This is an optimization exercise on Yosys and OpenROAD, whose aim is small area and a short achievable clock period, not a production implementation.
Where RTL was checked, it was by simulation tests only, not by an equivalence proof against the original.
The series may have gaps, and a smaller design here may also do less where the tests do not look.
Only the layout flow was run in runs 2 to 5 and 7; the RTL was not checked for function there.
No activity file was given, so power comes from the tool's default toggle rates.

Fig. 1: run 1, routed metal, one color a layer
Two of the layers only.
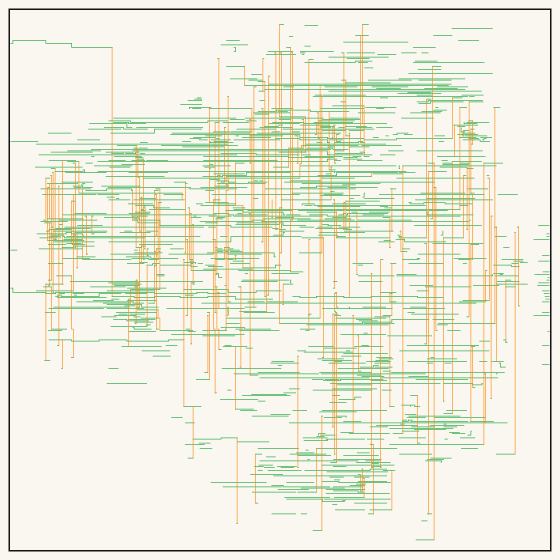
Fig. 2: run 1, placed cells, one color a class
Fill, decap, tap and diode cells in gray.
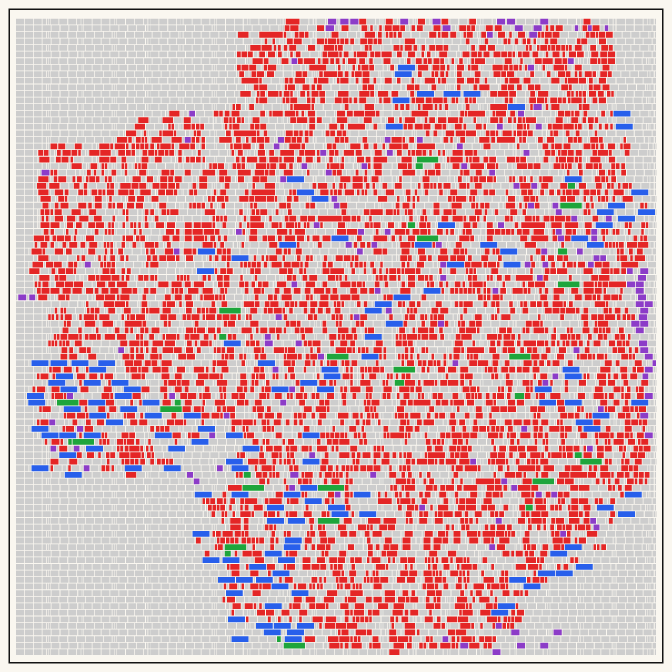
Fig. 3: run 1, clock network drawn from the DEF
The bar under the picture is 100 µm long.
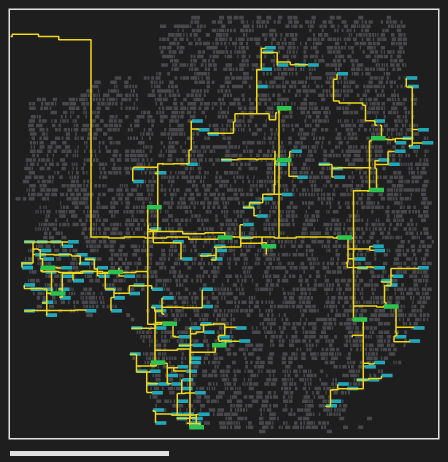
==> flow/design.v <==
`timescale 1ns / 1ps
module lab4_2(
  input [1:0] mode,
  input [2:0] n_gasoline_pumps,       
  input [2:0] n_diesel_pumps,         
  input [3:0] fuel_amount,            
  input fuel_type,                    
  input CLK, 
  input rst,                          
  output reg [0:5] pump_status,                 
  output reg is_gasoline_queue_not_full,        
  output reg is_diesel_queue_not_full,          
  output reg [3:0] n_cars_in_gasoline_queue,    
  output reg [3:0] n_cars_in_diesel_queue,      
  output reg [7:0] total_gasoline_needed,       
  output reg [7:0] total_diesel_needed,         
  output reg invalid_gasoline_car,              
  output reg invalid_diesel_car,                
  output reg invalid_setup_params               
);
reg [3:0] memoryForPump [0:5];
reg [3:0] queueForDiesel [7:0];
reg [3:0] queueForGasoline [7:0];
reg [3:0] frontForGasoline;
reg [3:0] backForGasoline;
reg [3:0] backForDiesel;
reg [3:0] frontForDiesel;
reg [2:0] gasolinePump;
reg [2:0] dieselPump;
reg setupDoneFlag;
reg added;
integer j;
always@(posedge CLK)
	begin
	if(rst)
		begin
		added = 0;
		memoryForPump[0] = 0;
		memoryForPump[1] = 0;
		memoryForPump[2] = 0;
		memoryForPump[3] = 0;
		memoryForPump[4] = 0;
		memoryForPump[5] = 0;
		pump_status = 6'b000000;
		is_gasoline_queue_not_full = 0;
		is_diesel_queue_not_full = 0;
		n_cars_in_gasoline_queue = 4'b1111;
		n_cars_in_diesel_queue = 4'b1111;
		total_gasoline_needed = 8'b11111111;
		total_diesel_needed = 8'b11111111;
		invalid_gasoline_car = 0;
		invalid_diesel_car = 0;
		invalid_setup_params = 0;
		queueForDiesel[7] = 0;
		queueForDiesel[6] = 0;
		queueForDiesel[5] = 0;
		queueForDiesel[4] = 0;
		queueForDiesel[3] = 0;
		queueForDiesel[2] = 0;
		queueForDiesel[1] = 0;
		queueForDiesel[0] = 0;
		queueForGasoline[7] = 0;
		queueForGasoline[6] = 0;
		queueForGasoline[5] = 0;
		queueForGasoline[4] = 0;
		queueForGasoline[3] = 0;
		queueForGasoline[2] = 0;
		queueForGasoline[1] = 0;
		queueForGasoline[0] = 0;
		frontForDiesel = 0;
		backForDiesel = 7;
		frontForGasoline = 0;
		backForGasoline = 7;
		setupDoneFlag = 0;
		gasolinePump = 0;
		dieselPump = 0;
		end
	else if(mode == 2'b10 || mode == 2'b11)
		begin
			if(n_gasoline_pumps > 6)
				begin
				invalid_diesel_car =0;
				invalid_gasoline_car=0;
				invalid_setup_params = 1;
				end
			else if(n_diesel_pumps > 6)
				begin
				invalid_diesel_car =0;
				invalid_gasoline_car=0;
				invalid_setup_params = 1;
				end
			else if(n_diesel_pumps+n_gasoline_pumps == 0 || n_diesel_pumps+n_gasoline_pumps > 6)
				begin
				invalid_diesel_car =0;
				invalid_gasoline_car=0;
				invalid_setup_params = 1;
				end
			else 
				begin
				for(j=0;j<6;j=j+1)
					begin
					pump_status[j] = 0;
					end
				invalid_setup_params = 0;
				invalid_diesel_car =0;
				invalid_gasoline_car=0;
				for(j=0;j<6;j=j+1)
					begin
						if(j < (n_gasoline_pumps+n_diesel_pumps))
							begin
							pump_status[j] = 1;
							end
					end
				queueForDiesel[7] = 0;
				queueForDiesel[6] = 0;
				queueForDiesel[5] = 0;
				queueForDiesel[4] = 0;
				queueForDiesel[3] = 0;
				queueForDiesel[2] = 0;
				queueForDiesel[1] = 0;
				queueForDiesel[0] = 0;
				queueForGasoline[7] = 0;
				queueForGasoline[6] = 0;
				queueForGasoline[5] = 0;
				queueForGasoline[4] = 0;
				queueForGasoline[3] = 0;
				queueForGasoline[2] = 0;
				queueForGasoline[1] = 0;
				queueForGasoline[0] = 0;
				memoryForPump[0] = 0;
				memoryForPump[1] = 0;
				memoryForPump[2] = 0;
				memoryForPump[3] = 0;
				memoryForPump[4] = 0;
				memoryForPump[5] = 0;
				if(n_diesel_pumps == 0)
					begin
						n_cars_in_diesel_queue = 4'b1111;
						total_diesel_needed = 8'b11111111;
						is_gasoline_queue_not_full= 1;
						n_cars_in_gasoline_queue = 0;
						is_diesel_queue_not_full= 0;
						total_gasoline_needed = 0;
						setupDoneFlag=1;
					end
				else if(n_gasoline_pumps == 0)
					begin
						n_cars_in_gasoline_queue = 4'b1111;
						total_gasoline_needed = 8'b11111111;
						is_gasoline_queue_not_full=0;
						is_diesel_queue_not_full=1;
						n_cars_in_diesel_queue = 0;
						total_diesel_needed = 0;
						setupDoneFlag=1;
					end
				else
					begin
						is_gasoline_queue_not_full=1;
						is_diesel_queue_not_full=1;
						n_cars_in_gasoline_queue = 0;
						n_cars_in_diesel_queue = 0;
						total_gasoline_needed = 0;
						total_diesel_needed = 0;
						setupDoneFlag=1;
					end
				gasolinePump = n_gasoline_pumps;
				dieselPump = n_diesel_pumps;
				frontForGasoline = 0;
				frontForDiesel = 0;
				backForGasoline = 7;
				backForDiesel = 7;
				end
		end
	else if(mode == 2'b00)
		begin
		if(setupDoneFlag)
			begin
			invalid_setup_params = 0;
			invalid_gasoline_car = 0;
			invalid_diesel_car = 0;
			for(j=0;j<6;j=j+1)
				begin
				if(j<gasolinePump)
					begin
					if(pump_status[j] == 0)
						begin
						memoryForPump[j] = memoryForPump[j] - 1;
						total_gasoline_needed = total_gasoline_needed - 1;
						if(memoryForPump[j] == 0) 
							begin
							pump_status[j] = 1;
							end
						end
					else if(pump_status[j] == 1)
						begin
							if(n_cars_in_gasoline_queue>0)
							begin
							pump_status[j] = 0;
							memoryForPump[j] = queueForGasoline[frontForGasoline];
							frontForGasoline = (frontForGasoline+1);
							if(frontForGasoline == 8) frontForGasoline = 0;
							n_cars_in_gasoline_queue = n_cars_in_gasoline_queue - 1;
							is_gasoline_queue_not_full = 1;
							end
						end
					end	
				end
				for(j=0;j<6;j=j+1)
				begin
				if(j>=gasolinePump && (j < dieselPump+gasolinePump))
					begin
					if(pump_status[j] == 0)
						begin
						memoryForPump[j] = memoryForPump[j] - 1;
						total_diesel_needed = total_diesel_needed - 1;
						if(memoryForPump[j] == 0)
							begin
							pump_status[j] = 1;
							end
						end
					else if(pump_status[j] == 1)
						begin
						if(n_cars_in_diesel_queue>0)
							begin
							pump_status[j] = 0;
							memoryForPump[j] = queueForDiesel[frontForDiesel];
							frontForDiesel = (frontForDiesel+1);
							if(frontForDiesel == 8) frontForDiesel = 0;
							n_cars_in_diesel_queue = n_cars_in_diesel_queue -1 ;
							is_diesel_queue_not_full = 1;
							end
						end
					end			
				end
			end
		end
	else if(mode == 2'b01)
		begin
		invalid_gasoline_car = 0;
		invalid_diesel_car = 0;
		added = 0;	
		if(setupDoneFlag)
			begin
			if(gasolinePump == 0 && fuel_type == 0) invalid_gasoline_car = 1;
			else if(fuel_type == 0 && fuel_amount == 0) invalid_gasoline_car = 1;
			else if(fuel_type == 0 && fuel_amount > 8) invalid_gasoline_car = 1;
			else if(dieselPump == 0 && fuel_type == 1) invalid_diesel_car = 1;
			else if(fuel_type == 1 && fuel_amount == 0) invalid_diesel_car = 1;
			else if(fuel_type == 1 && fuel_amount > 8) invalid_diesel_car = 1;
			for(j=0;j<6;j=j+1)
				begin
				if(j<gasolinePump)
					begin
					if(pump_status[j] == 0)
						begin
						memoryForPump[j] = memoryForPump[j] - 1;
						total_gasoline_needed = total_gasoline_needed - 1;
						if(memoryForPump[j] == 0) 
							begin
							pump_status[j] = 1;
							end
						end
					else if(pump_status[j] == 1)
						begin
							if(n_cars_in_gasoline_queue>0)
							begin
							pump_status[j] = 0;
							memoryForPump[j] = queueForGasoline[frontForGasoline];
							frontForGasoline = (frontForGasoline+1);
							if(frontForGasoline == 8) frontForGasoline = 0;
							n_cars_in_gasoline_queue = n_cars_in_gasoline_queue - 1;
							is_gasoline_queue_not_full = 1;
							end
							else if(n_cars_in_gasoline_queue == 0 && added == 0 && fuel_type == 0 && invalid_gasoline_car == 0)
							begin
							pump_status[j] =0;
							memoryForPump[j] = fuel_amount;
							total_gasoline_needed = total_gasoline_needed + fuel_amount;
							added = 1;
							end
						end
					end
				end
			for(j=0;j<6;j=j+1)
				begin
				if(j>=gasolinePump && (j < dieselPump+gasolinePump))
					begin
					if(pump_status[j] == 0)
						begin
						memoryForPump[j] = memoryForPump[j] - 1;
						total_diesel_needed = total_diesel_needed - 1;
						if(memoryForPump[j] == 0)
							begin
							pump_status[j] = 1;
							end
						end
					else if(pump_status[j] == 1)
						begin
						if(n_cars_in_diesel_queue>0)
							begin
							pump_status[j] = 0;
							memoryForPump[j] = queueForDiesel[frontForDiesel];
							frontForDiesel = (frontForDiesel+1);
							if(frontForDiesel == 8) frontForDiesel = 0;
							n_cars_in_diesel_queue = n_cars_in_diesel_queue -1 ;
							is_diesel_queue_not_full = 1;
							end
						else if(n_cars_in_diesel_queue == 0 && added == 0 && fuel_type == 1 && invalid_diesel_car == 0)
							begin
							pump_status[j] = 0;
							memoryForPump[j] = fuel_amount;
							total_diesel_needed = total_diesel_needed + fuel_amount;
							added = 1;
							end
						end
					end	
				end
			if(fuel_type == 0 && n_cars_in_gasoline_queue == 8) invalid_gasoline_car=1;
			else if(fuel_type == 1 && n_cars_in_diesel_queue == 8) invalid_diesel_car = 1;
			if(fuel_type == 0 && invalid_gasoline_car == 0 && added == 0) 
				begin
				backForGasoline = (backForGasoline+1);
				if(backForGasoline == 8) backForGasoline = 0;
				queueForGasoline[backForGasoline] = fuel_amount;
				total_gasoline_needed = total_gasoline_needed +fuel_amount;
				n_cars_in_gasoline_queue = n_cars_in_gasoline_queue + 1;
				if(n_cars_in_gasoline_queue == 8) is_gasoline_queue_not_full = 0;
				else is_gasoline_queue_not_full = 1;
				end
			else if(fuel_type == 1 && invalid_diesel_car == 0 && added == 0)
				begin
				backForDiesel = (backForDiesel+1);
				if(backForDiesel == 8) backForDiesel = 0;
				queueForDiesel[backForDiesel] = fuel_amount;
				total_diesel_needed = total_diesel_needed + fuel_amount;
				n_cars_in_diesel_queue = n_cars_in_diesel_queue + 1;
				if(n_cars_in_diesel_queue == 8) is_diesel_queue_not_full = 0;
				else is_diesel_queue_not_full = 1;
				end					
			end
		end	
	end
endmodule
==> flow/run.sh <==
#!/bin/bash
# synth_recipe.tcl (not shown) runs the flow's synth.tcl, then flattens the netlist and writes it again
# the make line also repeats each setting of config.mk as NAME=value (left out here)
make -C /OpenROAD-flow-scripts/flow DESIGN_CONFIG=/design/flow/config.mk WORK_HOME=/design/flow/orfs CLKGATE_MAP_FILE= SYNTH_SCRIPT=/design/flow/synth_recipe.tcl finish
==> flow/config.mk <==
export PLATFORM = sky130hd
export DESIGN_NAME = lab4_2
export DESIGN_NICKNAME = lab4_2
export VERILOG_FILES = /design/flow/design.v
export SDC_FILE = /design/flow/constraint.sdc
export NUM_CORES = 4
export LEC_CHECK = 0
export CAP_MARGIN = 20
export CORE_MARGIN = 2
export CORE_UTILIZATION = 40
export SLEW_MARGIN = 20
==> flow/constraint.sdc <==
create_clock -name core_clock -period 13.0 [get_ports {CLK}]
set_input_delay 2.6000 -clock core_clock [delete_from_list [all_inputs] [get_ports {CLK}]]
set_output_delay 2.6000 -clock core_clock [all_outputs]
set_load 0.01 [all_outputs]
==> results by group, run 1 <==
Synthesis
  • XOR/XNOR Fraction of Synth Area: 0.0725
  • Flop and latch count out of synthesis: 146
  • Combinational family with the most area after synthesis: compound AO/OA/AOI/OAI gates
  • Adder-cell share of the synthesized area: 0.126
  • Top post-synthesis cells by area: ha_1, dfxtp_1, nand2_1
  • Area leader, netlist: ha_1
  • Number of enable flip-flop cells after synthesis: 0
  • Syn nets: 4272
  • Netlist Area Pre-Place: 0.0283 mm²
  • Most frequent cell after synthesis: nand2_1
  • Average size of a mapped cell: 7.11 µm²
  • Compound-cell area share of the yosys netlist: 0.329
  • Post-Syn Instances: 3982
  • Sequential area share after synthesis: 0.103
  • Simple-gate share of the synthesized area: 0.242
  • Post-synthesis mux area share: 0.0634
  • Post-synth top flop: dfxtp_1

STA
  • Measured slew at the worst slew-check pin: 1.35 ns
  • Worst Hold Slack: 0.508 ns
  • Pins Over Slew Limit: 0
  • Fmax: 81.1 MHz
  • Final Cycle Share: 0.949
  • Final setup vio count: 0
  • Setup_tns: 0 ns
  • RSZ-0062 raised after global routing: false
  • Final Hold Viols: 0
  • Max-slew headroom: 0.0892
  • Final min period: 12.33 ns

Pwr
  • Combinational power share: 0.672
  • Pwr Total: 3230 µW
  • P_int: 1520 µW
  • Peak supply drop: 0.0909 mV
  • Pwr Density: 107 mW/mm²
  • Sequential Power Share: 0.169
  • Leak: 0.0113 µW
  • Switching Share: 0.529
  • Seq pwr: 547 µW
  • Psw: 1710 µW

Setup path
  • Crit path max fanout: 17
  • Crit-path max cell delay: 0.62 ns
  • Critical path class: in -> reg
  • Worst r2r src: gasolinePump[1]
  • Crit-path slowest cell: a222oi_1
  • Crit path top cell by count: ha_1
  • Startpoint types: primary input
  • CP Data Required Time: 13.37 ns
  • Worst setup EP type: flop
  • Critical Path AT: 12.70 ns
  • CP top delay family: simple AND/OR/NAND/NOR gates
  • Worst Reg-to-Reg Cells: 45

Hold path
  • Hold endpoint: dieselPump[0]
  • Hold_sp: dieselPump[0]
  • Tightest Hold Check Type: reg -> reg

GRT
  • Antenna violations before repair: 6
  • Met2 usage: 0.482
  • Met3 GRT Util: 0.0756
  • First-pass GRT wire length: 184000 µm
  • GRT busiest layer: met2
  • Gr ovfl total: 0
  • GRT met1 Usage: 0.431

Place
  • Buffers on Ports: 49
  • Placed instance area: 0.0297 mm²
  • Placer Congestion: 1.02
  • Detailed placement HPWL: 92900 µm

CTS
  • Longest Clk Path Bufs: 2
  • Clock sinks: 146
  • CTS tree: done
  • # Post-CTS Setup Buffers: 0
  • Clock Latency Late Sink: 0.50 ns
  • Total CTS buffers: 17
  • CTS resizes: 0
  • Hold-fix buffers, CTS: 0
  • Clock Pin Slew Worst Setup and Hold Paths: 0.08 ns
  • Cell chosen for the clock root: clkbuf_16

Detailed routing
  • ANT nets after route: 0
  • Met3 WL: 14100 µm
  • TritonRoute pass-1 iters: 10
  • Met2 routed WL: 50600 µm
  • Top sig layer: met5
  • Initial DRC count: 4265
  • Metal-1 WL: 50500 µm

Flow run
  • # Max-Cap Violations: 0

Die
  • Die width: 270 µm
  • Initial Utilization: 0.404
  • Die area: 0.0729 mm²
  • # IOs: 50

Final layout
  • Final net count: 4201
  • Layout cells sized above 1: 0.0869
  • Fillers: 7329
  • Area grow syn2layout: 7.16%

Run status
  • Status: complete, no violations
-- Fig. 1 (at the start) --
legend:
  met3:
    color: green
    wire_length: 14100 µm
  met4:
    color: orange
    wire_length: 7540 µm
vias: 32300
post-DR wirelength/cell: 25.3 µm
DRT Wirelength: 123000 µm
Tot GR Track Use: 0.324

-- Fig. 2 (at the start) --
legend:
  flops:
    color: blue
    cells: 146
    share_of_their_area: 10%
  all other logic:
    color: red
    cells: 3588
    share_of_their_area: 84%
  clock drivers and dummy loads:
    color: green
    cells: 32
    share_of_their_area: 2.0%
  other buffers and delay cells:
    color: purple
    cells: 158
    share_of_their_area: 4.4%
Seq/total area: 0.0964
Core Area: 0.0700 mm²
final instance area: 0.0303 mm²
Core Rows: 97

-- Fig. 3 (at the start) --
legend:
  cells driving clock nets:
    color: green
    count: 17
  clock wires:
    color: yellow
    length: 2770 µm
  flip-flops:
    color: cyan
    count: 146
routed clock nets: 18
clk pwr: 515 µW
Clock power frac: 0.159
Clock Skew: 0.0182 ns

run 1: worst max-delay path by stage:
stage,start,endpoint,slack (ns),depth (start not counted)
floorplan,fuel_amount[3],total_diesel_needed[7],1.89,42
global placement,fuel_amount[0],total_diesel_needed[7],0.59,39
detailed placement,fuel_amount[0],total_diesel_needed[7],0.35,39
CTS,fuel_amount[0],total_diesel_needed[7],0.86,39
global route,fuel_amount[0],total_diesel_needed[7],0.24,39
finish,fuel_amount[0],total_diesel_needed[7],0.67,39
run 1: per-stage QoR:
step                setup slack, ns  instances
floorplan                      1.89       3982
global placement              0.586       4832
detailed placement            0.354       4832
CTS                           0.860       4864
global route                  0.238       4864
finish                        0.669       4865
run 1: final cells by class:
class / instances / area (µm²) / area share
multi-input combinational: 3382 / 23600 / 0.778
sequential: 146 / 2920 / 0.0964
timing repair buffer: 158 / 1290 / 0.0424
tap: 940 / 1180 / 0.0388
inverter: 206 / 773 / 0.0255
clock buffer: 17 / 425 / 0.0140
clock inverter: 15 / 150 / 0.00495
antenna: 1 / 2.50 / 0.0000825
run 1: worst min-delay path: cells and delay by family, from the launching register on:
family,cells,cell delay (ns)
simple gates,1,0.06
compound gates,1,0.05
flops,1,0.35
Fig. 4: run 1, the whole layout, all layers
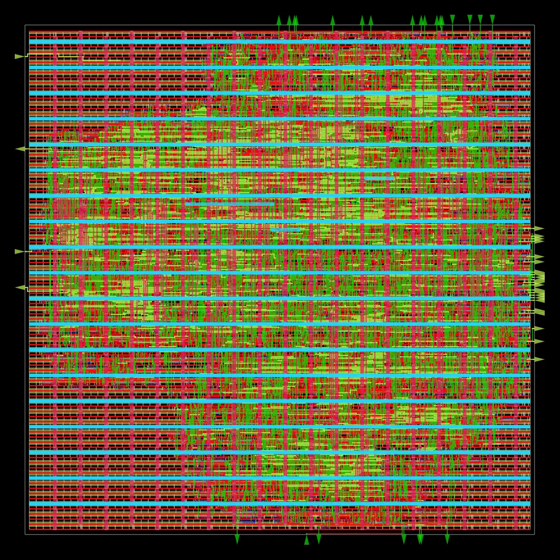

--- run 2 (changed files replaced; the others as in run 1) ---
==> flow/design.v <==
`timescale 1ns / 1ps
module lab4_2(
  input [1:0] mode,
  input [2:0] n_gasoline_pumps,
  input [2:0] n_diesel_pumps,
  input [3:0] fuel_amount,
  input fuel_type,
  input CLK,
  input rst,
  output [0:5] pump_status,
  output is_gasoline_queue_not_full,
  output is_diesel_queue_not_full,
  output [3:0] n_cars_in_gasoline_queue,
  output [3:0] n_cars_in_diesel_queue,
  output [7:0] total_gasoline_needed,
  output [7:0] total_diesel_needed,
  output reg invalid_gasoline_car,
  output reg invalid_diesel_car,
  output reg invalid_setup_params
);
reg [2:0] g;             
reg [2:0] s;             
reg [5:0] idle;          
reg [2:0] rem [0:5];     
reg [2:0] qg [0:7];      
reg [2:0] qd [0:7];      
reg [3:0] cg, cd;        
reg [7:0] tg, td;        
wire g_none = (g == 3'd0);
wire d_none = (s == g);
wire set_up = (s != 3'd0);
assign n_cars_in_gasoline_queue = cg | {4{g_none}};
assign n_cars_in_diesel_queue   = cd | {4{d_none}};
assign total_gasoline_needed    = tg | {8{g_none}};
assign total_diesel_needed      = td | {8{d_none}};
assign is_gasoline_queue_not_full = ~g_none & ~cg[3];
assign is_diesel_queue_not_full   = ~d_none & ~cd[3];
reg [5:0] gas, inuse;
integer j, k;
always @* begin
  for (j = 0; j < 6; j = j + 1) begin
    gas[j]   = (g > j);
    inuse[j] = (s > j);
  end
end
wire [5:0] dsl = inuse & ~gas;
genvar gj;
generate for (gj = 0; gj < 6; gj = gj + 1) begin : ps
  assign pump_status[gj] = idle[gj] & inuse[gj];
end endgenerate
wire proc = ~mode[1];    
wire add_mode = (mode == 2'b01);
wire amt_ok = fuel_amount[3] ? (fuel_amount[2:0] == 3'd0) : (fuel_amount[2:0] != 3'd0);
wire [2:0] amt = fuel_amount[2:0];
wire vg0 = add_mode & ~fuel_type & amt_ok & ~g_none;
wire vd0 = add_mode &  fuel_type & amt_ok & ~d_none;
wire [5:0] ig_m = idle & gas & {6{proc}};
wire [5:0] id_m = idle & dsl & {6{proc}};
wire [5:0] busy = ~idle & inuse;
wire [5:0] bg_m = busy & gas;
wire [5:0] bd_m = busy & dsl;
function [2:0] popc6(input [5:0] v);
  popc6 = {2'b0, v[0]} + v[1] + v[2] + v[3] + v[4] + v[5];
endfunction
wire [2:0] n_ig = popc6(ig_m);
wire [2:0] n_id = popc6(id_m);
wire [2:0] n_bg = popc6(bg_m & {6{proc}});
wire [2:0] n_bd = popc6(bd_m & {6{proc}});
reg [2:0] hg [0:5];      
reg [2:0] hd [0:5];
reg [2:0] lg [0:7];
reg [2:0] ld [0:7];
reg [5:0] vg, vd;        
reg [5:0] wg, wd;        
reg [5:0] tq_g, tq_d;    
reg [5:0] tn_g, tn_d;    
always @* begin
  for (k = 0; k < 8; k = k + 1) begin
    lg[k] = qg[k];
    ld[k] = qd[k];
  end
  for (k = 0; k < 6; k = k + 1) begin
    vg[k] = (cg > k);
    vd[k] = (cd > k);
    wg[k] = (cg > k) | (vg0 & (cg == k));
    wd[k] = (cd > k) | (vd0 & (cd == k));
  end
  for (j = 0; j < 6; j = j + 1) begin
    hg[j] = lg[0];
    hd[j] = ld[0];
    tq_g[j] = ig_m[j] & vg[0];
    tq_d[j] = id_m[j] & vd[0];
    tn_g[j] = ig_m[j] & ~vg[0] & wg[0];
    tn_d[j] = id_m[j] & ~vd[0] & wd[0];
    if (ig_m[j]) begin
      for (k = 0; k < 7; k = k + 1) lg[k] = lg[k + 1];
      for (k = 0; k < 5; k = k + 1) begin vg[k] = vg[k + 1]; wg[k] = wg[k + 1]; end
      vg[5] = 1'b0; wg[5] = 1'b0;
    end
    if (id_m[j]) begin
      for (k = 0; k < 7; k = k + 1) ld[k] = ld[k + 1];
      for (k = 0; k < 5; k = k + 1) begin vd[k] = vd[k + 1]; wd[k] = wd[k + 1]; end
      vd[5] = 1'b0; wd[5] = 1'b0;
    end
  end
end
wire direct_g = |tn_g;
wire direct_d = |tn_d;
wire full_g = cg[3] & (n_ig == 3'd0);
wire full_d = cd[3] & (n_id == 3'd0);
wire acc_g = vg0 & ~full_g;
wire acc_d = vd0 & ~full_d;
wire enq_g = acc_g & ~direct_g;
wire enq_d = acc_d & ~direct_d;
wire [3:0] left_g = ({1'b0, n_ig} < cg) ? cg - n_ig : 4'd0;
wire [3:0] left_d = ({1'b0, n_id} < cd) ? cd - n_id : 4'd0;
wire [3:0] setup_sum = {1'b0, n_gasoline_pumps} + {1'b0, n_diesel_pumps};
wire valid_setup = (setup_sum != 4'd0) && (setup_sum <= 4'd6);
wire do_setup = mode[1] & valid_setup;
always @(posedge CLK) begin
  if (rst) begin
    g <= 0;
    s <= 0;
    invalid_gasoline_car <= 0;
    invalid_diesel_car <= 0;
    invalid_setup_params <= 0;
  end else if (mode[1]) begin
    invalid_gasoline_car <= 0;
    invalid_diesel_car <= 0;
    invalid_setup_params <= ~valid_setup;
    if (valid_setup) begin
      g <= n_gasoline_pumps;
      s <= setup_sum[2:0];
    end
  end else begin
    if (set_up) begin
      if (!mode[0]) invalid_setup_params <= 0;
      invalid_gasoline_car <= add_mode & ~fuel_type & ~acc_g;
      invalid_diesel_car   <= add_mode &  fuel_type & ~acc_d;
    end else if (mode[0]) begin
      invalid_gasoline_car <= 0;
      invalid_diesel_car <= 0;
    end
  end
end
always @(posedge CLK) begin
  for (j = 0; j < 6; j = j + 1) begin
    if (do_setup) idle[j] <= 1'b1;
    else if (busy[j]) begin
      if (proc & (rem[j] == 3'd1)) idle[j] <= 1'b1;
    end else if (tq_g[j] | tq_d[j] | tn_g[j] | tn_d[j]) idle[j] <= 1'b0;
    if (busy[j]) rem[j] <= rem[j] - proc;
    else rem[j] <= tq_g[j] ? hg[j] : tq_d[j] ? hd[j] : amt;
  end
  for (k = 0; k < 8; k = k + 1) begin
    qg[k] <= (enq_g && left_g == k) ? amt : lg[k];
    qd[k] <= (enq_d && left_d == k) ? amt : ld[k];
  end
  cg <= do_setup ? 4'd0 : left_g + enq_g;
  cd <= do_setup ? 4'd0 : left_d + enq_d;
  tg <= do_setup ? 8'd0 : tg - n_bg + (acc_g ? fuel_amount : 4'd0);
  td <= do_setup ? 8'd0 : td - n_bd + (acc_d ? fuel_amount : 4'd0);
end
endmodule
Fig. 5: run 2, the whole layout, all layers
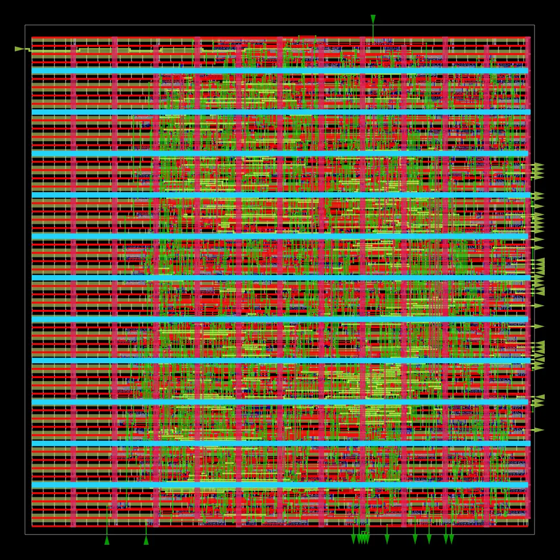
die width: 167 µm
die area: 0.0280 mm²
DRT Wirelength: 34800 µm

Fig. 6: run 2, floorplan with the power grid
Pins as bars on the die edge. Tap cells in gray.
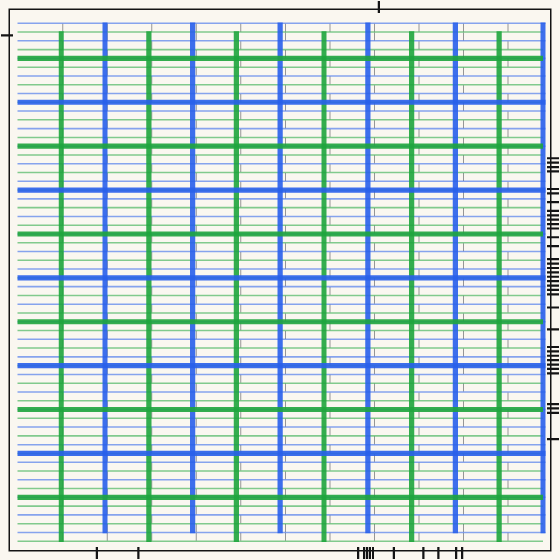
legend:
  VSS:
    color: green
  VDD:
    color: blue
met1 rails: 60
tap cells: 335
signal pins: 50
rows: 59
Core Area: 0.0261 mm²
Die Y: 167 µm
Peak supply drop: 0.0799 mV

==> results by group, run 2 <==
Synthesis
  • Post-synth top flop: dfxtp_1
  • Flop and latch count out of synthesis: 105
  • Average size of a mapped cell: 7.79 µm²
  • Sequential area share after synthesis: 0.203
  • Number of enable flip-flop cells after synthesis: 6
  • Most frequent cell after synthesis: nand2_1

Detailed routing
  • Met3 WL: 2840 µm
  • Vias: 10500
  • Top sig layer: met4
  • Metal-1 WL: 15600 µm
  • Initial DRC count: 1146

STA
  • Final setup vio count: 0
  • RSZ-0062 raised after global routing: false
  • Measured slew at the worst slew-check pin: 0.984 ns
  • Final Hold Viols: 0
  • Final min period: 9.77 ns
  • Final Cycle Share: 0.752
  • Fmax: 102 MHz

CTS
  • CTS tree: done
  • Cell chosen for the clock root: clkbuf_16
  • # Post-CTS Setup Buffers: 0

Pwr
  • Psw: 1070 µW
  • Combinational power share: 0.604
  • Pwr Density: 195 mW/mm²
  • Clock power frac: 0.130
  • Leak: 0.00464 µW
  • Seq pwr: 606 µW
  • Clk pwr: 296 µW

Run status
  • Status: complete, no violations

Setup path
  • Startpoint types: primary input
  • Worst Reg-to-Reg Cells: 24
  • Setup crit end: td[7]
  • CP Depth: 25
  • Worst setup EP type: flop
  • CP top delay family: adder cells
  • Crit-path slowest cell: inv_1

GRT
  • First-pass GRT wire length: 55200 µm
  • GRT met1 Usage: 0.343
  • GRT busiest layer: met2
  • Met3 GRT Util: 0.0385
  • Antenna violations before repair: 0

Hold path
  • Hold_sp: invalid_gasoline_car
  • Hold endpoint: invalid_gasoline_car

Final layout
  • Layout cells sized above 1: 0.105

Place
  • Buffers on Ports: 49

Flow run
  • # Max-Cap Violations: 0
-- run 2: changes by cell type after synthesis, moves of 95 or more --
cell and delta:
a21oi_1 -219, xnor2_1 -146, clkbuf_1 -131, ha_1 -210, o21ai_0 -168, nor2_1 -233
nand3_1 -95, inv_1 -112, nand2_1 -261
-- run 2: stage by stage --
step / instance area (µm²) / hold slack (ns) / worst slack, ns
detailed placement: 11400 / 0.461 / 2.86
CTS: 11700 / 0.472 / 3.26
global placement: 11400 / 0.467 / 3.05
floorplan: 10700 / 0.452 / 3.61
finish: 11700 / 0.471 / 3.23
global route: 11700 / 0.515 / 2.78
-- run 2: kinds of logic after synthesis --
logic type,after synthesis,synth area share
AO/OA/AOI/OAI,346,0.233
XOR/XNOR,32,0.0263
adder cells (fa/ha/maj),83,0.117
buffers and inverters,179,0.0654
flip-flops,105,0.203
multiplexers,138,0.137
AND/OR/NAND/NOR,487,0.219
-- run 2: layout make-up --
cell class                      count  area (µm²)
Clock buffer                       10         250
Multi-Input combinational cell   1086        7830
Timing Repair Buffer               64         603
Sequential cell                   105        2160
Clock inverter                      6        53.8
Inverter                           94         355
Fill cell                        2630       14500
Tap cell                          335         419
Fig. 7: run 2, placed cells, one color a class
Fill, decap, tap and diode cells in gray.
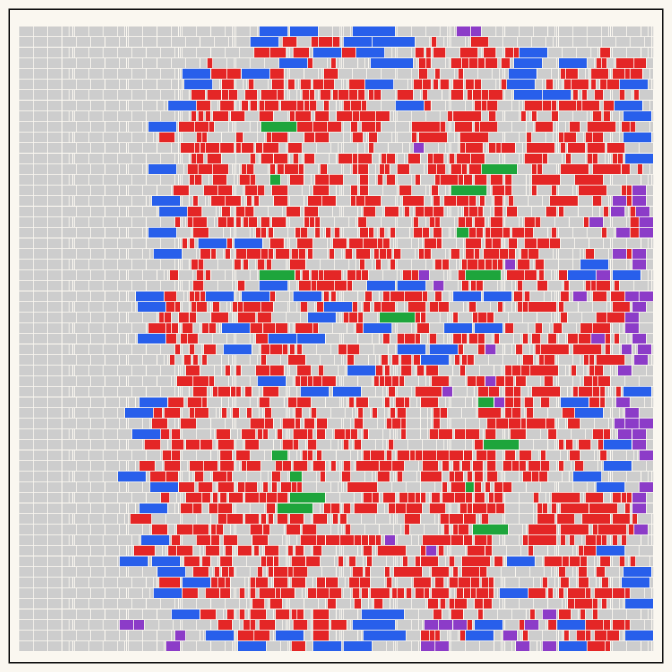

## Run 3: files that changed since run 2, shown whole
==> flow/design.v <==
`timescale 1ns / 1ps
module lab4_2(
  input [1:0] mode,
  input [2:0] n_gasoline_pumps,
  input [2:0] n_diesel_pumps,
  input [3:0] fuel_amount,
  input fuel_type,
  input CLK,
  input rst,
  output [0:5] pump_status,
  output is_gasoline_queue_not_full,
  output is_diesel_queue_not_full,
  output [3:0] n_cars_in_gasoline_queue,
  output [3:0] n_cars_in_diesel_queue,
  output [7:0] total_gasoline_needed,
  output [7:0] total_diesel_needed,
  output reg invalid_gasoline_car,
  output reg invalid_diesel_car,
  output reg invalid_setup_params
);
reg [2:0] g;             
reg [2:0] s;             
reg [5:0] idle;          
reg [2:0] rem [0:5];     
wire [3:0] cg, cd;       
wire [7:0] tg, td;       
integer j;
wire g_none = (g == 3'd0);
wire d_none = (s == g);
wire set_up = (s != 3'd0);
assign n_cars_in_gasoline_queue = cg | {4{g_none}};
assign n_cars_in_diesel_queue   = cd | {4{d_none}};
assign total_gasoline_needed    = tg | {8{g_none}};
assign total_diesel_needed      = td | {8{d_none}};
assign is_gasoline_queue_not_full = ~g_none & ~cg[3];
assign is_diesel_queue_not_full   = ~d_none & ~cd[3];
reg [5:0] gas, inuse;
always @* begin
  for (j = 0; j < 6; j = j + 1) begin
    gas[j]   = (g > j);
    inuse[j] = (s > j);
  end
end
wire [5:0] dsl = inuse & ~gas;
genvar gj;
generate for (gj = 0; gj < 6; gj = gj + 1) begin : ps
  assign pump_status[gj] = idle[gj] & inuse[gj];
end endgenerate
wire proc = ~mode[1];    
wire amt_ok = fuel_amount[3] ? (fuel_amount[2:0] == 3'd0) : (fuel_amount[2:0] != 3'd0);
wire [2:0] amt = fuel_amount[2:0];
wire vg0 = mode[0] & ~fuel_type & amt_ok & ~g_none;
wire vd0 = mode[0] &  fuel_type & amt_ok & ~d_none;
wire [5:0] busy = ~idle & inuse;
wire [3:0] setup_sum = {1'b0, n_gasoline_pumps} + {1'b0, n_diesel_pumps};
wire valid_setup = (setup_sum != 4'd0) && (setup_sum <= 4'd6);
wire do_setup = mode[1] & valid_setup;
wire [5:0] tq_g, tq_d, tn_g, tn_d;
wire [17:0] hg, hd;
wire acc_g, acc_d;
lab4_2_fuel fuel_g (
  .CLK(CLK), .proc(proc), .clear(do_setup), .take_m(idle & gas),
  .busy_m(busy & gas), .v(vg0), .amount(fuel_amount),
  .tq(tq_g), .tn(tn_g), .h(hg), .acc(acc_g), .cnt(cg), .total(tg));
lab4_2_fuel fuel_d (
  .CLK(CLK), .proc(proc), .clear(do_setup), .take_m(idle & dsl),
  .busy_m(busy & dsl), .v(vd0), .amount(fuel_amount),
  .tq(tq_d), .tn(tn_d), .h(hd), .acc(acc_d), .cnt(cd), .total(td));
always @(posedge CLK) begin
  if (rst) begin
    g <= 0;
    s <= 0;
    invalid_gasoline_car <= 0;
    invalid_diesel_car <= 0;
    invalid_setup_params <= 0;
  end else if (mode[1]) begin
    invalid_gasoline_car <= 0;
    invalid_diesel_car <= 0;
    invalid_setup_params <= ~valid_setup;
    if (valid_setup) begin
      g <= n_gasoline_pumps;
      s <= setup_sum[2:0];
    end
  end else begin
    if (set_up) begin
      if (!mode[0]) invalid_setup_params <= 0;
      invalid_gasoline_car <= mode[0] & ~fuel_type & ~acc_g;
      invalid_diesel_car   <= mode[0] &  fuel_type & ~acc_d;
    end else if (mode[0]) begin
      invalid_gasoline_car <= 0;
      invalid_diesel_car <= 0;
    end
  end
end
reg [5:0] idle_run;
reg [2:0] rem_run [0:5];
always @* begin
  for (j = 0; j < 6; j = j + 1) begin
    if (busy[j]) begin
      idle_run[j] = (rem[j] == 3'd1);
      rem_run[j] = rem[j] - 3'd1;
    end else begin
      idle_run[j] = idle[j] & ~(tq_g[j] | tq_d[j] | tn_g[j] | tn_d[j]);
      rem_run[j] = tq_g[j] ? hg[3*j +: 3] : tq_d[j] ? hd[3*j +: 3] : amt;
    end
  end
end
always @(posedge CLK) begin
  for (j = 0; j < 6; j = j + 1) begin
    if (proc) begin
      idle[j] <= idle_run[j];
      rem[j] <= rem_run[j];
    end else if (do_setup) idle[j] <= 1'b1;
  end
end
endmodule
module lab4_2_fuel (
  input CLK,
  input proc,                
  input clear,               
  input [5:0] take_m,        
  input [5:0] busy_m,        
  input v,                   
  input [3:0] amount,
  output reg [5:0] tq,       
  output reg [5:0] tn,       
  output reg [17:0] h,       
  output acc,                
  output reg [3:0] cnt,
  output reg [7:0] total
);
reg [2:0] q [0:7];
integer j, k;
reg [5:0] t;
reg [5:0] r;
reg [6:0] seen;
always @* begin
  for (k = 0; k < 6; k = k + 1) t[k] = (cnt > k);
  r = 6'b1;
  seen[0] = 1'b0;
  for (j = 0; j < 6; j = j + 1) begin
    tq[j] = take_m[j] & t[0];
    h[3*j +: 3] = 3'd0;
    for (k = 0; k <= j; k = k + 1)
      h[3*j +: 3] = h[3*j +: 3] | ({3{r[k]}} & q[k]);
    seen[j + 1] = seen[j] | (take_m[j] & ~t[0]);
    if (take_m[j]) begin
      t = {1'b0, t[5:1]};
      r = {r[4:0], 1'b0};
    end
  end
end
wire none_left = seen[6];    
always @* begin
  for (j = 0; j < 6; j = j + 1) tn[j] = take_m[j] & ~tq[j] & ~seen[j] & v;
end
wire [2:0] n = {2'b0, take_m[0]} + take_m[1] + take_m[2] + take_m[3] + take_m[4] + take_m[5];
wire [2:0] nb = {2'b0, busy_m[0]} + busy_m[1] + busy_m[2] + busy_m[3] + busy_m[4] + busy_m[5];
wire full = cnt[3] & (take_m == 6'd0);
assign acc = v & ~full;
wire enq = acc & ~none_left;
wire [3:0] left = none_left ? 4'd0 : cnt - n;
wire [3:0] left1 = none_left ? 4'd1 : cnt - n + 4'd1;
reg [2:0] a [0:7];
reg [2:0] b [0:7];
reg [2:0] c [0:7];
always @* begin
  for (k = 0; k < 8; k = k + 1) a[k] = (n[0] && k < 7) ? q[k + 1] : q[k];
  for (k = 0; k < 8; k = k + 1) b[k] = (n[1] && k < 6) ? a[k + 2] : a[k];
  for (k = 0; k < 8; k = k + 1) c[k] = (n[2] && k < 4) ? b[k + 4] : b[k];
end
wire [3:0] dlo = {1'b0, total[2:0]} - {1'b0, nb};
wire [4:0] thi = total[7:3];
wire [4:0] thi_m1 = thi - 5'd1;
wire [7:0] base = {dlo[3] ? thi_m1 : thi, dlo[2:0]};
wire [4:0] slo = {1'b0, base[3:0]} + {1'b0, amount};
wire [3:0] bhi_p1 = base[7:4] + 4'd1;
wire [7:0] with_car = {slo[4] ? bhi_p1 : base[7:4], slo[3:0]};
always @(posedge CLK) begin
  if (proc) begin
    for (k = 0; k < 8; k = k + 1)
      q[k] <= (enq && left == k) ? amount[2:0] : c[k];
    cnt <= enq ? left1 : left;
    total <= acc ? with_car : base;
  end else if (clear) begin
    cnt <= 4'd0;
    total <= 8'd0;
  end
end
endmodule
Fig. 8: run 3, placed cells, one color a class
Fill, decap, tap and diode cells in gray.
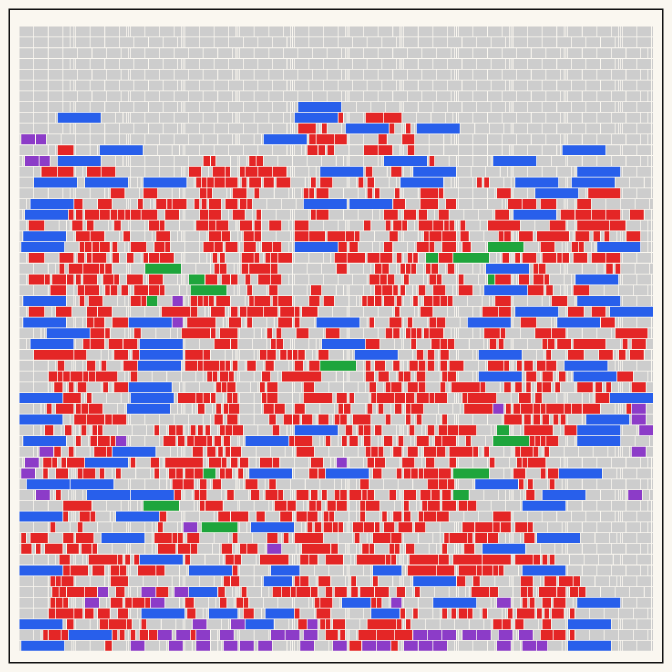
Core Rows: 58
final instance area: 0.0113 mm²
Core Area: 0.0253 mm²
Seq/total area: 0.272

Fig. 9: run 3, floorplan with the power grid
Pins as bars on the die edge. Tap cells in gray.
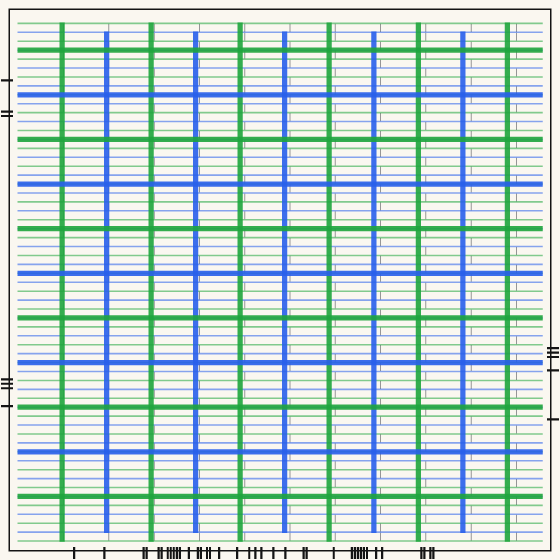
Die Y: 165 µm
Peak supply drop: 0.112 mV

==> results by group, run 3 <==
Run status
  • Status: complete, no violations

Hold path
  • Hold_sp: invalid_diesel_car
  • Hold endpoint: invalid_diesel_car
  • Tightest Hold Check Type: reg -> reg

GRT
  • GRT busiest layer: met2
  • GRT met1 Usage: 0.322
  • First-pass GRT wire length: 49600 µm
  • Gr ovfl total: 0
  • Antenna violations before repair: 0
  • Tot GR Track Use: 0.236
  • Met2 usage: 0.378

Synthesis
  • Top post-synthesis cells by area: edfxtp_1, mux2i_1, ha_1
  • Post-Syn Instances: 1179
  • Flop and latch count out of synthesis: 105
  • Netlist Area Pre-Place: 0.0103 mm²
  • Number of enable flip-flop cells after synthesis: 96
  • Post-synth top flop: edfxtp_1
  • Area leader, netlist: edfxtp_1
  • Average size of a mapped cell: 8.75 µm²

Final layout
  • Multi-input gates: 921
  • Biggest Area Class: multi-input combinational cells
  • Buffers excl. clock: 60
  • Fillers: 2492
  • # diodes: 0
  • Multi-input combinational area share: 0.588
  • ClkCell Share: 0.0254
  • Non-clock buffer share: 0.0509
  • Sequential cell count: 105
  • CLK BUF: 9
  • FF/Latch Area: 0.00306 mm²
  • Fin cells: 1514

STA
  • Final Cycle Share: 0.482
  • Final min period: 6.27 ns
  • Fmax: 160 MHz
  • Final WS setup: 6.73 ns
  • Max-slew headroom: 0.416
  • Measured slew at the worst slew-check pin: 0.870 ns
  • RSZ-0062 raised after global routing: false
  • Worst Hold Slack: 0.465 ns
  • Clock Skew: 0.00872 ns
  • Final Hold Viols: 0
  • Final setup vio count: 0
  • Pins Over Slew Limit: 0

Setup path
  • Crit-path max cell delay: 0.66 ns
  • Crit-path slowest cell: nor3_2
  • Worst Reg-to-Reg Cells: 15
  • Worst setup EP type: flop
  • CP Data Required Time: 13.05 ns
  • Worst r2r src: g[1]
  • Critical path class: reg -> reg
  • Startpoint types: flop
  • CP top delay family: adder cells
  • Crit path top cell by count: fa_1
  • Critical Path AT: 6.31 ns

Die
  • Die area: 0.0271 mm²
  • Die width: 165 µm
  • # IOs: 50
  • Initial Utilization: 0.408
  • Tap Cells: 330

Pwr
  • Psw: 978 µW
  • Pwr Density: 190 mW/mm²
  • Clock power frac: 0.132
  • Pwr Total: 2130 µW
  • P_int: 1160 µW
  • Switching Share: 0.458
  • Sequential Power Share: 0.314

Detailed routing
  • DRC: 0
  • Top sig layer: met4
  • Met2 routed WL: 14300 µm
  • TritonRoute pass-1 iters: 6
  • DRT Wirelength: 31400 µm
  • Vias: 9207
  • Metal-1 WL: 14100 µm
  • Post-DR wirelength/cell: 20.7 µm
  • ANT nets after route: 0
  • Met3 WL: 1940 µm

CTS
  • # Post-CTS Setup Buffers: 0
  • Clock sinks: 105
  • CTS tree: done
  • Cell chosen for the clock root: clkbuf_16
  • Total CTS buffers: 9

Place
  • Placed instance area: 0.0110 mm²
  • Placer Congestion: 0.948
  • Pre-CTS WS: 6.84 ns
  • Detailed placement HPWL: 22800 µm
  • Cells after DPL: 1498
  • Buffers on Ports: 49

Flow run
  • # Max-Cap Violations: 0
==> run 3: cell types whose count changed after synthesis, sizes merged, moves of 13 or more <==
cell,change
xnor2,+14
or2,-17
edfxtp,+90
nand2,-38
mux2,-17
clkbuf,-17
dfxtp,-90
nor2,-13
==> run 3: worst max-delay path by stage <==
stage | start | to | slack, ns
global route | g[1] | fuel_g.q[5][2] | 6.31
detailed placement | g[1] | fuel_d.q[1][1] | 6.84
finish | g[1] | fuel_d.q[1][0] | 6.73
CTS | g[1] | fuel_d.q[1][0] | 6.81
floorplan | s[0] | fuel_d.q[0][0] | 7.64
global placement | g[1] | fuel_d.q[1][0] | 6.93
==> run 3: power groups by stage <==
stage | clock, µW | sequential [µW] | combinational (µW)
final | 282 | 670 | 1180
after global routing | 297 | 686 | 1310
after CTS | 290 | 663 | 1170
after detailed placement | 0 | 669 | 1160
after global placement | 0 | 669 | 1160
after floorplan | 0 | 586 | 925
==> run 3: cell families after synthesis <==
kind of cell,synth area share
simple gates,0.178
compound gates,0.209
buf+inv,0.0610
mux,0.125
flops,0.297
fa+ha+maj,0.0940
xor+xnor,0.0357
Fig. 10: run 3, the whole layout, all layers
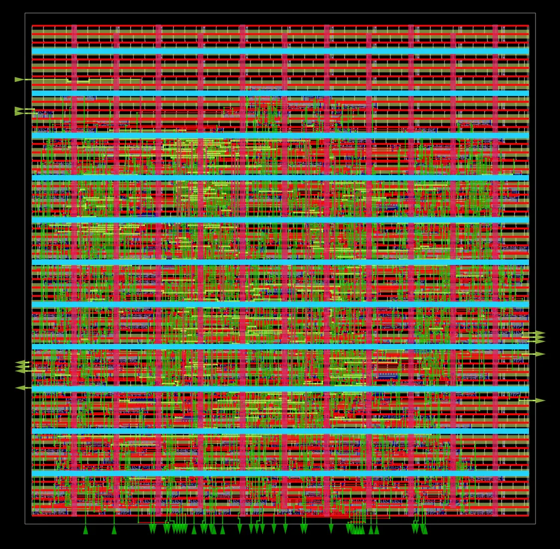

--- run 4 (changed files replaced; the others as in run 3) ---
==> flow/design.v <==
`timescale 1ns / 1ps
module lab4_2(
  input [1:0] mode,
  input [2:0] n_gasoline_pumps,
  input [2:0] n_diesel_pumps,
  input [3:0] fuel_amount,
  input fuel_type,
  input CLK,
  input rst,
  output [0:5] pump_status,
  output is_gasoline_queue_not_full,
  output is_diesel_queue_not_full,
  output [3:0] n_cars_in_gasoline_queue,
  output [3:0] n_cars_in_diesel_queue,
  output [7:0] total_gasoline_needed,
  output [7:0] total_diesel_needed,
  output reg invalid_gasoline_car,
  output reg invalid_diesel_car,
  output reg invalid_setup_params
);
reg [5:0] gas;           
reg [5:0] dsl;           
reg g_none, d_none;      
reg [5:0] idle;          
reg [2:0] rem [0:5];     
wire [3:0] cg, cd;       
wire [7:0] tg, td;       
integer j;
wire set_up = gas[0] | dsl[0];
wire [5:0] inuse = gas | dsl;
assign n_cars_in_gasoline_queue = cg | {4{g_none}};
assign n_cars_in_diesel_queue   = cd | {4{d_none}};
assign total_gasoline_needed    = tg | {8{g_none}};
assign total_diesel_needed      = td | {8{d_none}};
assign is_gasoline_queue_not_full = ~g_none & ~cg[3];
assign is_diesel_queue_not_full   = ~d_none & ~cd[3];
genvar gj;
generate for (gj = 0; gj < 6; gj = gj + 1) begin : ps
  assign pump_status[gj] = idle[gj] & inuse[gj];
end endgenerate
wire proc = ~mode[1];    
wire amt_ok = fuel_amount[3] ? (fuel_amount[2:0] == 3'd0) : (fuel_amount[2:0] != 3'd0);
wire [2:0] amt = fuel_amount[2:0];
wire vg0 = mode[0] & ~fuel_type & amt_ok & ~g_none;
wire vd0 = mode[0] &  fuel_type & amt_ok & ~d_none;
wire [5:0] busy = ~idle & inuse;
wire [3:0] setup_sum = {1'b0, n_gasoline_pumps} + {1'b0, n_diesel_pumps};
wire valid_setup = (setup_sum != 4'd0) && (setup_sum <= 4'd6);
wire do_setup = mode[1] & valid_setup;
reg [5:0] gas_new, use_new;
always @* begin
  for (j = 0; j < 6; j = j + 1) begin
    gas_new[j] = (n_gasoline_pumps > j);
    use_new[j] = (setup_sum > j);
  end
end
wire [5:0] tq_g, tq_d, tn_g, tn_d;
wire [17:0] hg, hd;
wire acc_g, acc_d;
lab4_2_fuel fuel_g (
  .CLK(CLK), .proc(proc), .clear(do_setup), .take_m(idle & gas),
  .busy_m(~idle & gas), .v(vg0), .amount(fuel_amount),
  .tq(tq_g), .tn(tn_g), .h(hg), .acc(acc_g), .cnt(cg), .total(tg));
lab4_2_fuel fuel_d (
  .CLK(CLK), .proc(proc), .clear(do_setup), .take_m(idle & dsl),
  .busy_m(~idle & dsl), .v(vd0), .amount(fuel_amount),
  .tq(tq_d), .tn(tn_d), .h(hd), .acc(acc_d), .cnt(cd), .total(td));
always @(posedge CLK) begin
  if (rst) begin
    gas <= 0;
    dsl <= 0;
    g_none <= 1;
    d_none <= 1;
    invalid_gasoline_car <= 0;
    invalid_diesel_car <= 0;
    invalid_setup_params <= 0;
  end else if (mode[1]) begin
    invalid_gasoline_car <= 0;
    invalid_diesel_car <= 0;
    invalid_setup_params <= ~valid_setup;
    if (valid_setup) begin
      gas <= gas_new;
      dsl <= use_new & ~gas_new;
      g_none <= (n_gasoline_pumps == 3'd0);
      d_none <= (n_diesel_pumps == 3'd0);
    end
  end else begin
    if (set_up) begin
      if (!mode[0]) invalid_setup_params <= 0;
      invalid_gasoline_car <= mode[0] & ~fuel_type & ~acc_g;
      invalid_diesel_car   <= mode[0] &  fuel_type & ~acc_d;
    end else if (mode[0]) begin
      invalid_gasoline_car <= 0;
      invalid_diesel_car <= 0;
    end
  end
end
reg [5:0] idle_run;
reg [2:0] rem_run [0:5];
always @* begin
  for (j = 0; j < 6; j = j + 1) begin
    if (busy[j]) begin
      idle_run[j] = (rem[j] == 3'd1);
      rem_run[j] = rem[j] - 3'd1;
    end else begin
      idle_run[j] = idle[j] & ~(tq_g[j] | tq_d[j] | tn_g[j] | tn_d[j]);
      rem_run[j] = tq_g[j] ? hg[3*j +: 3] : tq_d[j] ? hd[3*j +: 3] : amt;
    end
  end
end
always @(posedge CLK) begin
  for (j = 0; j < 6; j = j + 1) begin
    if (proc) begin
      idle[j] <= idle_run[j];
      rem[j] <= rem_run[j];
    end else if (do_setup) idle[j] <= 1'b1;
  end
end
endmodule
module lab4_2_fuel (
  input CLK,
  input proc,                
  input clear,               
  input [5:0] take_m,        
  input [5:0] busy_m,        
  input v,                   
  input [3:0] amount,
  output reg [5:0] tq,       
  output reg [5:0] tn,       
  output reg [17:0] h,       
  output acc,                
  output reg [3:0] cnt,
  output reg [7:0] total
);
reg [2:0] q [0:7];
integer j, k;
reg [5:0] t;
reg [2:0] l [0:5];
reg [6:0] seen;
always @* begin
  for (k = 0; k < 6; k = k + 1) begin
    t[k] = (cnt > k);
    l[k] = q[k];
  end
  seen[0] = 1'b0;
  for (j = 0; j < 6; j = j + 1) begin
    tq[j] = take_m[j] & t[0];
    h[3*j +: 3] = l[0];
    seen[j + 1] = seen[j] | (take_m[j] & ~t[0]);
    if (take_m[j]) begin
      t = {1'b0, t[5:1]};
      for (k = 0; k < 5; k = k + 1) l[k] = l[k + 1];
    end
  end
end
wire none_left = seen[6];    
always @* begin
  for (j = 0; j < 6; j = j + 1) tn[j] = take_m[j] & ~tq[j] & ~seen[j] & v;
end
function [6:0] cnt6(input [5:0] m);
  reg [3:0] a, b;
  integer x, y;
  begin
    a = {m[0] & m[1] & m[2],
         (m[0] & m[1] & ~m[2]) | (m[0] & ~m[1] & m[2]) | (~m[0] & m[1] & m[2]),
         (m[0] & ~m[1] & ~m[2]) | (~m[0] & m[1] & ~m[2]) | (~m[0] & ~m[1] & m[2]),
         ~m[0] & ~m[1] & ~m[2]};
    b = {m[3] & m[4] & m[5],
         (m[3] & m[4] & ~m[5]) | (m[3] & ~m[4] & m[5]) | (~m[3] & m[4] & m[5]),
         (m[3] & ~m[4] & ~m[5]) | (~m[3] & m[4] & ~m[5]) | (~m[3] & ~m[4] & m[5]),
         ~m[3] & ~m[4] & ~m[5]};
    cnt6 = 7'd0;
    for (x = 0; x < 4; x = x + 1)
      for (y = 0; y < 4; y = y + 1)
        cnt6[x + y] = cnt6[x + y] | (a[x] & b[y]);
  end
endfunction
wire [6:0] n_oh = cnt6(take_m);
wire [6:0] nb_oh = cnt6(busy_m);
wire [2:0] n = {n_oh[4] | n_oh[5] | n_oh[6], n_oh[2] | n_oh[3] | n_oh[6], n_oh[1] | n_oh[3] | n_oh[5]};
wire full = cnt[3] & n_oh[0];
assign acc = v & ~full;
wire enq = acc & ~none_left;
wire [3:0] left = cnt - n;      
wire [3:0] left1 = left + 4'd1;
reg [2:0] a [0:7];
reg [2:0] b [0:7];
reg [2:0] c [0:7];
always @* begin
  for (k = 0; k < 8; k = k + 1) a[k] = (n[0] && k < 7) ? q[k + 1] : q[k];
  for (k = 0; k < 8; k = k + 1) b[k] = (n[1] && k < 6) ? a[k + 2] : a[k];
  for (k = 0; k < 8; k = k + 1) c[k] = (n[2] && k < 4) ? b[k + 4] : b[k];
end
reg [7:0] base;
always @* begin
  base = total;
  for (k = 1; k < 7; k = k + 1)
    if (nb_oh[k]) base = total - k;
end
wire [4:0] slo = {1'b0, base[3:0]} + {1'b0, amount};
wire [3:0] bhi_p1 = base[7:4] + 4'd1;
wire [7:0] with_car = {slo[4] ? bhi_p1 : base[7:4], slo[3:0]};
always @(posedge CLK) begin
  if (proc) begin
    for (k = 0; k < 8; k = k + 1)
      q[k] <= (none_left || k >= left) ? amount[2:0] : c[k];
    cnt <= enq ? (none_left ? 4'd1 : left1) : (none_left ? 4'd0 : left);
    total <= acc ? with_car : base;
  end else if (clear) begin
    cnt <= 4'd0;
    total <= 8'd0;
  end
end
endmodule
Fig. 11: run 4, the whole layout, all layers
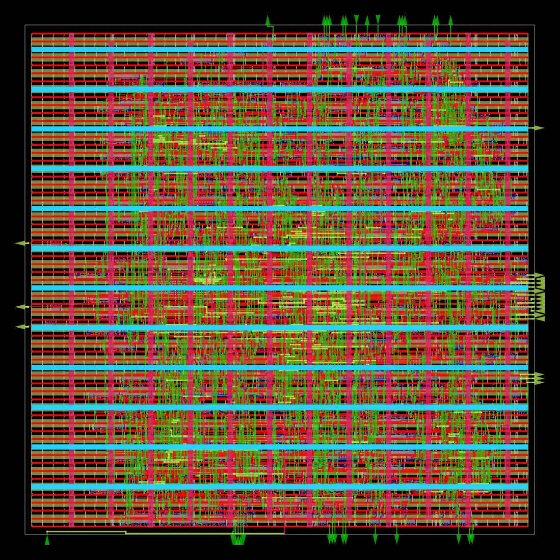
fin cells: 1780
# IOs: 50
die width: 174 µm
DRT Wirelength: 33300 µm

Fig. 12: run 4, placed cells, one color a class
Fill, decap, tap and diode cells in gray.
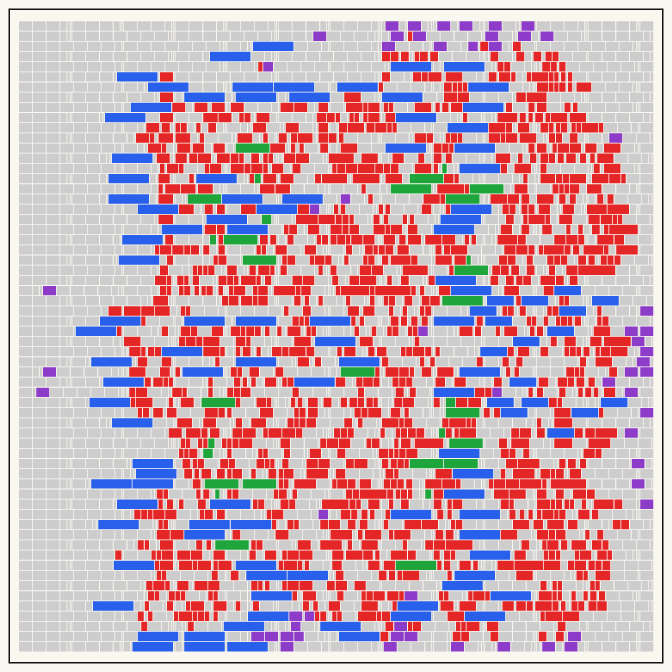
legend:
  flops:
    color: blue
    cells: 113
    share_of_their_area: 26%
  all other logic:
    color: red
    cells: 1193
    share_of_their_area: 65%
  clock drivers and dummy loads:
    color: green
    cells: 31
    share_of_their_area: 4.7%
  other buffers and delay cells:
    color: purple
    cells: 59
    share_of_their_area: 4.6%
final instance area: 0.0128 mm²
Seq/total area: 0.252
Core Rows: 62
Core Area: 0.0286 mm²
fin util: 0.448

==> results by group, run 4 <==
Synthesis
  • Most frequent cell after synthesis: nand2_1
  • Average size of a mapped cell: 8.36 µm²
  • Post-synth top flop: edfxtp_1
  • Flop and latch count out of synthesis: 113
  • Number of enable flip-flop cells after synthesis: 96
  • Syn nets: 1465
  • Post-Syn Instances: 1388
  • Sequential area share after synthesis: 0.278
  • Netlist Area Pre-Place: 0.0116 mm²
  • Top post-synthesis cells by area: edfxtp_1, ha_1, mux2i_1
  • Area leader, netlist: edfxtp_1

Detailed routing
  • Vias: 10500
  • Post-DR wirelength/cell: 18.7 µm
  • ANT nets after route: 0
  • DRC: 0
  • Initial DRC count: 1176
  • TritonRoute pass-1 iters: 6

Final layout
  • CLK BUF: 18
  • Multi-input gates: 1123
  • ClkCell Share: 0.0448
  • Fillers: 2792
  • Non-clock buffer share: 0.0441
  • Area grow syn2layout: 10.4%
  • Biggest Area Class: multi-input combinational cells
  • FF/Latch Area: 0.00322 mm²
  • Area of the multi-input gates: 0.00770 mm²
  • Sequential cell count: 113
  • Layout cells sized above 1: 0.115
  • Final net count: 1461

Die
  • Die area: 0.0304 mm²
  • Tap Cells: 384

GRT
  • GRT met1 Usage: 0.302
  • First-pass GRT wire length: 53800 µm
  • Tot GR Track Use: 0.220
  • Antenna violations before repair: 0

Setup path
  • Worst r2r src: idle[0]
  • Worst Reg-to-Reg Cells: 14
  • Crit-path max cell delay: 0.63 ns
  • Setup crit end: fuel_d.total[7]
  • Crit path max fanout: 15
  • CP startpoint: fuel_amount[1]
  • Crit-path slowest cell: nor3b_1
  • CP Depth: 10
  • Startpoint types: primary input
  • Critical Path AT: 5.65 ns
  • Worst setup EP type: flop
  • Crit path top cell by count: nand2_1

STA
  • Setup_tns: 0 ns
  • Pins Over Slew Limit: 0
  • Final setup vio count: 0
  • Final Hold Viols: 0
  • Final WS setup: 7.51 ns
  • Worst Hold Slack: 0.542 ns
  • Fmax: 182 MHz
  • Clock Skew: 0.00992 ns
  • Max-slew headroom: 0.351
  • RSZ-0062 raised after global routing: false
  • Final Cycle Share: 0.422

CTS
  • Cell chosen for the clock root: clkbuf_16
  • Clock Pin Slew Worst Setup and Hold Paths: 0.06 ns
  • Hold-fix buffers, CTS: 0
  • Longest Clk Path Bufs: 2
  • Clock Latency Late Sink: 0.42 ns
  • Total CTS buffers: 17

Place
  • Detailed placement HPWL: 24300 µm
  • Pre-CTS WS: 7.12 ns
  • Buffers on Ports: 49
  • Placer Congestion: 0.893
  • Placed instance area: 0.0122 mm²

Hold path
  • Tightest Hold Check Type: reg -> reg
  • Hold endpoint: invalid_setup_params

Pwr
  • Pwr Total: 2490 µW
  • Pwr Density: 195 mW/mm²

Flow run
  • # Max-Cap Violations: 0

Run status
  • Status: complete, no violations
run 4: cell count changes after synthesis, sizes merged, moves of 13 or more:
cell   delta
nor2     +51
nand2    +21
fa       -13
a21oi    +21
mux2i    -13
buf      +16
o21ai    +53
nor3     +13
or2      +18
o22ai    +18
run 4: layer usage:
metal | up-vias | routed length [µm]
met5 | - | 0
met4 | 0 | 835
met3 | 52 | 1470
met2 | 317 | 15400
met1 | 5051 | 15600
li1 | 5086 | -
run 4: cells by family after synthesis:
logic type                 after synthesis  share of synthesized area
adders and majority gates               64                     0.0718
AOI/OAI and AO/OA                      418                      0.258
buffers and inverters                  152                     0.0595
xor gates and xnor gates                51                     0.0434
and+or+nand+nor                        502                      0.210
DFF                                    113                      0.278
muxes                                   88                     0.0790
run 4: worst reg2reg max path, delay by kind of cell, from the launching register on:
family | cells | cell delay (ns)
XOR/XNOR | 3 | 1.05
buffers and inverters | 3 | 0.54
AND/OR/NAND/NOR | 3 | 1.12
AO/OA/AOI/OAI | 2 | 0.25
flip-flops | 1 | 0.84
adder cells (fa/ha/maj) | 3 | 1.06
run 4: power breakdown:
part	internal (µW)	total, µW	switching [µW]
registers	585	755	170
logic	532	1260	728
clock network	297	476	180
total	1410	2490	1080
Fig. 13: run 4, routed metal, one color a layer
Two of the layers only.
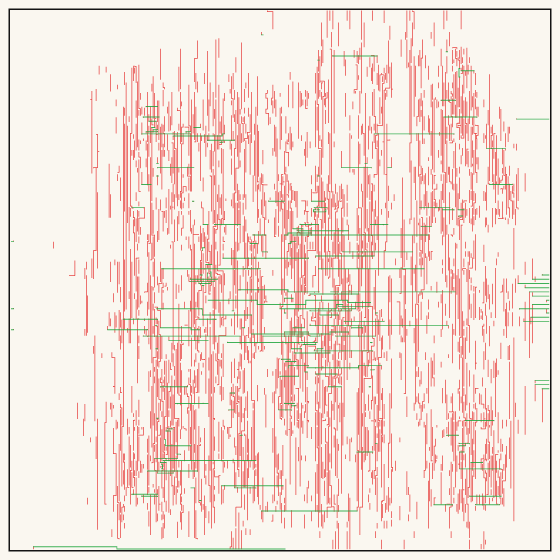

==> inputs of run 5 (changes only) <==
==> flow/flow/run.sh (new file) <==
#!/bin/bash
# Own layout flow: the standard flow, with two changes:
#  - synthesis maps with an area-oriented ABC script (flow/area.abc) instead
#    of ORFS's speed script; everything else in synthesis is the standard flow's
#    synth_recipe.tcl unchanged (same registers, names and cell types);
#  - the timing repair steps aim for a setup slack margin (SETUP_MARGIN below)
#    so that the critical paths get sized up after the area-oriented mapping.
# Each tool's full output goes to a log file in this folder.
set -euo pipefail
here=$(pwd)
SETUP_MARGIN=${SETUP_MARGIN:-8}
{
  echo "proc abc {args} {"
  echo "  set i [lsearch -exact \$args -script]"
  echo "  if {\$i >= 0} { set args [lreplace \$args [expr {\$i + 1}] [expr {\$i + 1}] $here/flow/area.abc] }"
  echo "  yosys abc {*}\$args"
  echo "}"
  cat synth_recipe.tcl
} > own_synth.tcl
bash standard.sh SYNTH_SCRIPT=$here/own_synth.tcl SETUP_SLACK_MARGIN=$SETUP_MARGIN finish > flow_make.log 2>&1
cp -r orfs/logs/*/*/base orfs_logs 2>/dev/null || true
==> flow/flow/area.abc (new file) <==
strash
ifraig
scorr
dc2
strash
&get -n
&dch -f
&nf -R 1000
&put
buffer -c
topo
stime -c
upsize -c
dnsize -c
==> flow/standard.sh (new file) <==
#!/bin/bash
# synth_recipe.tcl (not shown) runs the flow's synth.tcl, then flattens the netlist and writes it again
# the make line also repeats each setting of config.mk as NAME=value (left out here)
make -C /OpenROAD-flow-scripts/flow DESIGN_CONFIG=/design/flow/config.mk WORK_HOME=/design/flow/orfs CLKGATE_MAP_FILE= SYNTH_SCRIPT=/design/flow/synth_recipe.tcl "${@:-finish}"
removed: flow/run.sh
Fig. 14: run 5, routed metal, one color a layer
Two of the layers only.
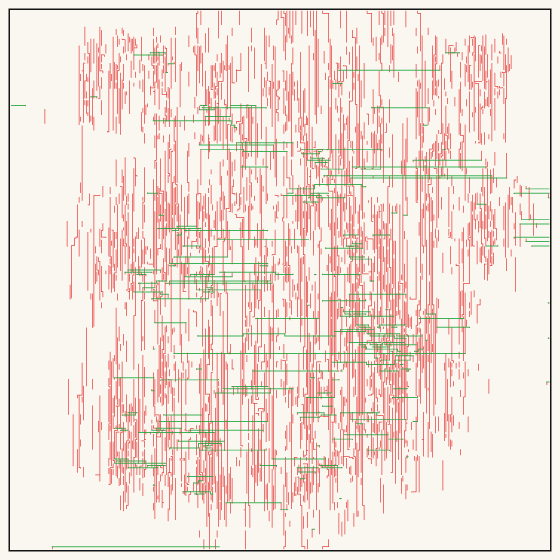
legend:
  met2:
    color: red
    wire_length: 14500 µm
  met3:
    color: green
    wire_length: 1960 µm
post-DR wirelength/cell: 19.2 µm
DRT Wirelength: 32400 µm

==> results by group, run 5 <==
Run status
  • Status: complete, no violations

STA
  • Fmax: 207 MHz
  • Clock Skew: 0.00996 ns
  • RSZ-0062 raised after global routing: false
  • Max-slew headroom: 0.372
  • Final min period: 4.84 ns
  • Final Hold Viols: 0
  • Final WS setup: 8.16 ns
  • Final setup vio count: 0
  • Pins Over Slew Limit: 0
  • Worst Hold Slack: 0.519 ns
  • Final Cycle Share: 0.372

Setup path
  • Worst Reg-to-Reg Cells: 17
  • Worst setup EP type: flop
  • Crit path max fanout: 14
  • Crit path top cell by count: a21oi_1
  • CP top delay family: buffers and inverters
  • Crit-path slowest cell: or4b_4
  • Crit-path max cell delay: 0.60 ns
  • Startpoint types: primary input
  • CP startpoint: fuel_amount[0]
  • CP Data Required Time: 13.17 ns
  • Worst r2r src: idle[2]
  • Critical path class: in -> reg
  • Critical Path AT: 5.01 ns
  • CP Depth: 11
  • Setup crit end: fuel_g.total[7]
  • RR Endpoint: fuel_d.q[1][2]

GRT
  • Gr ovfl total: 0
  • GRT met1 Usage: 0.330
  • First-pass GRT wire length: 50800 µm
  • Antenna violations before repair: 0
  • GRT busiest layer: met2
  • Tot GR Track Use: 0.229
  • Met3 GRT Util: 0.0317

Pwr
  • Combinational power share: 0.524
  • P_int: 1420 µW
  • Leak: 0.00486 µW
  • Seq pwr: 755 µW
  • Power Combinational: 1360 µW
  • Clk pwr: 479 µW
  • Psw: 1180 µW
  • Sequential Power Share: 0.291
  • Pwr Density: 213 mW/mm²
  • Switching Share: 0.454
  • Clock power frac: 0.185
  • Pwr Total: 2590 µW
  • Top pwr grp: combinational logic

Final layout
  • Layout cells sized above 1: 0.120
  • Fin util: 0.466
  • Area grow syn2layout: 14.1%
  • Fin cells: 1692
  • FF/Latch Area: 0.00322 mm²
  • # diodes: 0
  • Area of the multi-input gates: 0.00705 mm²
  • Final instance area: 0.0122 mm²
  • Fillers: 2571

Synthesis
  • Syn nets: 1387
  • Flop and latch count out of synthesis: 113
  • Most frequent cell after synthesis: nand2_1
  • Area leader, netlist: edfxtp_1
  • Async set-reset flop share out of synthesis: 0
  • Number of enable flip-flop cells after synthesis: 96
  • Average size of a mapped cell: 8.14 µm²
  • Sequential area share after synthesis: 0.302
  • Netlist Area Pre-Place: 0.0107 mm²
  • Top post-synthesis cells by area: edfxtp_1, mux2i_1, ha_1
  • Post-synth top flop: edfxtp_1
  • Post-Syn Instances: 1310

Place
  • Placed instance area: 0.0114 mm²
  • Pre-CTS WS: 7.08 ns
  • Buffers on Ports: 49
  • Placer Congestion: 0.895
  • Detailed placement HPWL: 23900 µm
  • Cells after DPL: 1645

Detailed routing
  • ANT nets after route: 0
  • Met2 routed WL: 14500 µm
  • Metal-1 WL: 15100 µm
  • DRC: 0
  • Initial DRC count: 1194
  • Met3 WL: 1960 µm
  • TritonRoute pass-1 iters: 17
  • Top sig layer: met4

Hold path
  • Hold endpoint: invalid_setup_params
  • Tightest Hold Check Type: reg -> reg
  • Hold_sp: invalid_setup_params

CTS
  • Clock Pin Slew Worst Setup and Hold Paths: 0.06 ns
  • Longest Clk Path Bufs: 2
  • Clock sinks: 113
  • Total CTS buffers: 17
  • Clock Latency Late Sink: 0.43 ns
  • Cell chosen for the clock root: clkbuf_16

Flow run
  • # Max-Cap Violations: 0

Die
  • Core Rows: 59
  • # IOs: 50
  • Initial Utilization: 0.408
  • Die area: 0.0280 mm²
Fig. 15: run 5, floorplan with the power grid
Pins as bars on the die edge. Tap cells in gray.
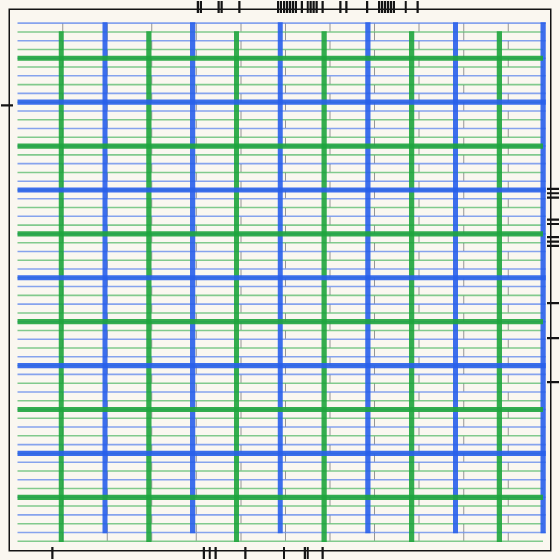
legend:
  VSS:
    color: green
  VDD:
    color: blue
met5 straps: 11
rows: 59
signal pins: 50
met1 rails: 60
Peak supply drop: 0.138 mV
die width: 167 µm
Core Area: 0.0261 mm²
Die Y: 167 µm

-- run 5: cell types whose count changed after synthesis, moves of 11 or more --
cell / delta
a21oi_1: +44
buf_2: -14
inv_1: -14
o211ai_1: -14
o221ai_1: -14
xor2_1: +13
mux2_2: -11
mux2i_1: +11
nand3_1: -11
xnor2_1: -11
-- run 5: cell families (layout without fill, tap and decap cells) --
kind of cell	Yosys count	in the layout	synth area share
adder cells (fa/ha/maj)	62	62	0.0763
buffers and inverters	115	162	0.0447
AND/OR/NAND/NOR	480	480	0.214
XOR/XNOR	48	48	0.0401
AO/OA/AOI/OAI	404	404	0.238
flip-flops	113	113	0.302
multiplexers	88	88	0.0847
-- run 5: final cells by class --
cell class	count	share of cell area
sequential	113	0.265
clock inverter	14	0.0132
multi-input combinational	1082	0.579
inverter	60	0.0188
tap	335	0.0344
clock buffer	18	0.0353
timing repair buffer	70	0.0543
-- run 5: repair_timing --
action	in CTS	in global routing
resized for setup	11	18
buffers inserted	2	13
hold buffers	0	0
pin swaps	1	2
endpoints found under the setup margin	69	99
Fig. 16: run 5, placed cells, one color a class
Fill, decap, tap and diode cells in gray.
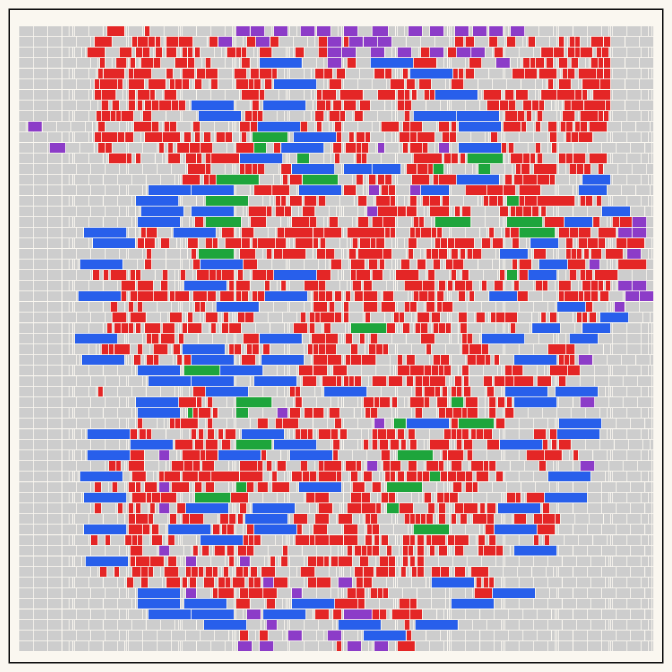

==> inputs of run 6 (changes only) <==
--- a/flow/design.v
+++ b/flow/design.v
@@ -191,15 +191,16 @@
   for (k = 0; k < 8; k = k + 1) b[k] = (n[1] && k < 6) ? a[k + 2] : a[k];
   for (k = 0; k < 8; k = k + 1) c[k] = (n[2] && k < 4) ? b[k + 4] : b[k];
 end
-reg [7:0] base;
-always @* begin
-  base = total;
-  for (k = 1; k < 7; k = k + 1)
-    if (nb_oh[k]) base = total - k;
-end
-wire [4:0] slo = {1'b0, base[3:0]} + {1'b0, amount};
-wire [3:0] bhi_p1 = base[7:4] + 4'd1;
-wire [7:0] with_car = {slo[4] ? bhi_p1 : base[7:4], slo[3:0]};
+wire [2:0] nb = {nb_oh[4] | nb_oh[5] | nb_oh[6], nb_oh[2] | nb_oh[3] | nb_oh[6], nb_oh[1] | nb_oh[3] | nb_oh[5]};
+wire [3:0] p = {1'b0, total[2:0]} - {1'b0, nb};           
+wire [4:0] sw = {p[3], p} + {2'b0, amount[2:0]};            
+wire [4:0] thi = total[7:3];
+wire [4:0] thi_m1 = thi - 5'd1;
+wire [4:0] thi_p1 = thi + 5'd1;
+wire up_w = (sw[4:3] == 2'b01) | ((sw[4:3] == 2'b00) & amount[3]);
+wire dn_w = (sw[4:3] == 2'b11) & ~amount[3];
+wire [7:0] with_car = {up_w ? thi_p1 : dn_w ? thi_m1 : thi, sw[2:0]};
+wire [7:0] base = {p[3] ? thi_m1 : thi, p[2:0]};
 always @(posedge CLK) begin
   if (proc) begin
     for (k = 0; k < 8; k = k + 1)
==> flow/flow/run.sh (replaced) <==
#!/bin/bash
# Own layout flow: the standard flow (standard.sh), with three changes:
#  - synthesis maps with an area-oriented ABC script (flow/area.abc) instead
#    of ORFS's speed script; everything else in synthesis is the standard flow's
#    synth_recipe.tcl unchanged (same registers, names and cell types);
#  - Yosys's full-adder extraction is left out (ADDER_MAP_FILE empty), so ABC
#    maps the adders along with the rest of the logic;
#  - the timing repair steps aim for a setup slack margin (SETUP_MARGIN) so
#    that the critical paths get sized up after the area-oriented mapping.
# Each tool's full output goes to a log file in this folder.
set -euo pipefail
here=$(pwd)
SETUP_MARGIN=${SETUP_MARGIN:-8.5}
{
  echo "proc abc {args} {"
  echo "  set i [lsearch -exact \$args -script]"
  echo "  if {\$i >= 0} { set args [lreplace \$args [expr {\$i + 1}] [expr {\$i + 1}] $here/flow/area.abc] }"
  echo "  yosys abc {*}\$args"
  echo "}"
  cat synth_recipe.tcl
} > own_synth.tcl
bash standard.sh SYNTH_SCRIPT=$here/own_synth.tcl ADDER_MAP_FILE= SETUP_SLACK_MARGIN=$SETUP_MARGIN finish > flow_make.log 2>&1
==> flow/flow/area.abc (replaced) <==
strash
ifraig
scorr
dc2
strash
&get -n
&dch -f
&nf -R 1000
&put
Fig. 17: run 6, placed cells, one color a class
Fill, decap, tap and diode cells in gray.
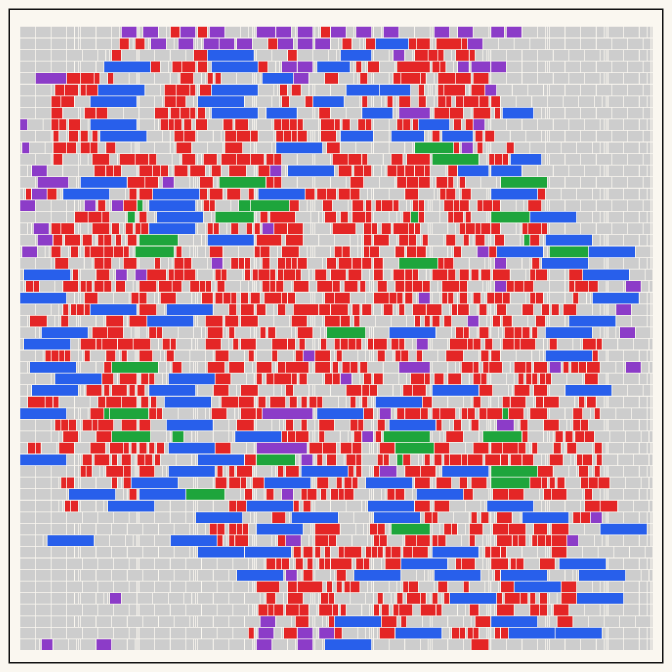
fin util: 0.511
Seq/total area: 0.289
Core Rows: 54

==> results by group, run 6 <==
Detailed routing
  • Vias: 8982
  • ANT nets after route: 0
  • TritonRoute pass-1 iters: 5
  • DRT Wirelength: 29400 µm
  • Top sig layer: met4
  • Met2 routed WL: 13500 µm
  • Metal-1 WL: 13500 µm
  • Initial DRC count: 928
  • Met3 WL: 1860 µm
  • Post-DR wirelength/cell: 20.0 µm
  • DRC: 0

Run status
  • Status: complete, no violations

Hold path
  • Hold_sp: invalid_setup_params
  • Hold endpoint: invalid_setup_params
  • WHS Path Cells: 2
  • Tightest Hold Check Type: reg -> reg

Pwr
  • Pwr Density: 196 mW/mm²
  • Sequential Power Share: 0.306
  • Top pwr grp: combinational logic
  • Power Combinational: 986 µW
  • Peak supply drop: 0.0967 mV
  • Seq pwr: 669 µW
  • Clk pwr: 533 µW
  • P_int: 1290 µW
  • Psw: 900 µW
  • Clock power frac: 0.244
  • Pwr Total: 2190 µW
  • Switching Share: 0.411
  • Combinational power share: 0.451
  • Leak: 0.00413 µW

Final layout
  • FF/Latch Area: 0.00323 mm²
  • Most frequent cells in the layout: nor2_1, nand2_1, edfxtp_1
  • Area of the multi-input gates: 0.00603 mm²
  • Area grow syn2layout: 25.2%
  • # diodes: 0
  • Final net count: 1196
  • Fillers: 2108
  • Layout cells sized above 1: 0.123

Synthesis
  • Netlist Area Pre-Place: 0.00894 mm²
  • Ys Warns: 9
  • Average size of a mapped cell: 8.32 µm²
  • Syn nets: 1089
  • Post-synth top flop: edfxtp_1
  • Area leader, netlist: edfxtp_1
  • Sequential area share after synthesis: 0.361
  • Async set-reset flop share out of synthesis: 0
  • Number of enable flip-flop cells after synthesis: 96
  • Flop and latch count out of synthesis: 113
  • Most frequent cell after synthesis: nor2_1
  • Top post-synthesis cells by area: edfxtp_1, mux2i_1, nor2_1
  • Post-Syn Instances: 1074

STA
  • Setup_tns: 0 ns
  • Pins Over Slew Limit: 0
  • RSZ-0062 raised after global routing: true
  • Final setup vio count: 0
  • Worst Hold Slack: 0.507 ns
  • Fmax: 224 MHz
  • Measured slew at the worst slew-check pin: 0.985 ns
  • Final Hold Viols: 0
  • Clock Skew: 0.0151 ns
  • Final min period: 4.45 ns
  • Max-slew headroom: 0.338
  • Final Cycle Share: 0.343

GRT
  • Antenna violations before repair: 0
  • Tot GR Track Use: 0.248
  • Gr ovfl total: 0
  • Vias in the first global route: 8384
  • Met3 GRT Util: 0.0439
  • Pin count of the biggest net entering global routing: 57
  • GRT met1 Usage: 0.346
  • Met2 usage: 0.392
  • First-pass GRT wire length: 46100 µm
  • GRT busiest layer: met2

Setup path
  • RR Endpoint: fuel_g.total[6]
  • CP Data Required Time: 10.40 ns
  • CP startpoint: idle[1]
  • Critical Path AT: 1.85 ns
  • Cells along the critical path: buf_4 > nand2_4 > nand2_1 > clkdlybuf4s50_1
  • Reg2reg setup slack: 8.71 ns
  • Crit-path slowest cell: clkdlybuf4s50_1
  • Startpoint types: flop
  • Setup crit end: pump_status[1]
  • Worst r2r src: idle[3]
  • Crit path max fanout: 18
  • Critical path class: reg -> out
  • Worst setup EP type: primary output
  • Worst Reg-to-Reg Cells: 16
  • Crit-path max cell delay: 0.50 ns

Place
  • Detailed placement HPWL: 20400 µm
  • Placer Congestion: 0.930
  • Buffers on Ports: 49

Die
  • # IOs: 50
  • Core Area: 0.0219 mm²
  • Initial Utilization: 0.408

CTS
  • H-tree levels: 4
  • Clock sinks: 113
  • Total CTS buffers: 17
  • CTS tree: done
  • # Post-CTS Setup Buffers: 17
  • Clock Latency Late Sink: 0.43 ns
  • Longest Clk Path Bufs: 2
  • CTS resizes: 67
  • Hold-fix buffers, CTS: 0
  • Cell chosen for the clock root: clkbuf_16
  • Clock Pin Slew Worst Setup and Hold Paths: 0.06 ns

Flow run
  • # Max-Cap Violations: 0
Fig. 18: run 6, the whole layout, all layers
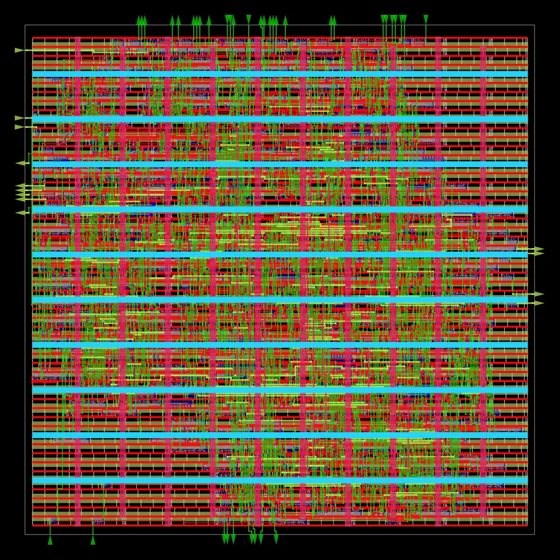
final instance area: 0.0112 mm²
die width: 153 µm
Die Y: 153 µm
die area: 0.0236 mm²
fin cells: 1474

## run 6: critical path: cells and delay by family, from the launching register on
kind          cells  cell delay (ns)
simple gates      2             0.32
buf+inv           2             0.68
flops             1             0.43
## run 6: cell families after synthesis
kind of cell / share of synthesized area
and+or+nand+nor: 0.229
xor gates and xnor gates: 0.0549
adders and majority gates: 0.0146
muxes: 0.115
buffers and inverters: 0.00420
AOI/OAI and AO/OA: 0.222
DFF: 0.361
## run 6: cell type report
| cell class | instances | share of cell area |
|---|---|---|
| sequential | 113 | 0.289 |
| clock inverter | 12 | 0.0190 |
| multi-input combinational | 952 | 0.539 |
| clock buffer | 20 | 0.0390 |
| tap | 280 | 0.0313 |
| inverter | 10 | 0.00459 |
| timing repair buffer | 87 | 0.0782 |
## run 6: through the flow
step / instance area (µm²) / instances / utilization / setup WS [ns]
floorplan: 8970 / 1074 / - / 8.51
global placement: 9910 / 1416 / 0.453 / 7.17
detailed placement: 9910 / 1416 / 0.453 / 7.10
CTS: 10900 / 1467 / 0.499 / 8.48
global route: 11200 / 1474 / 0.511 / 8.46
finish: 11200 / 1474 / 0.511 / 8.55
Fig. 19: run 6, floorplan with the power grid
Pins as bars on the die edge. Tap cells in gray.
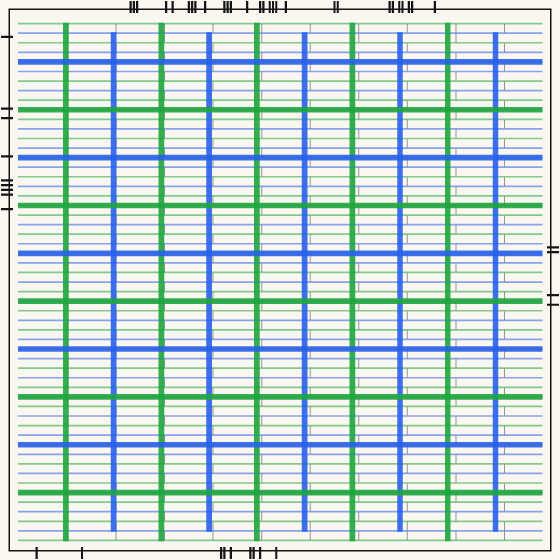

==> run 7: a larger rewrite; changed files in full <==
==> flow/design.v <==
`timescale 1ns / 1ps
module lab4_2(
  input [1:0] mode,
  input [2:0] n_gasoline_pumps,
  input [2:0] n_diesel_pumps,
  input [3:0] fuel_amount,
  input fuel_type,
  input CLK,
  input rst,
  output [0:5] pump_status,
  output is_gasoline_queue_not_full,
  output is_diesel_queue_not_full,
  output [3:0] n_cars_in_gasoline_queue,
  output [3:0] n_cars_in_diesel_queue,
  output [7:0] total_gasoline_needed,
  output [7:0] total_diesel_needed,
  output reg invalid_gasoline_car,
  output reg invalid_diesel_car,
  output reg invalid_setup_params
);
reg [5:0] gas;           
reg [5:0] dsl;           
reg g_none, d_none;      
reg [5:0] st;            
reg [2:0] rem [0:5];     
wire [3:0] cg, cd;       
wire [7:0] tg, td;       
integer j;
wire set_up = gas[0] | dsl[0];
wire [5:0] inuse = gas | dsl;
assign n_cars_in_gasoline_queue = cg | {4{g_none}};
assign n_cars_in_diesel_queue   = cd | {4{d_none}};
assign total_gasoline_needed    = tg | {8{g_none}};
assign total_diesel_needed      = td | {8{d_none}};
assign is_gasoline_queue_not_full = ~g_none & ~cg[3];
assign is_diesel_queue_not_full   = ~d_none & ~cd[3];
genvar gj;
generate for (gj = 0; gj < 6; gj = gj + 1) begin : ps
  assign pump_status[gj] = st[gj];
end endgenerate
wire proc = ~mode[1];    
wire amt_ok = fuel_amount[3] ? (fuel_amount[2:0] == 3'd0) : (fuel_amount[2:0] != 3'd0);
wire [2:0] amt = fuel_amount[2:0];
wire vg0 = mode[0] & ~fuel_type & amt_ok & ~g_none;
wire vd0 = mode[0] &  fuel_type & amt_ok & ~d_none;
wire [5:0] busy = ~st & inuse;
wire [3:0] setup_sum = {1'b0, n_gasoline_pumps} + {1'b0, n_diesel_pumps};
wire valid_setup = (setup_sum != 4'd0) && (setup_sum <= 4'd6);
wire do_setup = mode[1] & valid_setup;
reg [5:0] gas_new, use_new;
always @* begin
  for (j = 0; j < 6; j = j + 1) begin
    gas_new[j] = (n_gasoline_pumps > j);
    use_new[j] = (setup_sum > j);
  end
end
wire [5:0] tq_g, tq_d, tn_g, tn_d;
wire [17:0] hg, hd;
wire acc_g, acc_d;
lab4_2_fuel fuel_g (
  .CLK(CLK), .proc(proc), .clear(do_setup), .take_m(st & gas),
  .busy_m(~st & gas), .v(vg0), .amount(fuel_amount),
  .tq(tq_g), .tn(tn_g), .h(hg), .acc(acc_g), .cnt(cg), .total(tg));
lab4_2_fuel fuel_d (
  .CLK(CLK), .proc(proc), .clear(do_setup), .take_m(st & dsl),
  .busy_m(~st & dsl), .v(vd0), .amount(fuel_amount),
  .tq(tq_d), .tn(tn_d), .h(hd), .acc(acc_d), .cnt(cd), .total(td));
always @(posedge CLK) begin
  if (rst) begin
    gas <= 0;
    dsl <= 0;
    g_none <= 1;
    d_none <= 1;
    invalid_gasoline_car <= 0;
    invalid_diesel_car <= 0;
    invalid_setup_params <= 0;
  end else if (mode[1]) begin
    invalid_gasoline_car <= 0;
    invalid_diesel_car <= 0;
    invalid_setup_params <= ~valid_setup;
    if (valid_setup) begin
      gas <= gas_new;
      dsl <= use_new & ~gas_new;
      g_none <= (n_gasoline_pumps == 3'd0);
      d_none <= (n_diesel_pumps == 3'd0);
    end
  end else begin
    if (set_up) begin
      if (!mode[0]) invalid_setup_params <= 0;
      invalid_gasoline_car <= mode[0] & ~fuel_type & ~acc_g;
      invalid_diesel_car   <= mode[0] &  fuel_type & ~acc_d;
    end else if (mode[0]) begin
      invalid_gasoline_car <= 0;
      invalid_diesel_car <= 0;
    end
  end
end
reg [5:0] st_run;
reg [2:0] rem_run [0:5];
always @* begin
  for (j = 0; j < 6; j = j + 1) begin
    if (busy[j]) begin
      st_run[j] = (rem[j] == 3'd1);
      rem_run[j] = rem[j] - 3'd1;
    end else begin
      st_run[j] = st[j] & ~(tq_g[j] | tq_d[j] | tn_g[j] | tn_d[j]);
      rem_run[j] = tq_g[j] ? hg[3*j +: 3] : tq_d[j] ? hd[3*j +: 3] : amt;
    end
  end
end
always @(posedge CLK) begin
  if (rst) st <= 6'd0;
  else if (proc) st <= st_run;
  else if (do_setup) st <= use_new;
  for (j = 0; j < 6; j = j + 1)
    if (proc) rem[j] <= rem_run[j];
end
endmodule
module lab4_2_fuel (
  input CLK,
  input proc,                
  input clear,               
  input [5:0] take_m,        
  input [5:0] busy_m,        
  input v,                   
  input [3:0] amount,
  output reg [5:0] tq,       
  output reg [5:0] tn,       
  output reg [17:0] h,       
  output acc,                
  output reg [3:0] cnt,
  output [7:0] total
);
reg [2:0] q [0:7];
reg [6:0] tot;           
assign total = {1'b0, tot};
integer j, k;
reg [5:0] t;
reg [2:0] l [0:5];
reg [6:0] seen;
always @* begin
  for (k = 0; k < 6; k = k + 1) begin
    t[k] = (cnt > k);
    l[k] = q[k];
  end
  seen[0] = 1'b0;
  for (j = 0; j < 6; j = j + 1) begin
    tq[j] = take_m[j] & t[0];
    h[3*j +: 3] = l[0];
    seen[j + 1] = seen[j] | (take_m[j] & ~t[0]);
    if (take_m[j]) begin
      t = {1'b0, t[5:1]};
      for (k = 0; k < 5; k = k + 1) l[k] = l[k + 1];
    end
  end
end
wire none_left = seen[6];    
always @* begin
  for (j = 0; j < 6; j = j + 1) tn[j] = take_m[j] & ~tq[j] & ~seen[j] & v;
end
function [6:0] cnt6(input [5:0] m);
  reg [3:0] a, b;
  integer x, y;
  begin
    a = {m[0] & m[1] & m[2],
         (m[0] & m[1] & ~m[2]) | (m[0] & ~m[1] & m[2]) | (~m[0] & m[1] & m[2]),
         (m[0] & ~m[1] & ~m[2]) | (~m[0] & m[1] & ~m[2]) | (~m[0] & ~m[1] & m[2]),
         ~m[0] & ~m[1] & ~m[2]};
    b = {m[3] & m[4] & m[5],
         (m[3] & m[4] & ~m[5]) | (m[3] & ~m[4] & m[5]) | (~m[3] & m[4] & m[5]),
         (m[3] & ~m[4] & ~m[5]) | (~m[3] & m[4] & ~m[5]) | (~m[3] & ~m[4] & m[5]),
         ~m[3] & ~m[4] & ~m[5]};
    cnt6 = 7'd0;
    for (x = 0; x < 4; x = x + 1)
      for (y = 0; y < 4; y = y + 1)
        cnt6[x + y] = cnt6[x + y] | (a[x] & b[y]);
  end
endfunction
wire [6:0] n_oh = cnt6(take_m);
wire [6:0] nb_oh = cnt6(busy_m);
wire [2:0] n = {2'b0, take_m[0]} + take_m[1] + take_m[2] + take_m[3] + take_m[4] + take_m[5];
wire full = cnt[3] & (take_m == 6'd0);
assign acc = v & ~full;
wire enq = acc & ~none_left;
wire [3:0] left = cnt - n;      
wire [3:0] left1 = left + 4'd1;
reg [2:0] a [0:7];
reg [2:0] b [0:7];
reg [2:0] c [0:7];
always @* begin
  for (k = 0; k < 8; k = k + 1) a[k] = (n[0] && k < 7) ? q[k + 1] : q[k];
  for (k = 0; k < 8; k = k + 1) b[k] = (n[1] && k < 6) ? a[k + 2] : a[k];
  for (k = 0; k < 8; k = k + 1) c[k] = (n[2] && k < 4) ? b[k + 4] : b[k];
end
wire [2:0] nb = {2'b0, busy_m[0]} + busy_m[1] + busy_m[2] + busy_m[3] + busy_m[4] + busy_m[5];
wire [3:0] p = {1'b0, tot[2:0]} - {1'b0, nb};             
wire [4:0] sw = {p[3], p} + {2'b0, amount[2:0]};            
wire [3:0] thi = tot[6:3];
wire [3:0] thi_m1 = thi - 4'd1;
wire [3:0] thi_p1 = thi + 4'd1;
wire up_w = (sw[4:3] == 2'b01) | ((sw[4:3] == 2'b00) & amount[3]);
wire dn_w = (sw[4:3] == 2'b11) & ~amount[3];
wire [6:0] with_car = {up_w ? thi_p1 : dn_w ? thi_m1 : thi, sw[2:0]};
wire [6:0] base = {p[3] ? thi_m1 : thi, p[2:0]};
always @(posedge CLK) begin
  if (proc) begin
    for (k = 0; k < 8; k = k + 1)
      q[k] <= (none_left || k >= left) ? amount[2:0] : c[k];
    cnt <= enq ? (none_left ? 4'd1 : left1) : (none_left ? 4'd0 : left);
    tot <= acc ? with_car : base;
  end else if (clear) begin
    cnt <= 4'd0;
    tot <= 7'd0;
  end
end
endmodule
==> flow/flow/run.sh <==
#!/bin/bash
# Own layout flow: the standard flow (standard.sh), with three changes:
#  - synthesis maps with an area-oriented ABC script (flow/area.abc) instead
#    of ORFS's speed script; everything else in synthesis is the standard flow's
#    synth_recipe.tcl unchanged (same registers, names and cell types);
#  - Yosys's full-adder extraction is left out (ADDER_MAP_FILE empty), so ABC
#    maps the adders along with the rest of the logic;
#  - ports are buffered with buf_2 cells, and timing repair may resize
#    cells across footprints (MATCH_CELL_FOOTPRINT 0);
#  - the timing repair steps aim for a setup slack margin (SETUP_MARGIN) so
#    that the critical paths get sized up after the area-oriented mapping.
# Each tool's full output goes to a log file in this folder.
set -euo pipefail
here=$(pwd)
SETUP_MARGIN=${SETUP_MARGIN:-9}
{
  echo "proc abc {args} {"
  echo "  set i [lsearch -exact \$args -script]"
  echo "  if {\$i >= 0} { set args [lreplace \$args [expr {\$i + 1}] [expr {\$i + 1}] $here/flow/area.abc] }"
  echo "  yosys abc {*}\$args"
  echo "}"
  cat synth_recipe.tcl
} > own_synth.tcl
bash standard.sh SYNTH_SCRIPT=$here/own_synth.tcl ADDER_MAP_FILE= SETUP_SLACK_MARGIN=$SETUP_MARGIN MATCH_CELL_FOOTPRINT=0 "BUFFER_PORTS_ARGS=-inputs -outputs -buffer_cell sky130_fd_sc_hd__buf_2" finish > flow_make.log 2>&1
==> flow/config.mk <==
export PLATFORM = sky130hd
export DESIGN_NAME = lab4_2
export DESIGN_NICKNAME = lab4_2
export VERILOG_FILES = /design/flow/design.v
export SDC_FILE = /design/flow/constraint.sdc
export NUM_CORES = 4
export LEC_CHECK = 0
export CAP_MARGIN = 20
export CORE_MARGIN = 2
export CORE_UTILIZATION = 40
export CTS_BUF_LIST = sky130_fd_sc_hd__clkbuf_4 sky130_fd_sc_hd__clkbuf_8
export SLEW_MARGIN = 20
Fig. 20: run 7, floorplan with the power grid
Pins as bars on the die edge. Tap cells in gray.
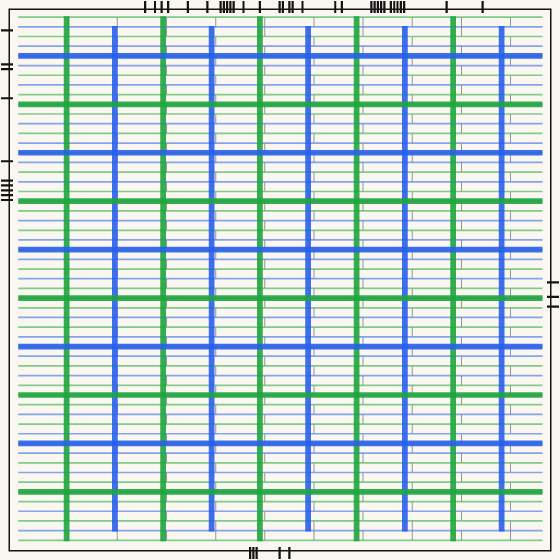
legend:
  VDD:
    color: blue
  VSS:
    color: green
met4 straps: 10
signal pins: 50
met5 straps: 10
tap cells: 280
rows: 54
Die Y: 152 µm
die width: 152 µm
Core Area: 0.0216 mm²
Peak supply drop: 0.151 mV

==> results by group, run 7 <==
Place
  • Pre-CTS WS: 7.62 ns
  • Placed instance area: 0.00971 mm²
  • Cells after DPL: 1380
  • Detailed placement HPWL: 19600 µm
  • Placer Congestion: 0.886
  • Buffers on Ports: 49

Setup path
  • Setup crit end: st[4]
  • Crit path max fanout: 3
  • Cells along the critical path: buf_16 > nor3_4 > xor2_2 > buf_4 > nor3_4 > nand2_2 > a211oi_4 > o21ai_2 > nor3_2 > a31oi_1 > nand3_1 > o31ai_2 > a221oi_1 > nor2_1
  • Crit-path max cell delay: 0.28 ns
  • RR Endpoint: fuel_d.q[0][2]
  • Critical Path AT: 4.64 ns
  • Startpoint types: primary input
  • CP Depth: 14
  • Worst Reg-to-Reg Cells: 18
  • Worst setup EP type: flop
  • Crit-path slowest cell: a211oi_4
  • Crit path top cell by count: nor3_4
  • Critical path class: in -> reg
  • CP Buf/Inv Count: 2
  • Reg2reg setup slack: 8.92 ns
  • CP startpoint: fuel_amount[2]
  • CP top delay family: simple AND/OR/NAND/NOR gates
  • CP Data Required Time: 13.30 ns

Final layout
  • Final net count: 1218
  • Area grow syn2layout: 30.3%
  • Layout cells sized above 1: 0.261
  • Most frequent cells in the layout: nand2_1, nor2_1, o21ai_0, a21oi_1, edfxtp_1
  • # diodes: 0

GRT
  • GRT busiest layer: met2
  • Gr ovfl total: 0
  • GRT met1 Usage: 0.359
  • Antenna violations before repair: 0
  • Vias in the first global route: 7740
  • First-pass GRT wire length: 44200 µm
  • Pin count of the biggest net entering global routing: 61
  • Met2 usage: 0.399
  • Tot GR Track Use: 0.253
  • Met3 GRT Util: 0.0443

Synthesis
  • Sequential area share after synthesis: 0.356
  • Most frequent cell after synthesis: nand2_1
  • Post-Syn Instances: 1049
  • Syn nets: 1064
  • Async set-reset flop share out of synthesis: 0
  • Number of enable flip-flop cells after synthesis: 88
  • Top post-synthesis cells by area: edfxtp_1, mux2i_1, o21ai_0
  • Average size of a mapped cell: 8.31 µm²
  • Area leader, netlist: edfxtp_1
  • Ys Warns: 9
  • Post-synth top flop: edfxtp_1
  • Flop and latch count out of synthesis: 111

CTS
  • Clock sinks: 111
  • H-tree levels: 3
  • Clock Pin Slew Worst Setup and Hold Paths: 0.12 ns
  • Cell chosen for the clock root: clkbuf_8
  • Clock Latency Late Sink: 0.41 ns
  • CTS tree: done
  • Total CTS buffers: 9
  • Longest Clk Path Bufs: 2

Pwr
  • Clock power frac: 0.153
  • Switching Share: 0.405
  • Clk pwr: 211 µW
  • P_int: 822 µW
  • Pwr Density: 122 mW/mm²
  • Psw: 559 µW
  • Top pwr grp: combinational logic
  • Sequential Power Share: 0.382
  • Power Combinational: 643 µW
  • Leak: 0.00405 µW
  • Combinational power share: 0.465
  • Pwr Total: 1380 µW
  • Seq pwr: 527 µW

STA
  • Final min period: 4.35 ns
  • Final Cycle Share: 0.334
  • Worst Hold Slack: 0.532 ns
  • Pins Over Slew Limit: 0
  • Final setup vio count: 0
  • RSZ-0062 raised after global routing: true
  • Measured slew at the worst slew-check pin: 0.803 ns
  • Max-slew headroom: 0.463
  • Clock Skew: 0.0101 ns
  • Setup_tns: 0 ns
  • Final WS setup: 8.65 ns
  • Final Hold Viols: 0
  • Fmax: 230 MHz

Detailed routing
  • Metal-1 WL: 13400 µm
  • ANT nets after route: 0
  • DRC: 0
  • Vias: 8622
  • Initial DRC count: 766
  • Met3 WL: 1790 µm
  • Post-DR wirelength/cell: 19.9 µm
  • Met2 routed WL: 13900 µm
  • TritonRoute pass-1 iters: 5
  • Top sig layer: met4

Hold path
  • WHS Path Cells: 2
  • Tightest Hold Check Type: reg -> reg
  • Hold_sp: invalid_setup_params
  • Hold endpoint: invalid_setup_params

Die
  • Initial Utilization: 0.403
  • Core Rows: 54
  • # IOs: 50

Run status
  • Status: complete, no violations

Flow run
  • # Max-Cap Violations: 0
Fig. 21: run 7, the whole layout, all layers
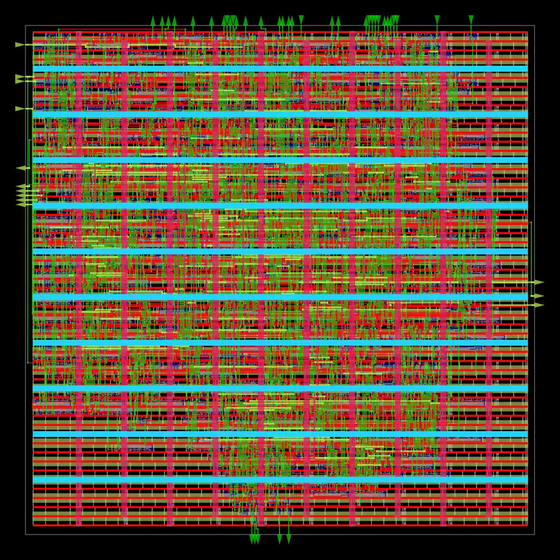
fin cells: 1488
DRT Wirelength: 29600 µm
fin util: 0.525
die area: 0.0230 mm²
final instance area: 0.0114 mm²

## run 7: cells by family (layout without fill, tap and decap cells)
kind of cell | after synthesis | in the layout | share of synthesized area
flops | 111 | 111 | 0.356
compound gates | 318 | 318 | 0.209
mux | 105 | 105 | 0.125
xor+xnor | 65 | 65 | 0.0685
buf+inv | 15 | 173 | 0.00732
simple gates | 420 | 421 | 0.217
fa+ha+maj | 15 | 15 | 0.0172
## run 7: worst register-to-register path, delay by kind of cell (launching register included)
family	cells	cell delay, ns
and+or+nand+nor	10	1.72
buffers and inverters	2	0.19
DFF	1	0.41
xor gates and xnor gates	1	0.13
adders and majority gates	2	0.73
AOI/OAI and AO/OA	3	0.61
## run 7: final cells by class
type / instances / area (µm²)
Timing Repair Buffer: 144 / 1180
Clock buffer: 9 / 124
Clock inverter: 7 / 55.1
Inverter: 13 / 56.3
Multi-Input combinational cell: 924 / 6460
Fill cell: 2038 / 10300
Tap cell: 280 / 350
Sequential cell: 111 / 3130
## run 7: what timing repair did
item	in CTS	in global routing
pin swaps	24	47
hold buffers	0	0
setup buffers	29	59
gates resized for setup	71	105
setup endpoints to repair	139	111
gates cloned	3	1
Fig. 22: run 7, clock network drawn from the DEF
The bar under the picture is 50 µm long.
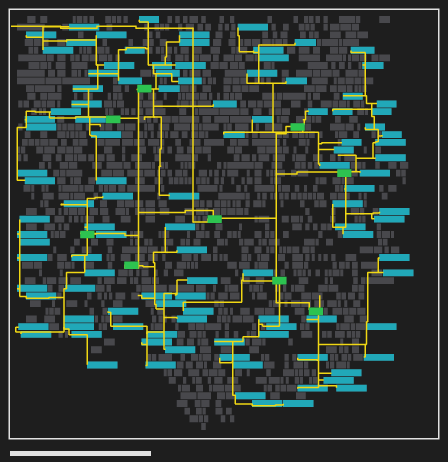

==> inputs of run 8 (changes only) <==
--- a/flow/design.v
+++ b/flow/design.v
@@ -101,7 +101,7 @@
   for (j = 0; j < 6; j = j + 1) begin
     if (busy[j]) begin
       st_run[j] = (rem[j] == 3'd1);
-      rem_run[j] = rem[j] - 3'd1;
+      rem_run[j] = rem[j] - {2'b0, proc};    
     end else begin
       st_run[j] = st[j] & ~(tq_g[j] | tq_d[j] | tn_g[j] | tn_d[j]);
       rem_run[j] = tq_g[j] ? hg[3*j +: 3] : tq_d[j] ? hd[3*j +: 3] : amt;
@@ -113,7 +113,7 @@
   else if (proc) st <= st_run;
   else if (do_setup) st <= use_new;
   for (j = 0; j < 6; j = j + 1)
-    if (proc) rem[j] <= rem_run[j];
+    rem[j] <= rem_run[j];      
 end
 endmodule
 module lab4_2_fuel (
Fig. 23: run 8, clock network drawn from the DEF
The bar under the picture is 50 µm long.
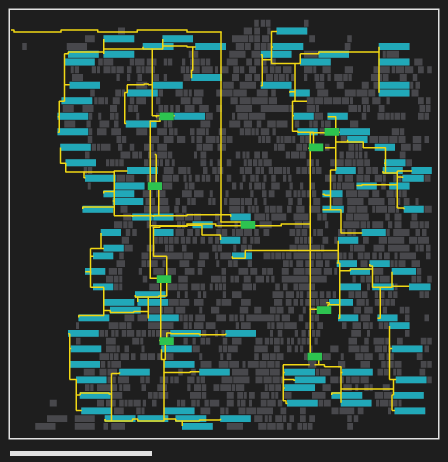
legend:
  flip-flops:
    color: cyan
    count: 111
  clock wires:
    color: yellow
    length: 1520 µm
  cells driving clock nets:
    color: green
    count: 9
flops lie: widely spread
Clock power frac: 0.158
Clock Latency Late Sink: 0.40 ns

==> results by group, run 8 <==
Synthesis
  • Ys Warns: 9
  • Simple-gate share of the synthesized area: 0.223
  • Area leader, netlist: edfxtp_1
  • Post-synthesis mux area share: 0.117
  • Number of enable flip-flop cells after synthesis: 70
  • Async set-reset flop share out of synthesis: 0
  • Post-Syn Instances: 1061
  • Post-synth top flop: edfxtp_1
  • XOR/XNOR Fraction of Synth Area: 0.0686
  • Compound-cell area share of the yosys netlist: 0.225
  • Netlist Area Pre-Place: 0.00855 mm²
  • Sequential area share after synthesis: 0.342
  • Flop and latch count out of synthesis: 111

Setup path
  • Worst setup EP type: flop
  • Worst Reg-to-Reg Cells: 12
  • Startpoint types: primary input
  • CP Buf/Inv Count: 5
  • Reg2reg setup slack: 8.80 ns
  • Crit-path max cell delay: 0.38 ns
  • Cells along the critical path: buf_12 > buf_12 > nor3_4 > xor2_2 > or3_4 > a221oi_4 > nand2_2 > buf_4 > buf_6 > buf_6 > o211ai_1 > nand2_1 > a31oi_1 > a21oi_1
  • Worst r2r src: st[3]
  • Critical path class: in -> reg
  • RR Endpoint: fuel_g.q[0][0]
  • CP Data Required Time: 13.27 ns
  • Crit-path slowest cell: or3_4
  • CP top delay family: simple AND/OR/NAND/NOR gates
  • Crit path max fanout: 3

Pwr
  • Psw: 563 µW
  • Seq pwr: 541 µW
  • P_int: 813 µW
  • Pwr Density: 131 mW/mm²
  • Sequential Power Share: 0.393
  • Clk pwr: 218 µW
  • Combinational power share: 0.448
  • Switching Share: 0.409
  • Pwr Total: 1380 µW
  • Leak: 0.00388 µW

Detailed routing
  • Metal-1 WL: 12900 µm
  • Vias: 8692
  • ANT nets after route: 0
  • DRT Wirelength: 28600 µm
  • TritonRoute pass-1 iters: 5
  • Top sig layer: met4
  • Met3 WL: 1910 µm
  • Met2 routed WL: 12900 µm
  • Post-DR wirelength/cell: 19.7 µm

Run status
  • Status: complete, no violations

Hold path
  • WHS Path Cells: 2
  • Tightest Hold Check Type: reg -> reg
  • Hold endpoint: invalid_setup_params
  • Hold_sp: invalid_setup_params

CTS
  • Cell chosen for the clock root: clkbuf_8
  • Hold-fix buffers, CTS: 0
  • Longest Clk Path Bufs: 2
  • CTS tree: done
  • Clock Pin Slew Worst Setup and Hold Paths: 0.11 ns
  • Clock sinks: 111
  • H-tree levels: 3
  • # Post-CTS Setup Buffers: 33

STA
  • Clock Skew: 0.0152 ns
  • Max-slew headroom: 0.265
  • Pins Over Slew Limit: 0
  • Final min period: 4.50 ns
  • Final Hold Viols: 0
  • Final Cycle Share: 0.346
  • Fmax: 222 MHz
  • Setup_tns: 0 ns

Final layout
  • Multi-input combinational area share: 0.591
  • Non-clock buffer share: 0.0738
  • Biggest Area Class: multi-input combinational cells
  • Sequential cell count: 111
  • Buffers excl. clock: 101
  • Layout cells sized above 1: 0.198
  • FF/Latch Area: 0.00294 mm²
  • ClkCell Share: 0.0186
  • Area grow syn2layout: 23.4%
  • CLK BUF: 9
  • Area of the multi-input gates: 0.00623 mm²
  • Most frequent cells in the layout: nor2_1, nand2_1, a21oi_1

GRT
  • Met3 GRT Util: 0.0294
  • Vias in the first global route: 8035
  • Tot GR Track Use: 0.252
  • First-pass GRT wire length: 44000 µm
  • Met2 usage: 0.398
  • Antenna violations before repair: 0
  • Gr ovfl total: 0
  • GRT met1 Usage: 0.356
  • GRT busiest layer: met2

Die
  • Die area: 0.0226 mm²
  • Tap Cells: 275
  • # IOs: 50
  • Initial Utilization: 0.407
  • Die Y: 150 µm
  • Die width: 150 µm

Place
  • Placer Congestion: 0.935
  • Detailed placement HPWL: 18900 µm
  • Cells after DPL: 1389
Fig. 24: run 8, placed cells, one color a class
Fill, decap, tap and diode cells in gray.
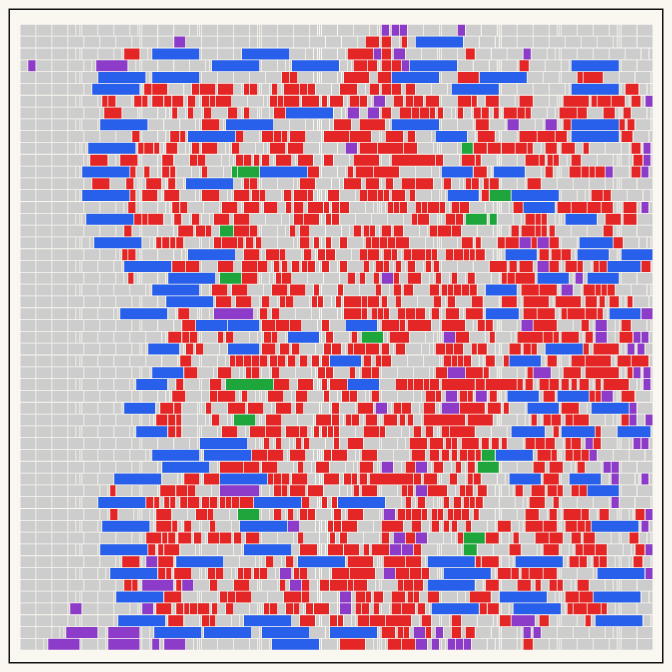
Core Rows: 53
fin util: 0.502
final instance area: 0.0105 mm²
Seq/total area: 0.279
Core Area: 0.0210 mm²

[run 8: changes by cell type after synthesis, moves of 5 or more]
cell / previous run / this run
nand2b_1: 20 / 11
mux2i_1: 75 / 80
nor2b_1: 12 / 20
o21ai_0: 119 / 110
a21boi_0: 6 / 1
o211ai_1: 5 / 10
a21oi_1: 107 / 124
edfxtp_1: 88 / 70
mux2_1: 30 / 18
nor3_1: 21 / 32
dfxtp_1: 23 / 41
[run 8: through the flow]
stage	hold WS (ns)	worst slack, ns	cell area, µm²
2_1_floorplan	0.465	8.62	8820
3_3_place_gp	0.488	7.98	9440
6_report	0.520	8.50	10500
3_5_place_dp	0.507	7.93	9440
4_1_cts	0.523	8.58	10200
5_1_grt	0.551	8.38	10500
[run 8: worst max path at each step]
stage / slack, ns / cells past startpoint / start / endpoint
2_1_floorplan: 8.62 / 13 / fuel_amount[2] / st[5]
3_3_place_gp: 7.98 / 9 / mode[1] / st[4]
3_5_place_dp: 7.93 / 9 / mode[1] / st[4]
4_1_cts: 8.58 / 15 / fuel_amount[1] / st[5]
5_1_grt: 8.38 / 15 / fuel_amount[1] / st[5]
6_report: 8.50 / 14 / fuel_amount[1] / st[3]
Fig. 25: run 8, the whole layout, all layers
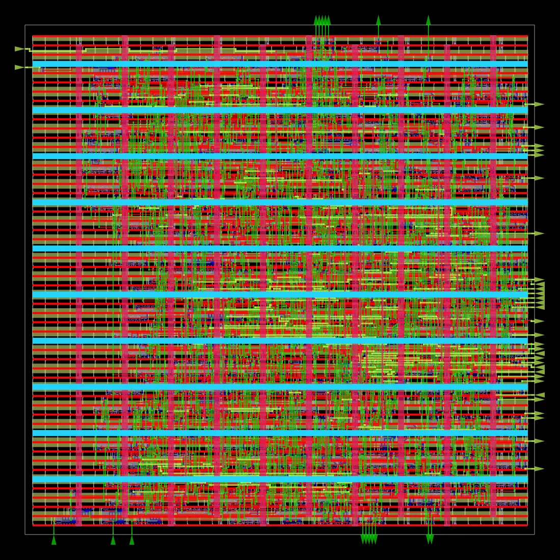

==> inputs of run 9 (changes only) <==
--- a/flow/flow/run.sh
+++ b/flow/flow/run.sh
@@ -12,7 +12,7 @@
 # Each tool's full output goes to a log file in this folder.
 set -euo pipefail
 here=$(pwd)
-SETUP_MARGIN=${SETUP_MARGIN:-9}
+SETUP_MARGIN=${SETUP_MARGIN:-8}
 {
   echo "proc abc {args} {"
   echo "  set i [lsearch -exact \$args -script]"
Fig. 26: run 9, the whole layout, all layers
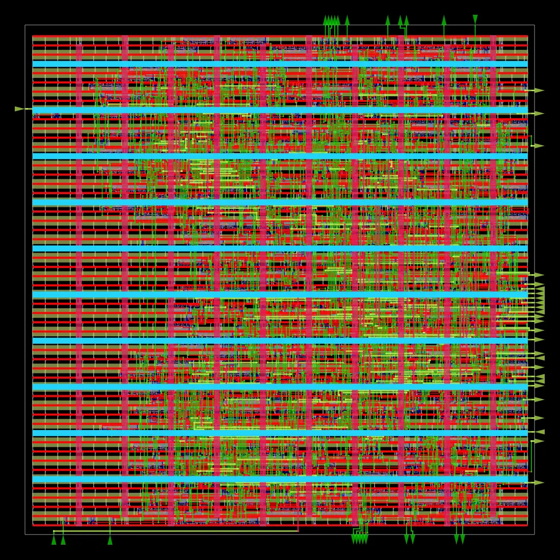
fin util: 0.453
fin cells: 1411

Fig. 27: run 9, routed metal, one color a layer
Two of the layers only.
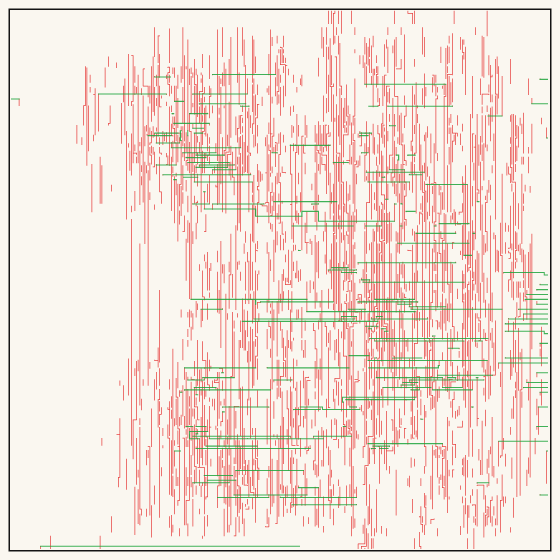
legend:
  met2:
    color: red
    wire_length: 12100 µm
  met3:
    color: green
    wire_length: 1780 µm
vias: 8432
Tot GR Track Use: 0.241
post-DR wirelength/cell: 19.1 µm
DRT Wirelength: 27000 µm

==> results by group, run 9 <==
Synthesis
  • Area leader, netlist: edfxtp_1
  • Combinational family with the most area after synthesis: compound AO/OA/AOI/OAI gates
  • Top post-synthesis cells by area: edfxtp_1, dfxtp_1, mux2i_1
  • Share of Yosys cell area claimed by the top area cell type: 0.246
  • Post-synthesis mux area share: 0.117
  • Post-synth top flop: edfxtp_1
  • XOR/XNOR Fraction of Synth Area: 0.0686
  • Compound-cell area share of the yosys netlist: 0.225
  • Flop and latch count out of synthesis: 111
  • Ys Warns: 9
  • Average size of a mapped cell: 8.06 µm²
  • Sequential area share after synthesis: 0.342
  • Adder-cell share of the synthesized area: 0.0176
  • Syn nets: 1076
  • Netlist Area Pre-Place: 0.00855 mm²
  • Simple-gate share of the synthesized area: 0.223
  • Post-Syn Instances: 1061
  • Async set-reset flop share out of synthesis: 0
  • Number of enable flip-flop cells after synthesis: 70

CTS
  • Cell chosen for the clock root: clkbuf_8
  • Hold-fix buffers, CTS: 0
  • Clock Pin Slew Worst Setup and Hold Paths: 0.11 ns
  • # Post-CTS Setup Buffers: 2
  • CTS tree: done
  • H-tree levels: 3
  • Longest Clk Path Bufs: 2
  • Total CTS buffers: 9
  • Clock sinks: 111
  • CTS resizes: 21

Setup path
  • Cells along the critical path: buf_2 > buf_4 > nor3_1 > xor2_1 > nor3_2 > nor3b_1 > nor2b_1 > o21ai_0 > nor2_1 > o21ai_0 > nand3_1 > o21ai_0 > a222oi_1 > nor2_1
  • Critical Path AT: 5.07 ns
  • Worst setup EP type: flop
  • Critical path class: in -> reg
  • Crit-path max cell delay: 0.43 ns
  • CP Data Required Time: 13.29 ns
  • Crit-path slowest cell: nor3_2
  • CP Depth: 14
  • CP top delay family: simple AND/OR/NAND/NOR gates
  • CP Buf/Inv Count: 2
  • Crit path max fanout: 26
  • Worst Reg-to-Reg Cells: 17
  • Startpoint types: primary input
  • Crit path top cell by count: o21ai_0
  • Reg2reg setup slack: 8.24 ns

GRT
  • Gr ovfl total: 0
  • Met2 usage: 0.383
  • Pin count of the biggest net entering global routing: 52
  • Met3 GRT Util: 0.0318
  • Vias in the first global route: 7840
  • GRT met1 Usage: 0.335
  • GRT busiest layer: met2
  • Antenna violations before repair: 0
  • First-pass GRT wire length: 42400 µm

Detailed routing
  • Met3 WL: 1780 µm
  • DRC: 0
  • Metal-1 WL: 12200 µm
  • Top sig layer: met4
  • Initial DRC count: 751
  • TritonRoute pass-1 iters: 6
  • Met2 routed WL: 12100 µm
  • ANT nets after route: 0

Final layout
  • # diodes: 0
  • Fillers: 2114
  • Layout cells sized above 1: 0.0933
  • Most frequent cells in the layout: nor2_1, nand2_1, a21oi_1
  • Area grow syn2layout: 11.4%
  • Final net count: 1146

Pwr
  • Top pwr grp: sequential cells
  • Psw: 526 µW
  • Clk pwr: 199 µW
  • Seq pwr: 544 µW
  • Clock power frac: 0.157
  • Leak: 0.00344 µW
  • Peak supply drop: 0.0423 mV
  • Pwr Density: 134 mW/mm²
  • Sequential Power Share: 0.427
  • Power Combinational: 530 µW
  • Switching Share: 0.414

STA
  • Final min period: 4.78 ns
  • Clock Skew: 0.0132 ns
  • Pins Over Slew Limit: 0
  • Worst Hold Slack: 0.501 ns
  • Max-slew headroom: 0.319
  • RSZ-0062 raised after global routing: true
  • Final setup vio count: 0
  • Final Hold Viols: 0
  • Final Cycle Share: 0.368
  • Fmax: 209 MHz
  • Setup_tns: 0 ns

Die
  • Die Y: 150 µm
  • Core Rows: 53
  • # IOs: 50
  • Core Area: 0.0210 mm²
  • Initial Utilization: 0.407
  • Die width: 150 µm

Run status
  • Status: complete, no violations

Flow run
  • # Max-Cap Violations: 0

Hold path
  • WHS Path Cells: 2
  • Tightest Hold Check Type: reg -> reg

Place
  • Buffers on Ports: 49
  • Placer Congestion: 0.879
run 9: cell types whose count changed in the layout (fill, tap and decap cells not counted), sizes merged:
cell / delta
buf: -38
bufinv: -1
clkbuf: -2
clkinv: +2
clkinvlp: -1
inv: -1
nand2: -1
run 9: per-stage QoR:
stage               setup slack [ns]  instance area [µm²]  instances  power, µW   util
floorplan                       8.08                 8580       1061        914      -
global placement                7.33                 9230       1392       1060  0.439
detailed placement              7.18                 9230       1392       1060  0.439
CTS                             8.04                 9440       1411       1260  0.449
global route                    7.95                 9520       1411       1360  0.453
finish                          8.22                 9520       1411       1270  0.453
run 9: cell type report:
type	count	area, µm²	area share
timing repair buffer	60	328	0.0344
sequential	111	2930	0.308
clock inverter	6	36.3	0.00381
tap	275	344	0.0361
multi-input combinational	939	5710	0.600
clock buffer	10	131	0.0138
inverter	10	41.3	0.00434
run 9: path summary, 6_finish.rpt:
path	startpoint	end
worst max-delay path	fuel_amount[1]	st[5]
worst min-delay path	invalid_setup_params	invalid_setup_params
worst max register to register	st[1]	fuel_d.q[0][0]
worst min register to register	invalid_setup_params	invalid_setup_params

## Gallery

Clock network drawn from the DEF.
The bar under the picture is 50 µm long.
Plate I
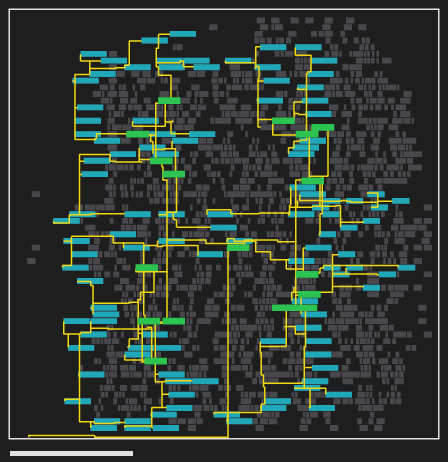
Plate II
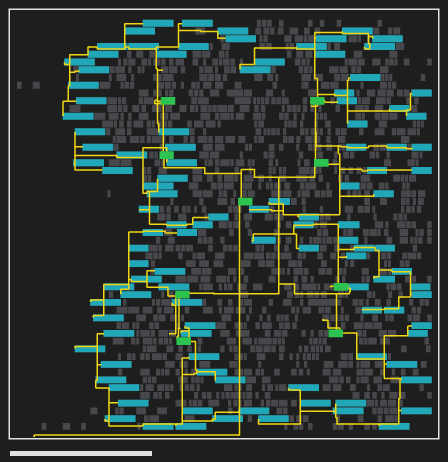
Plate III
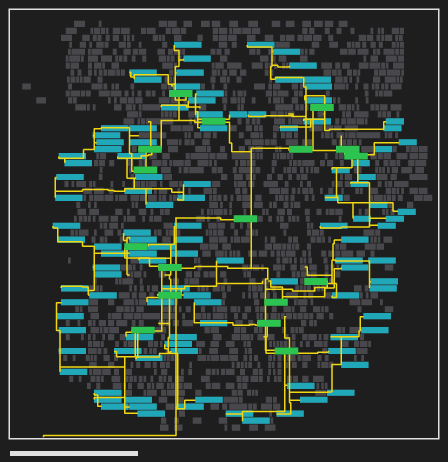
Plate IV
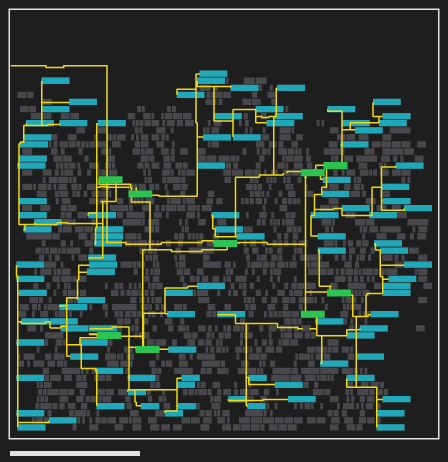
Plate V
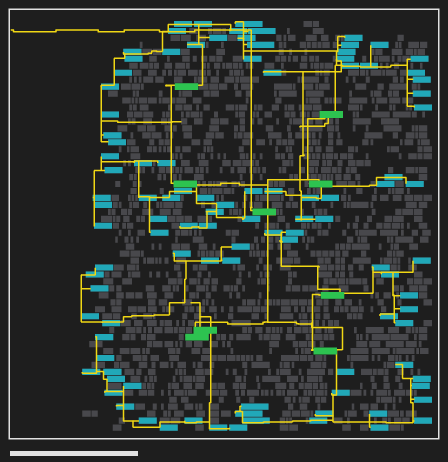
Plate VI
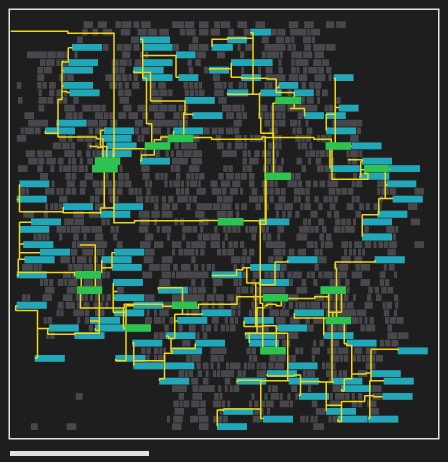
Plate II: run 9
Plate III: run 5
Plate V: run 2
Plate I: run 4
Plate IV: run 3
Plate VI: run 6

Key to Plate I:
legend:
  flip-flops:
    color: cyan
    count: 113
  clock wires:
    color: yellow
    length: 2050 µm
  cells driving clock nets:
    color: green
    count: 17
routed clock nets: 18


==> layout pictures side by side <==
Routed metal, one color a layer.
Two of the layers only.
shot_01.png
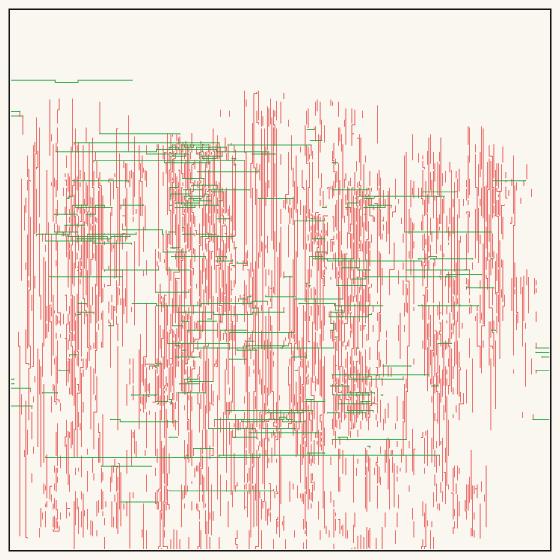
shot_02.png
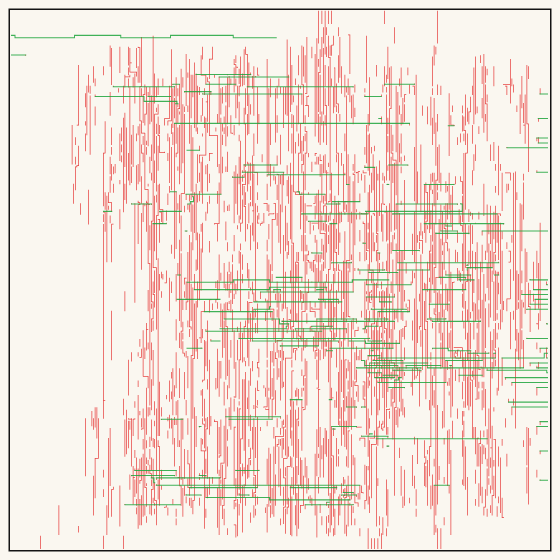
shot_03.png
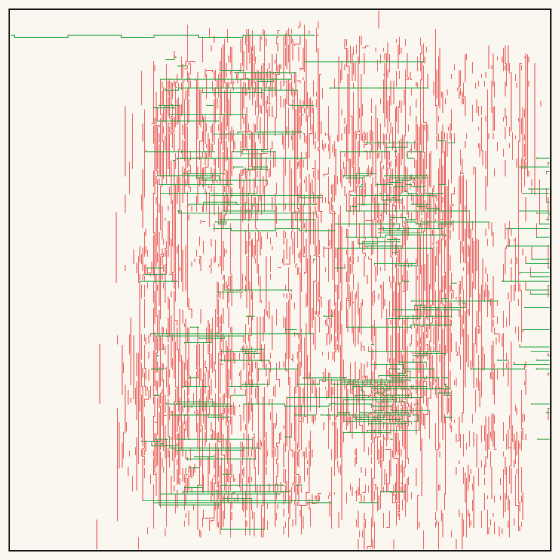
shot_04.png
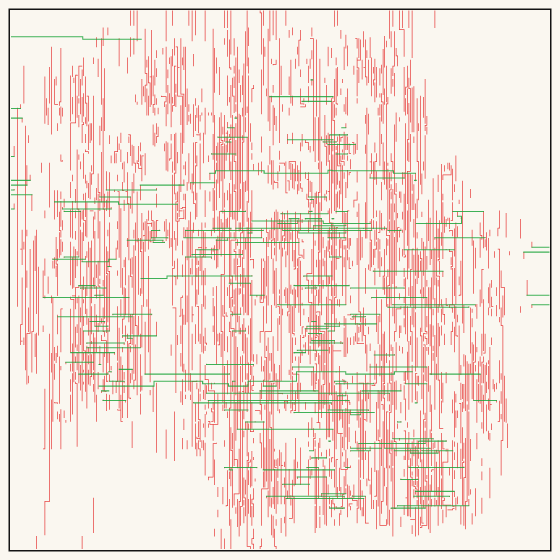
shot_05.png
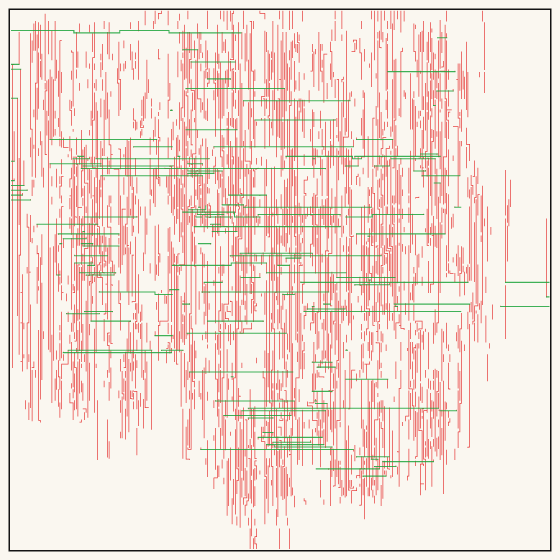
shot_04.png is run 6.
shot_03.png is run 2.
shot_05.png is run 7.
shot_01.png is run 3.
shot_02.png is run 8.

Key to shot_05.png:
legend:
  met2:
    color: red
    wire_length: 13900 µm
  met3:
    color: green
    wire_length: 1790 µm

==> what the ideal ports hide <==
How much do the figures lean on ideal ports? The routed layouts below were timed once more, with nothing changed but the port constraints.
Step 1 assumes that a clkbuf_16 drives the clock port and a buf_2 every other input.
Step 2 moves the port delays by t, midway between the first and last clock arrival at a register: inputs arrive t later, outputs are due t later. That takes back most of the time a late clock gives input paths.
Slacks: no drivers / after step 1 / after step 2; pairs: no drivers / after step 1.
run | shift t [ns] | setup slack, ns | worst setup path after step 2 | worst register clock-pin slew, ns
run 1 | 0.556 | 0.669 / 0.689 / 0.133 | input to register | 0.08 / 0.08
run 2 | 0.421 | 3.227 / 3.253 / 2.832 | input to register | 0.08 / 0.08
run 3 | 0.411 | 6.734 / 6.734 / 6.734 | register to register | 0.08 / 0.08
run 4 | 0.464 | 7.515 / 7.536 / 7.072 | input to register | 0.06 / 0.06
run 5 | 0.475 | 8.160 / 8.143 / 7.712 | input to register | 0.07 / 0.07
run 6 | 0.473 | 8.545 / 8.498 / 8.127 | input to register | 0.06 / 0.06
run 7 | 0.448 | 8.652 / 8.562 / 8.114 | input to register | 0.12 / 0.12
run 8 | 0.436 | 8.502 / 8.499 / 8.062 | input to register | 0.12 / 0.12
run 9 | 0.438 | 8.222 / 8.242 / 7.806 | input to register | 0.11 / 0.11
After both steps setup and hold are still met in every run listed. For run 7, which loses most, drivers alone change the setup slack by -0.090 ns; drivers and shift together by -0.538 ns.
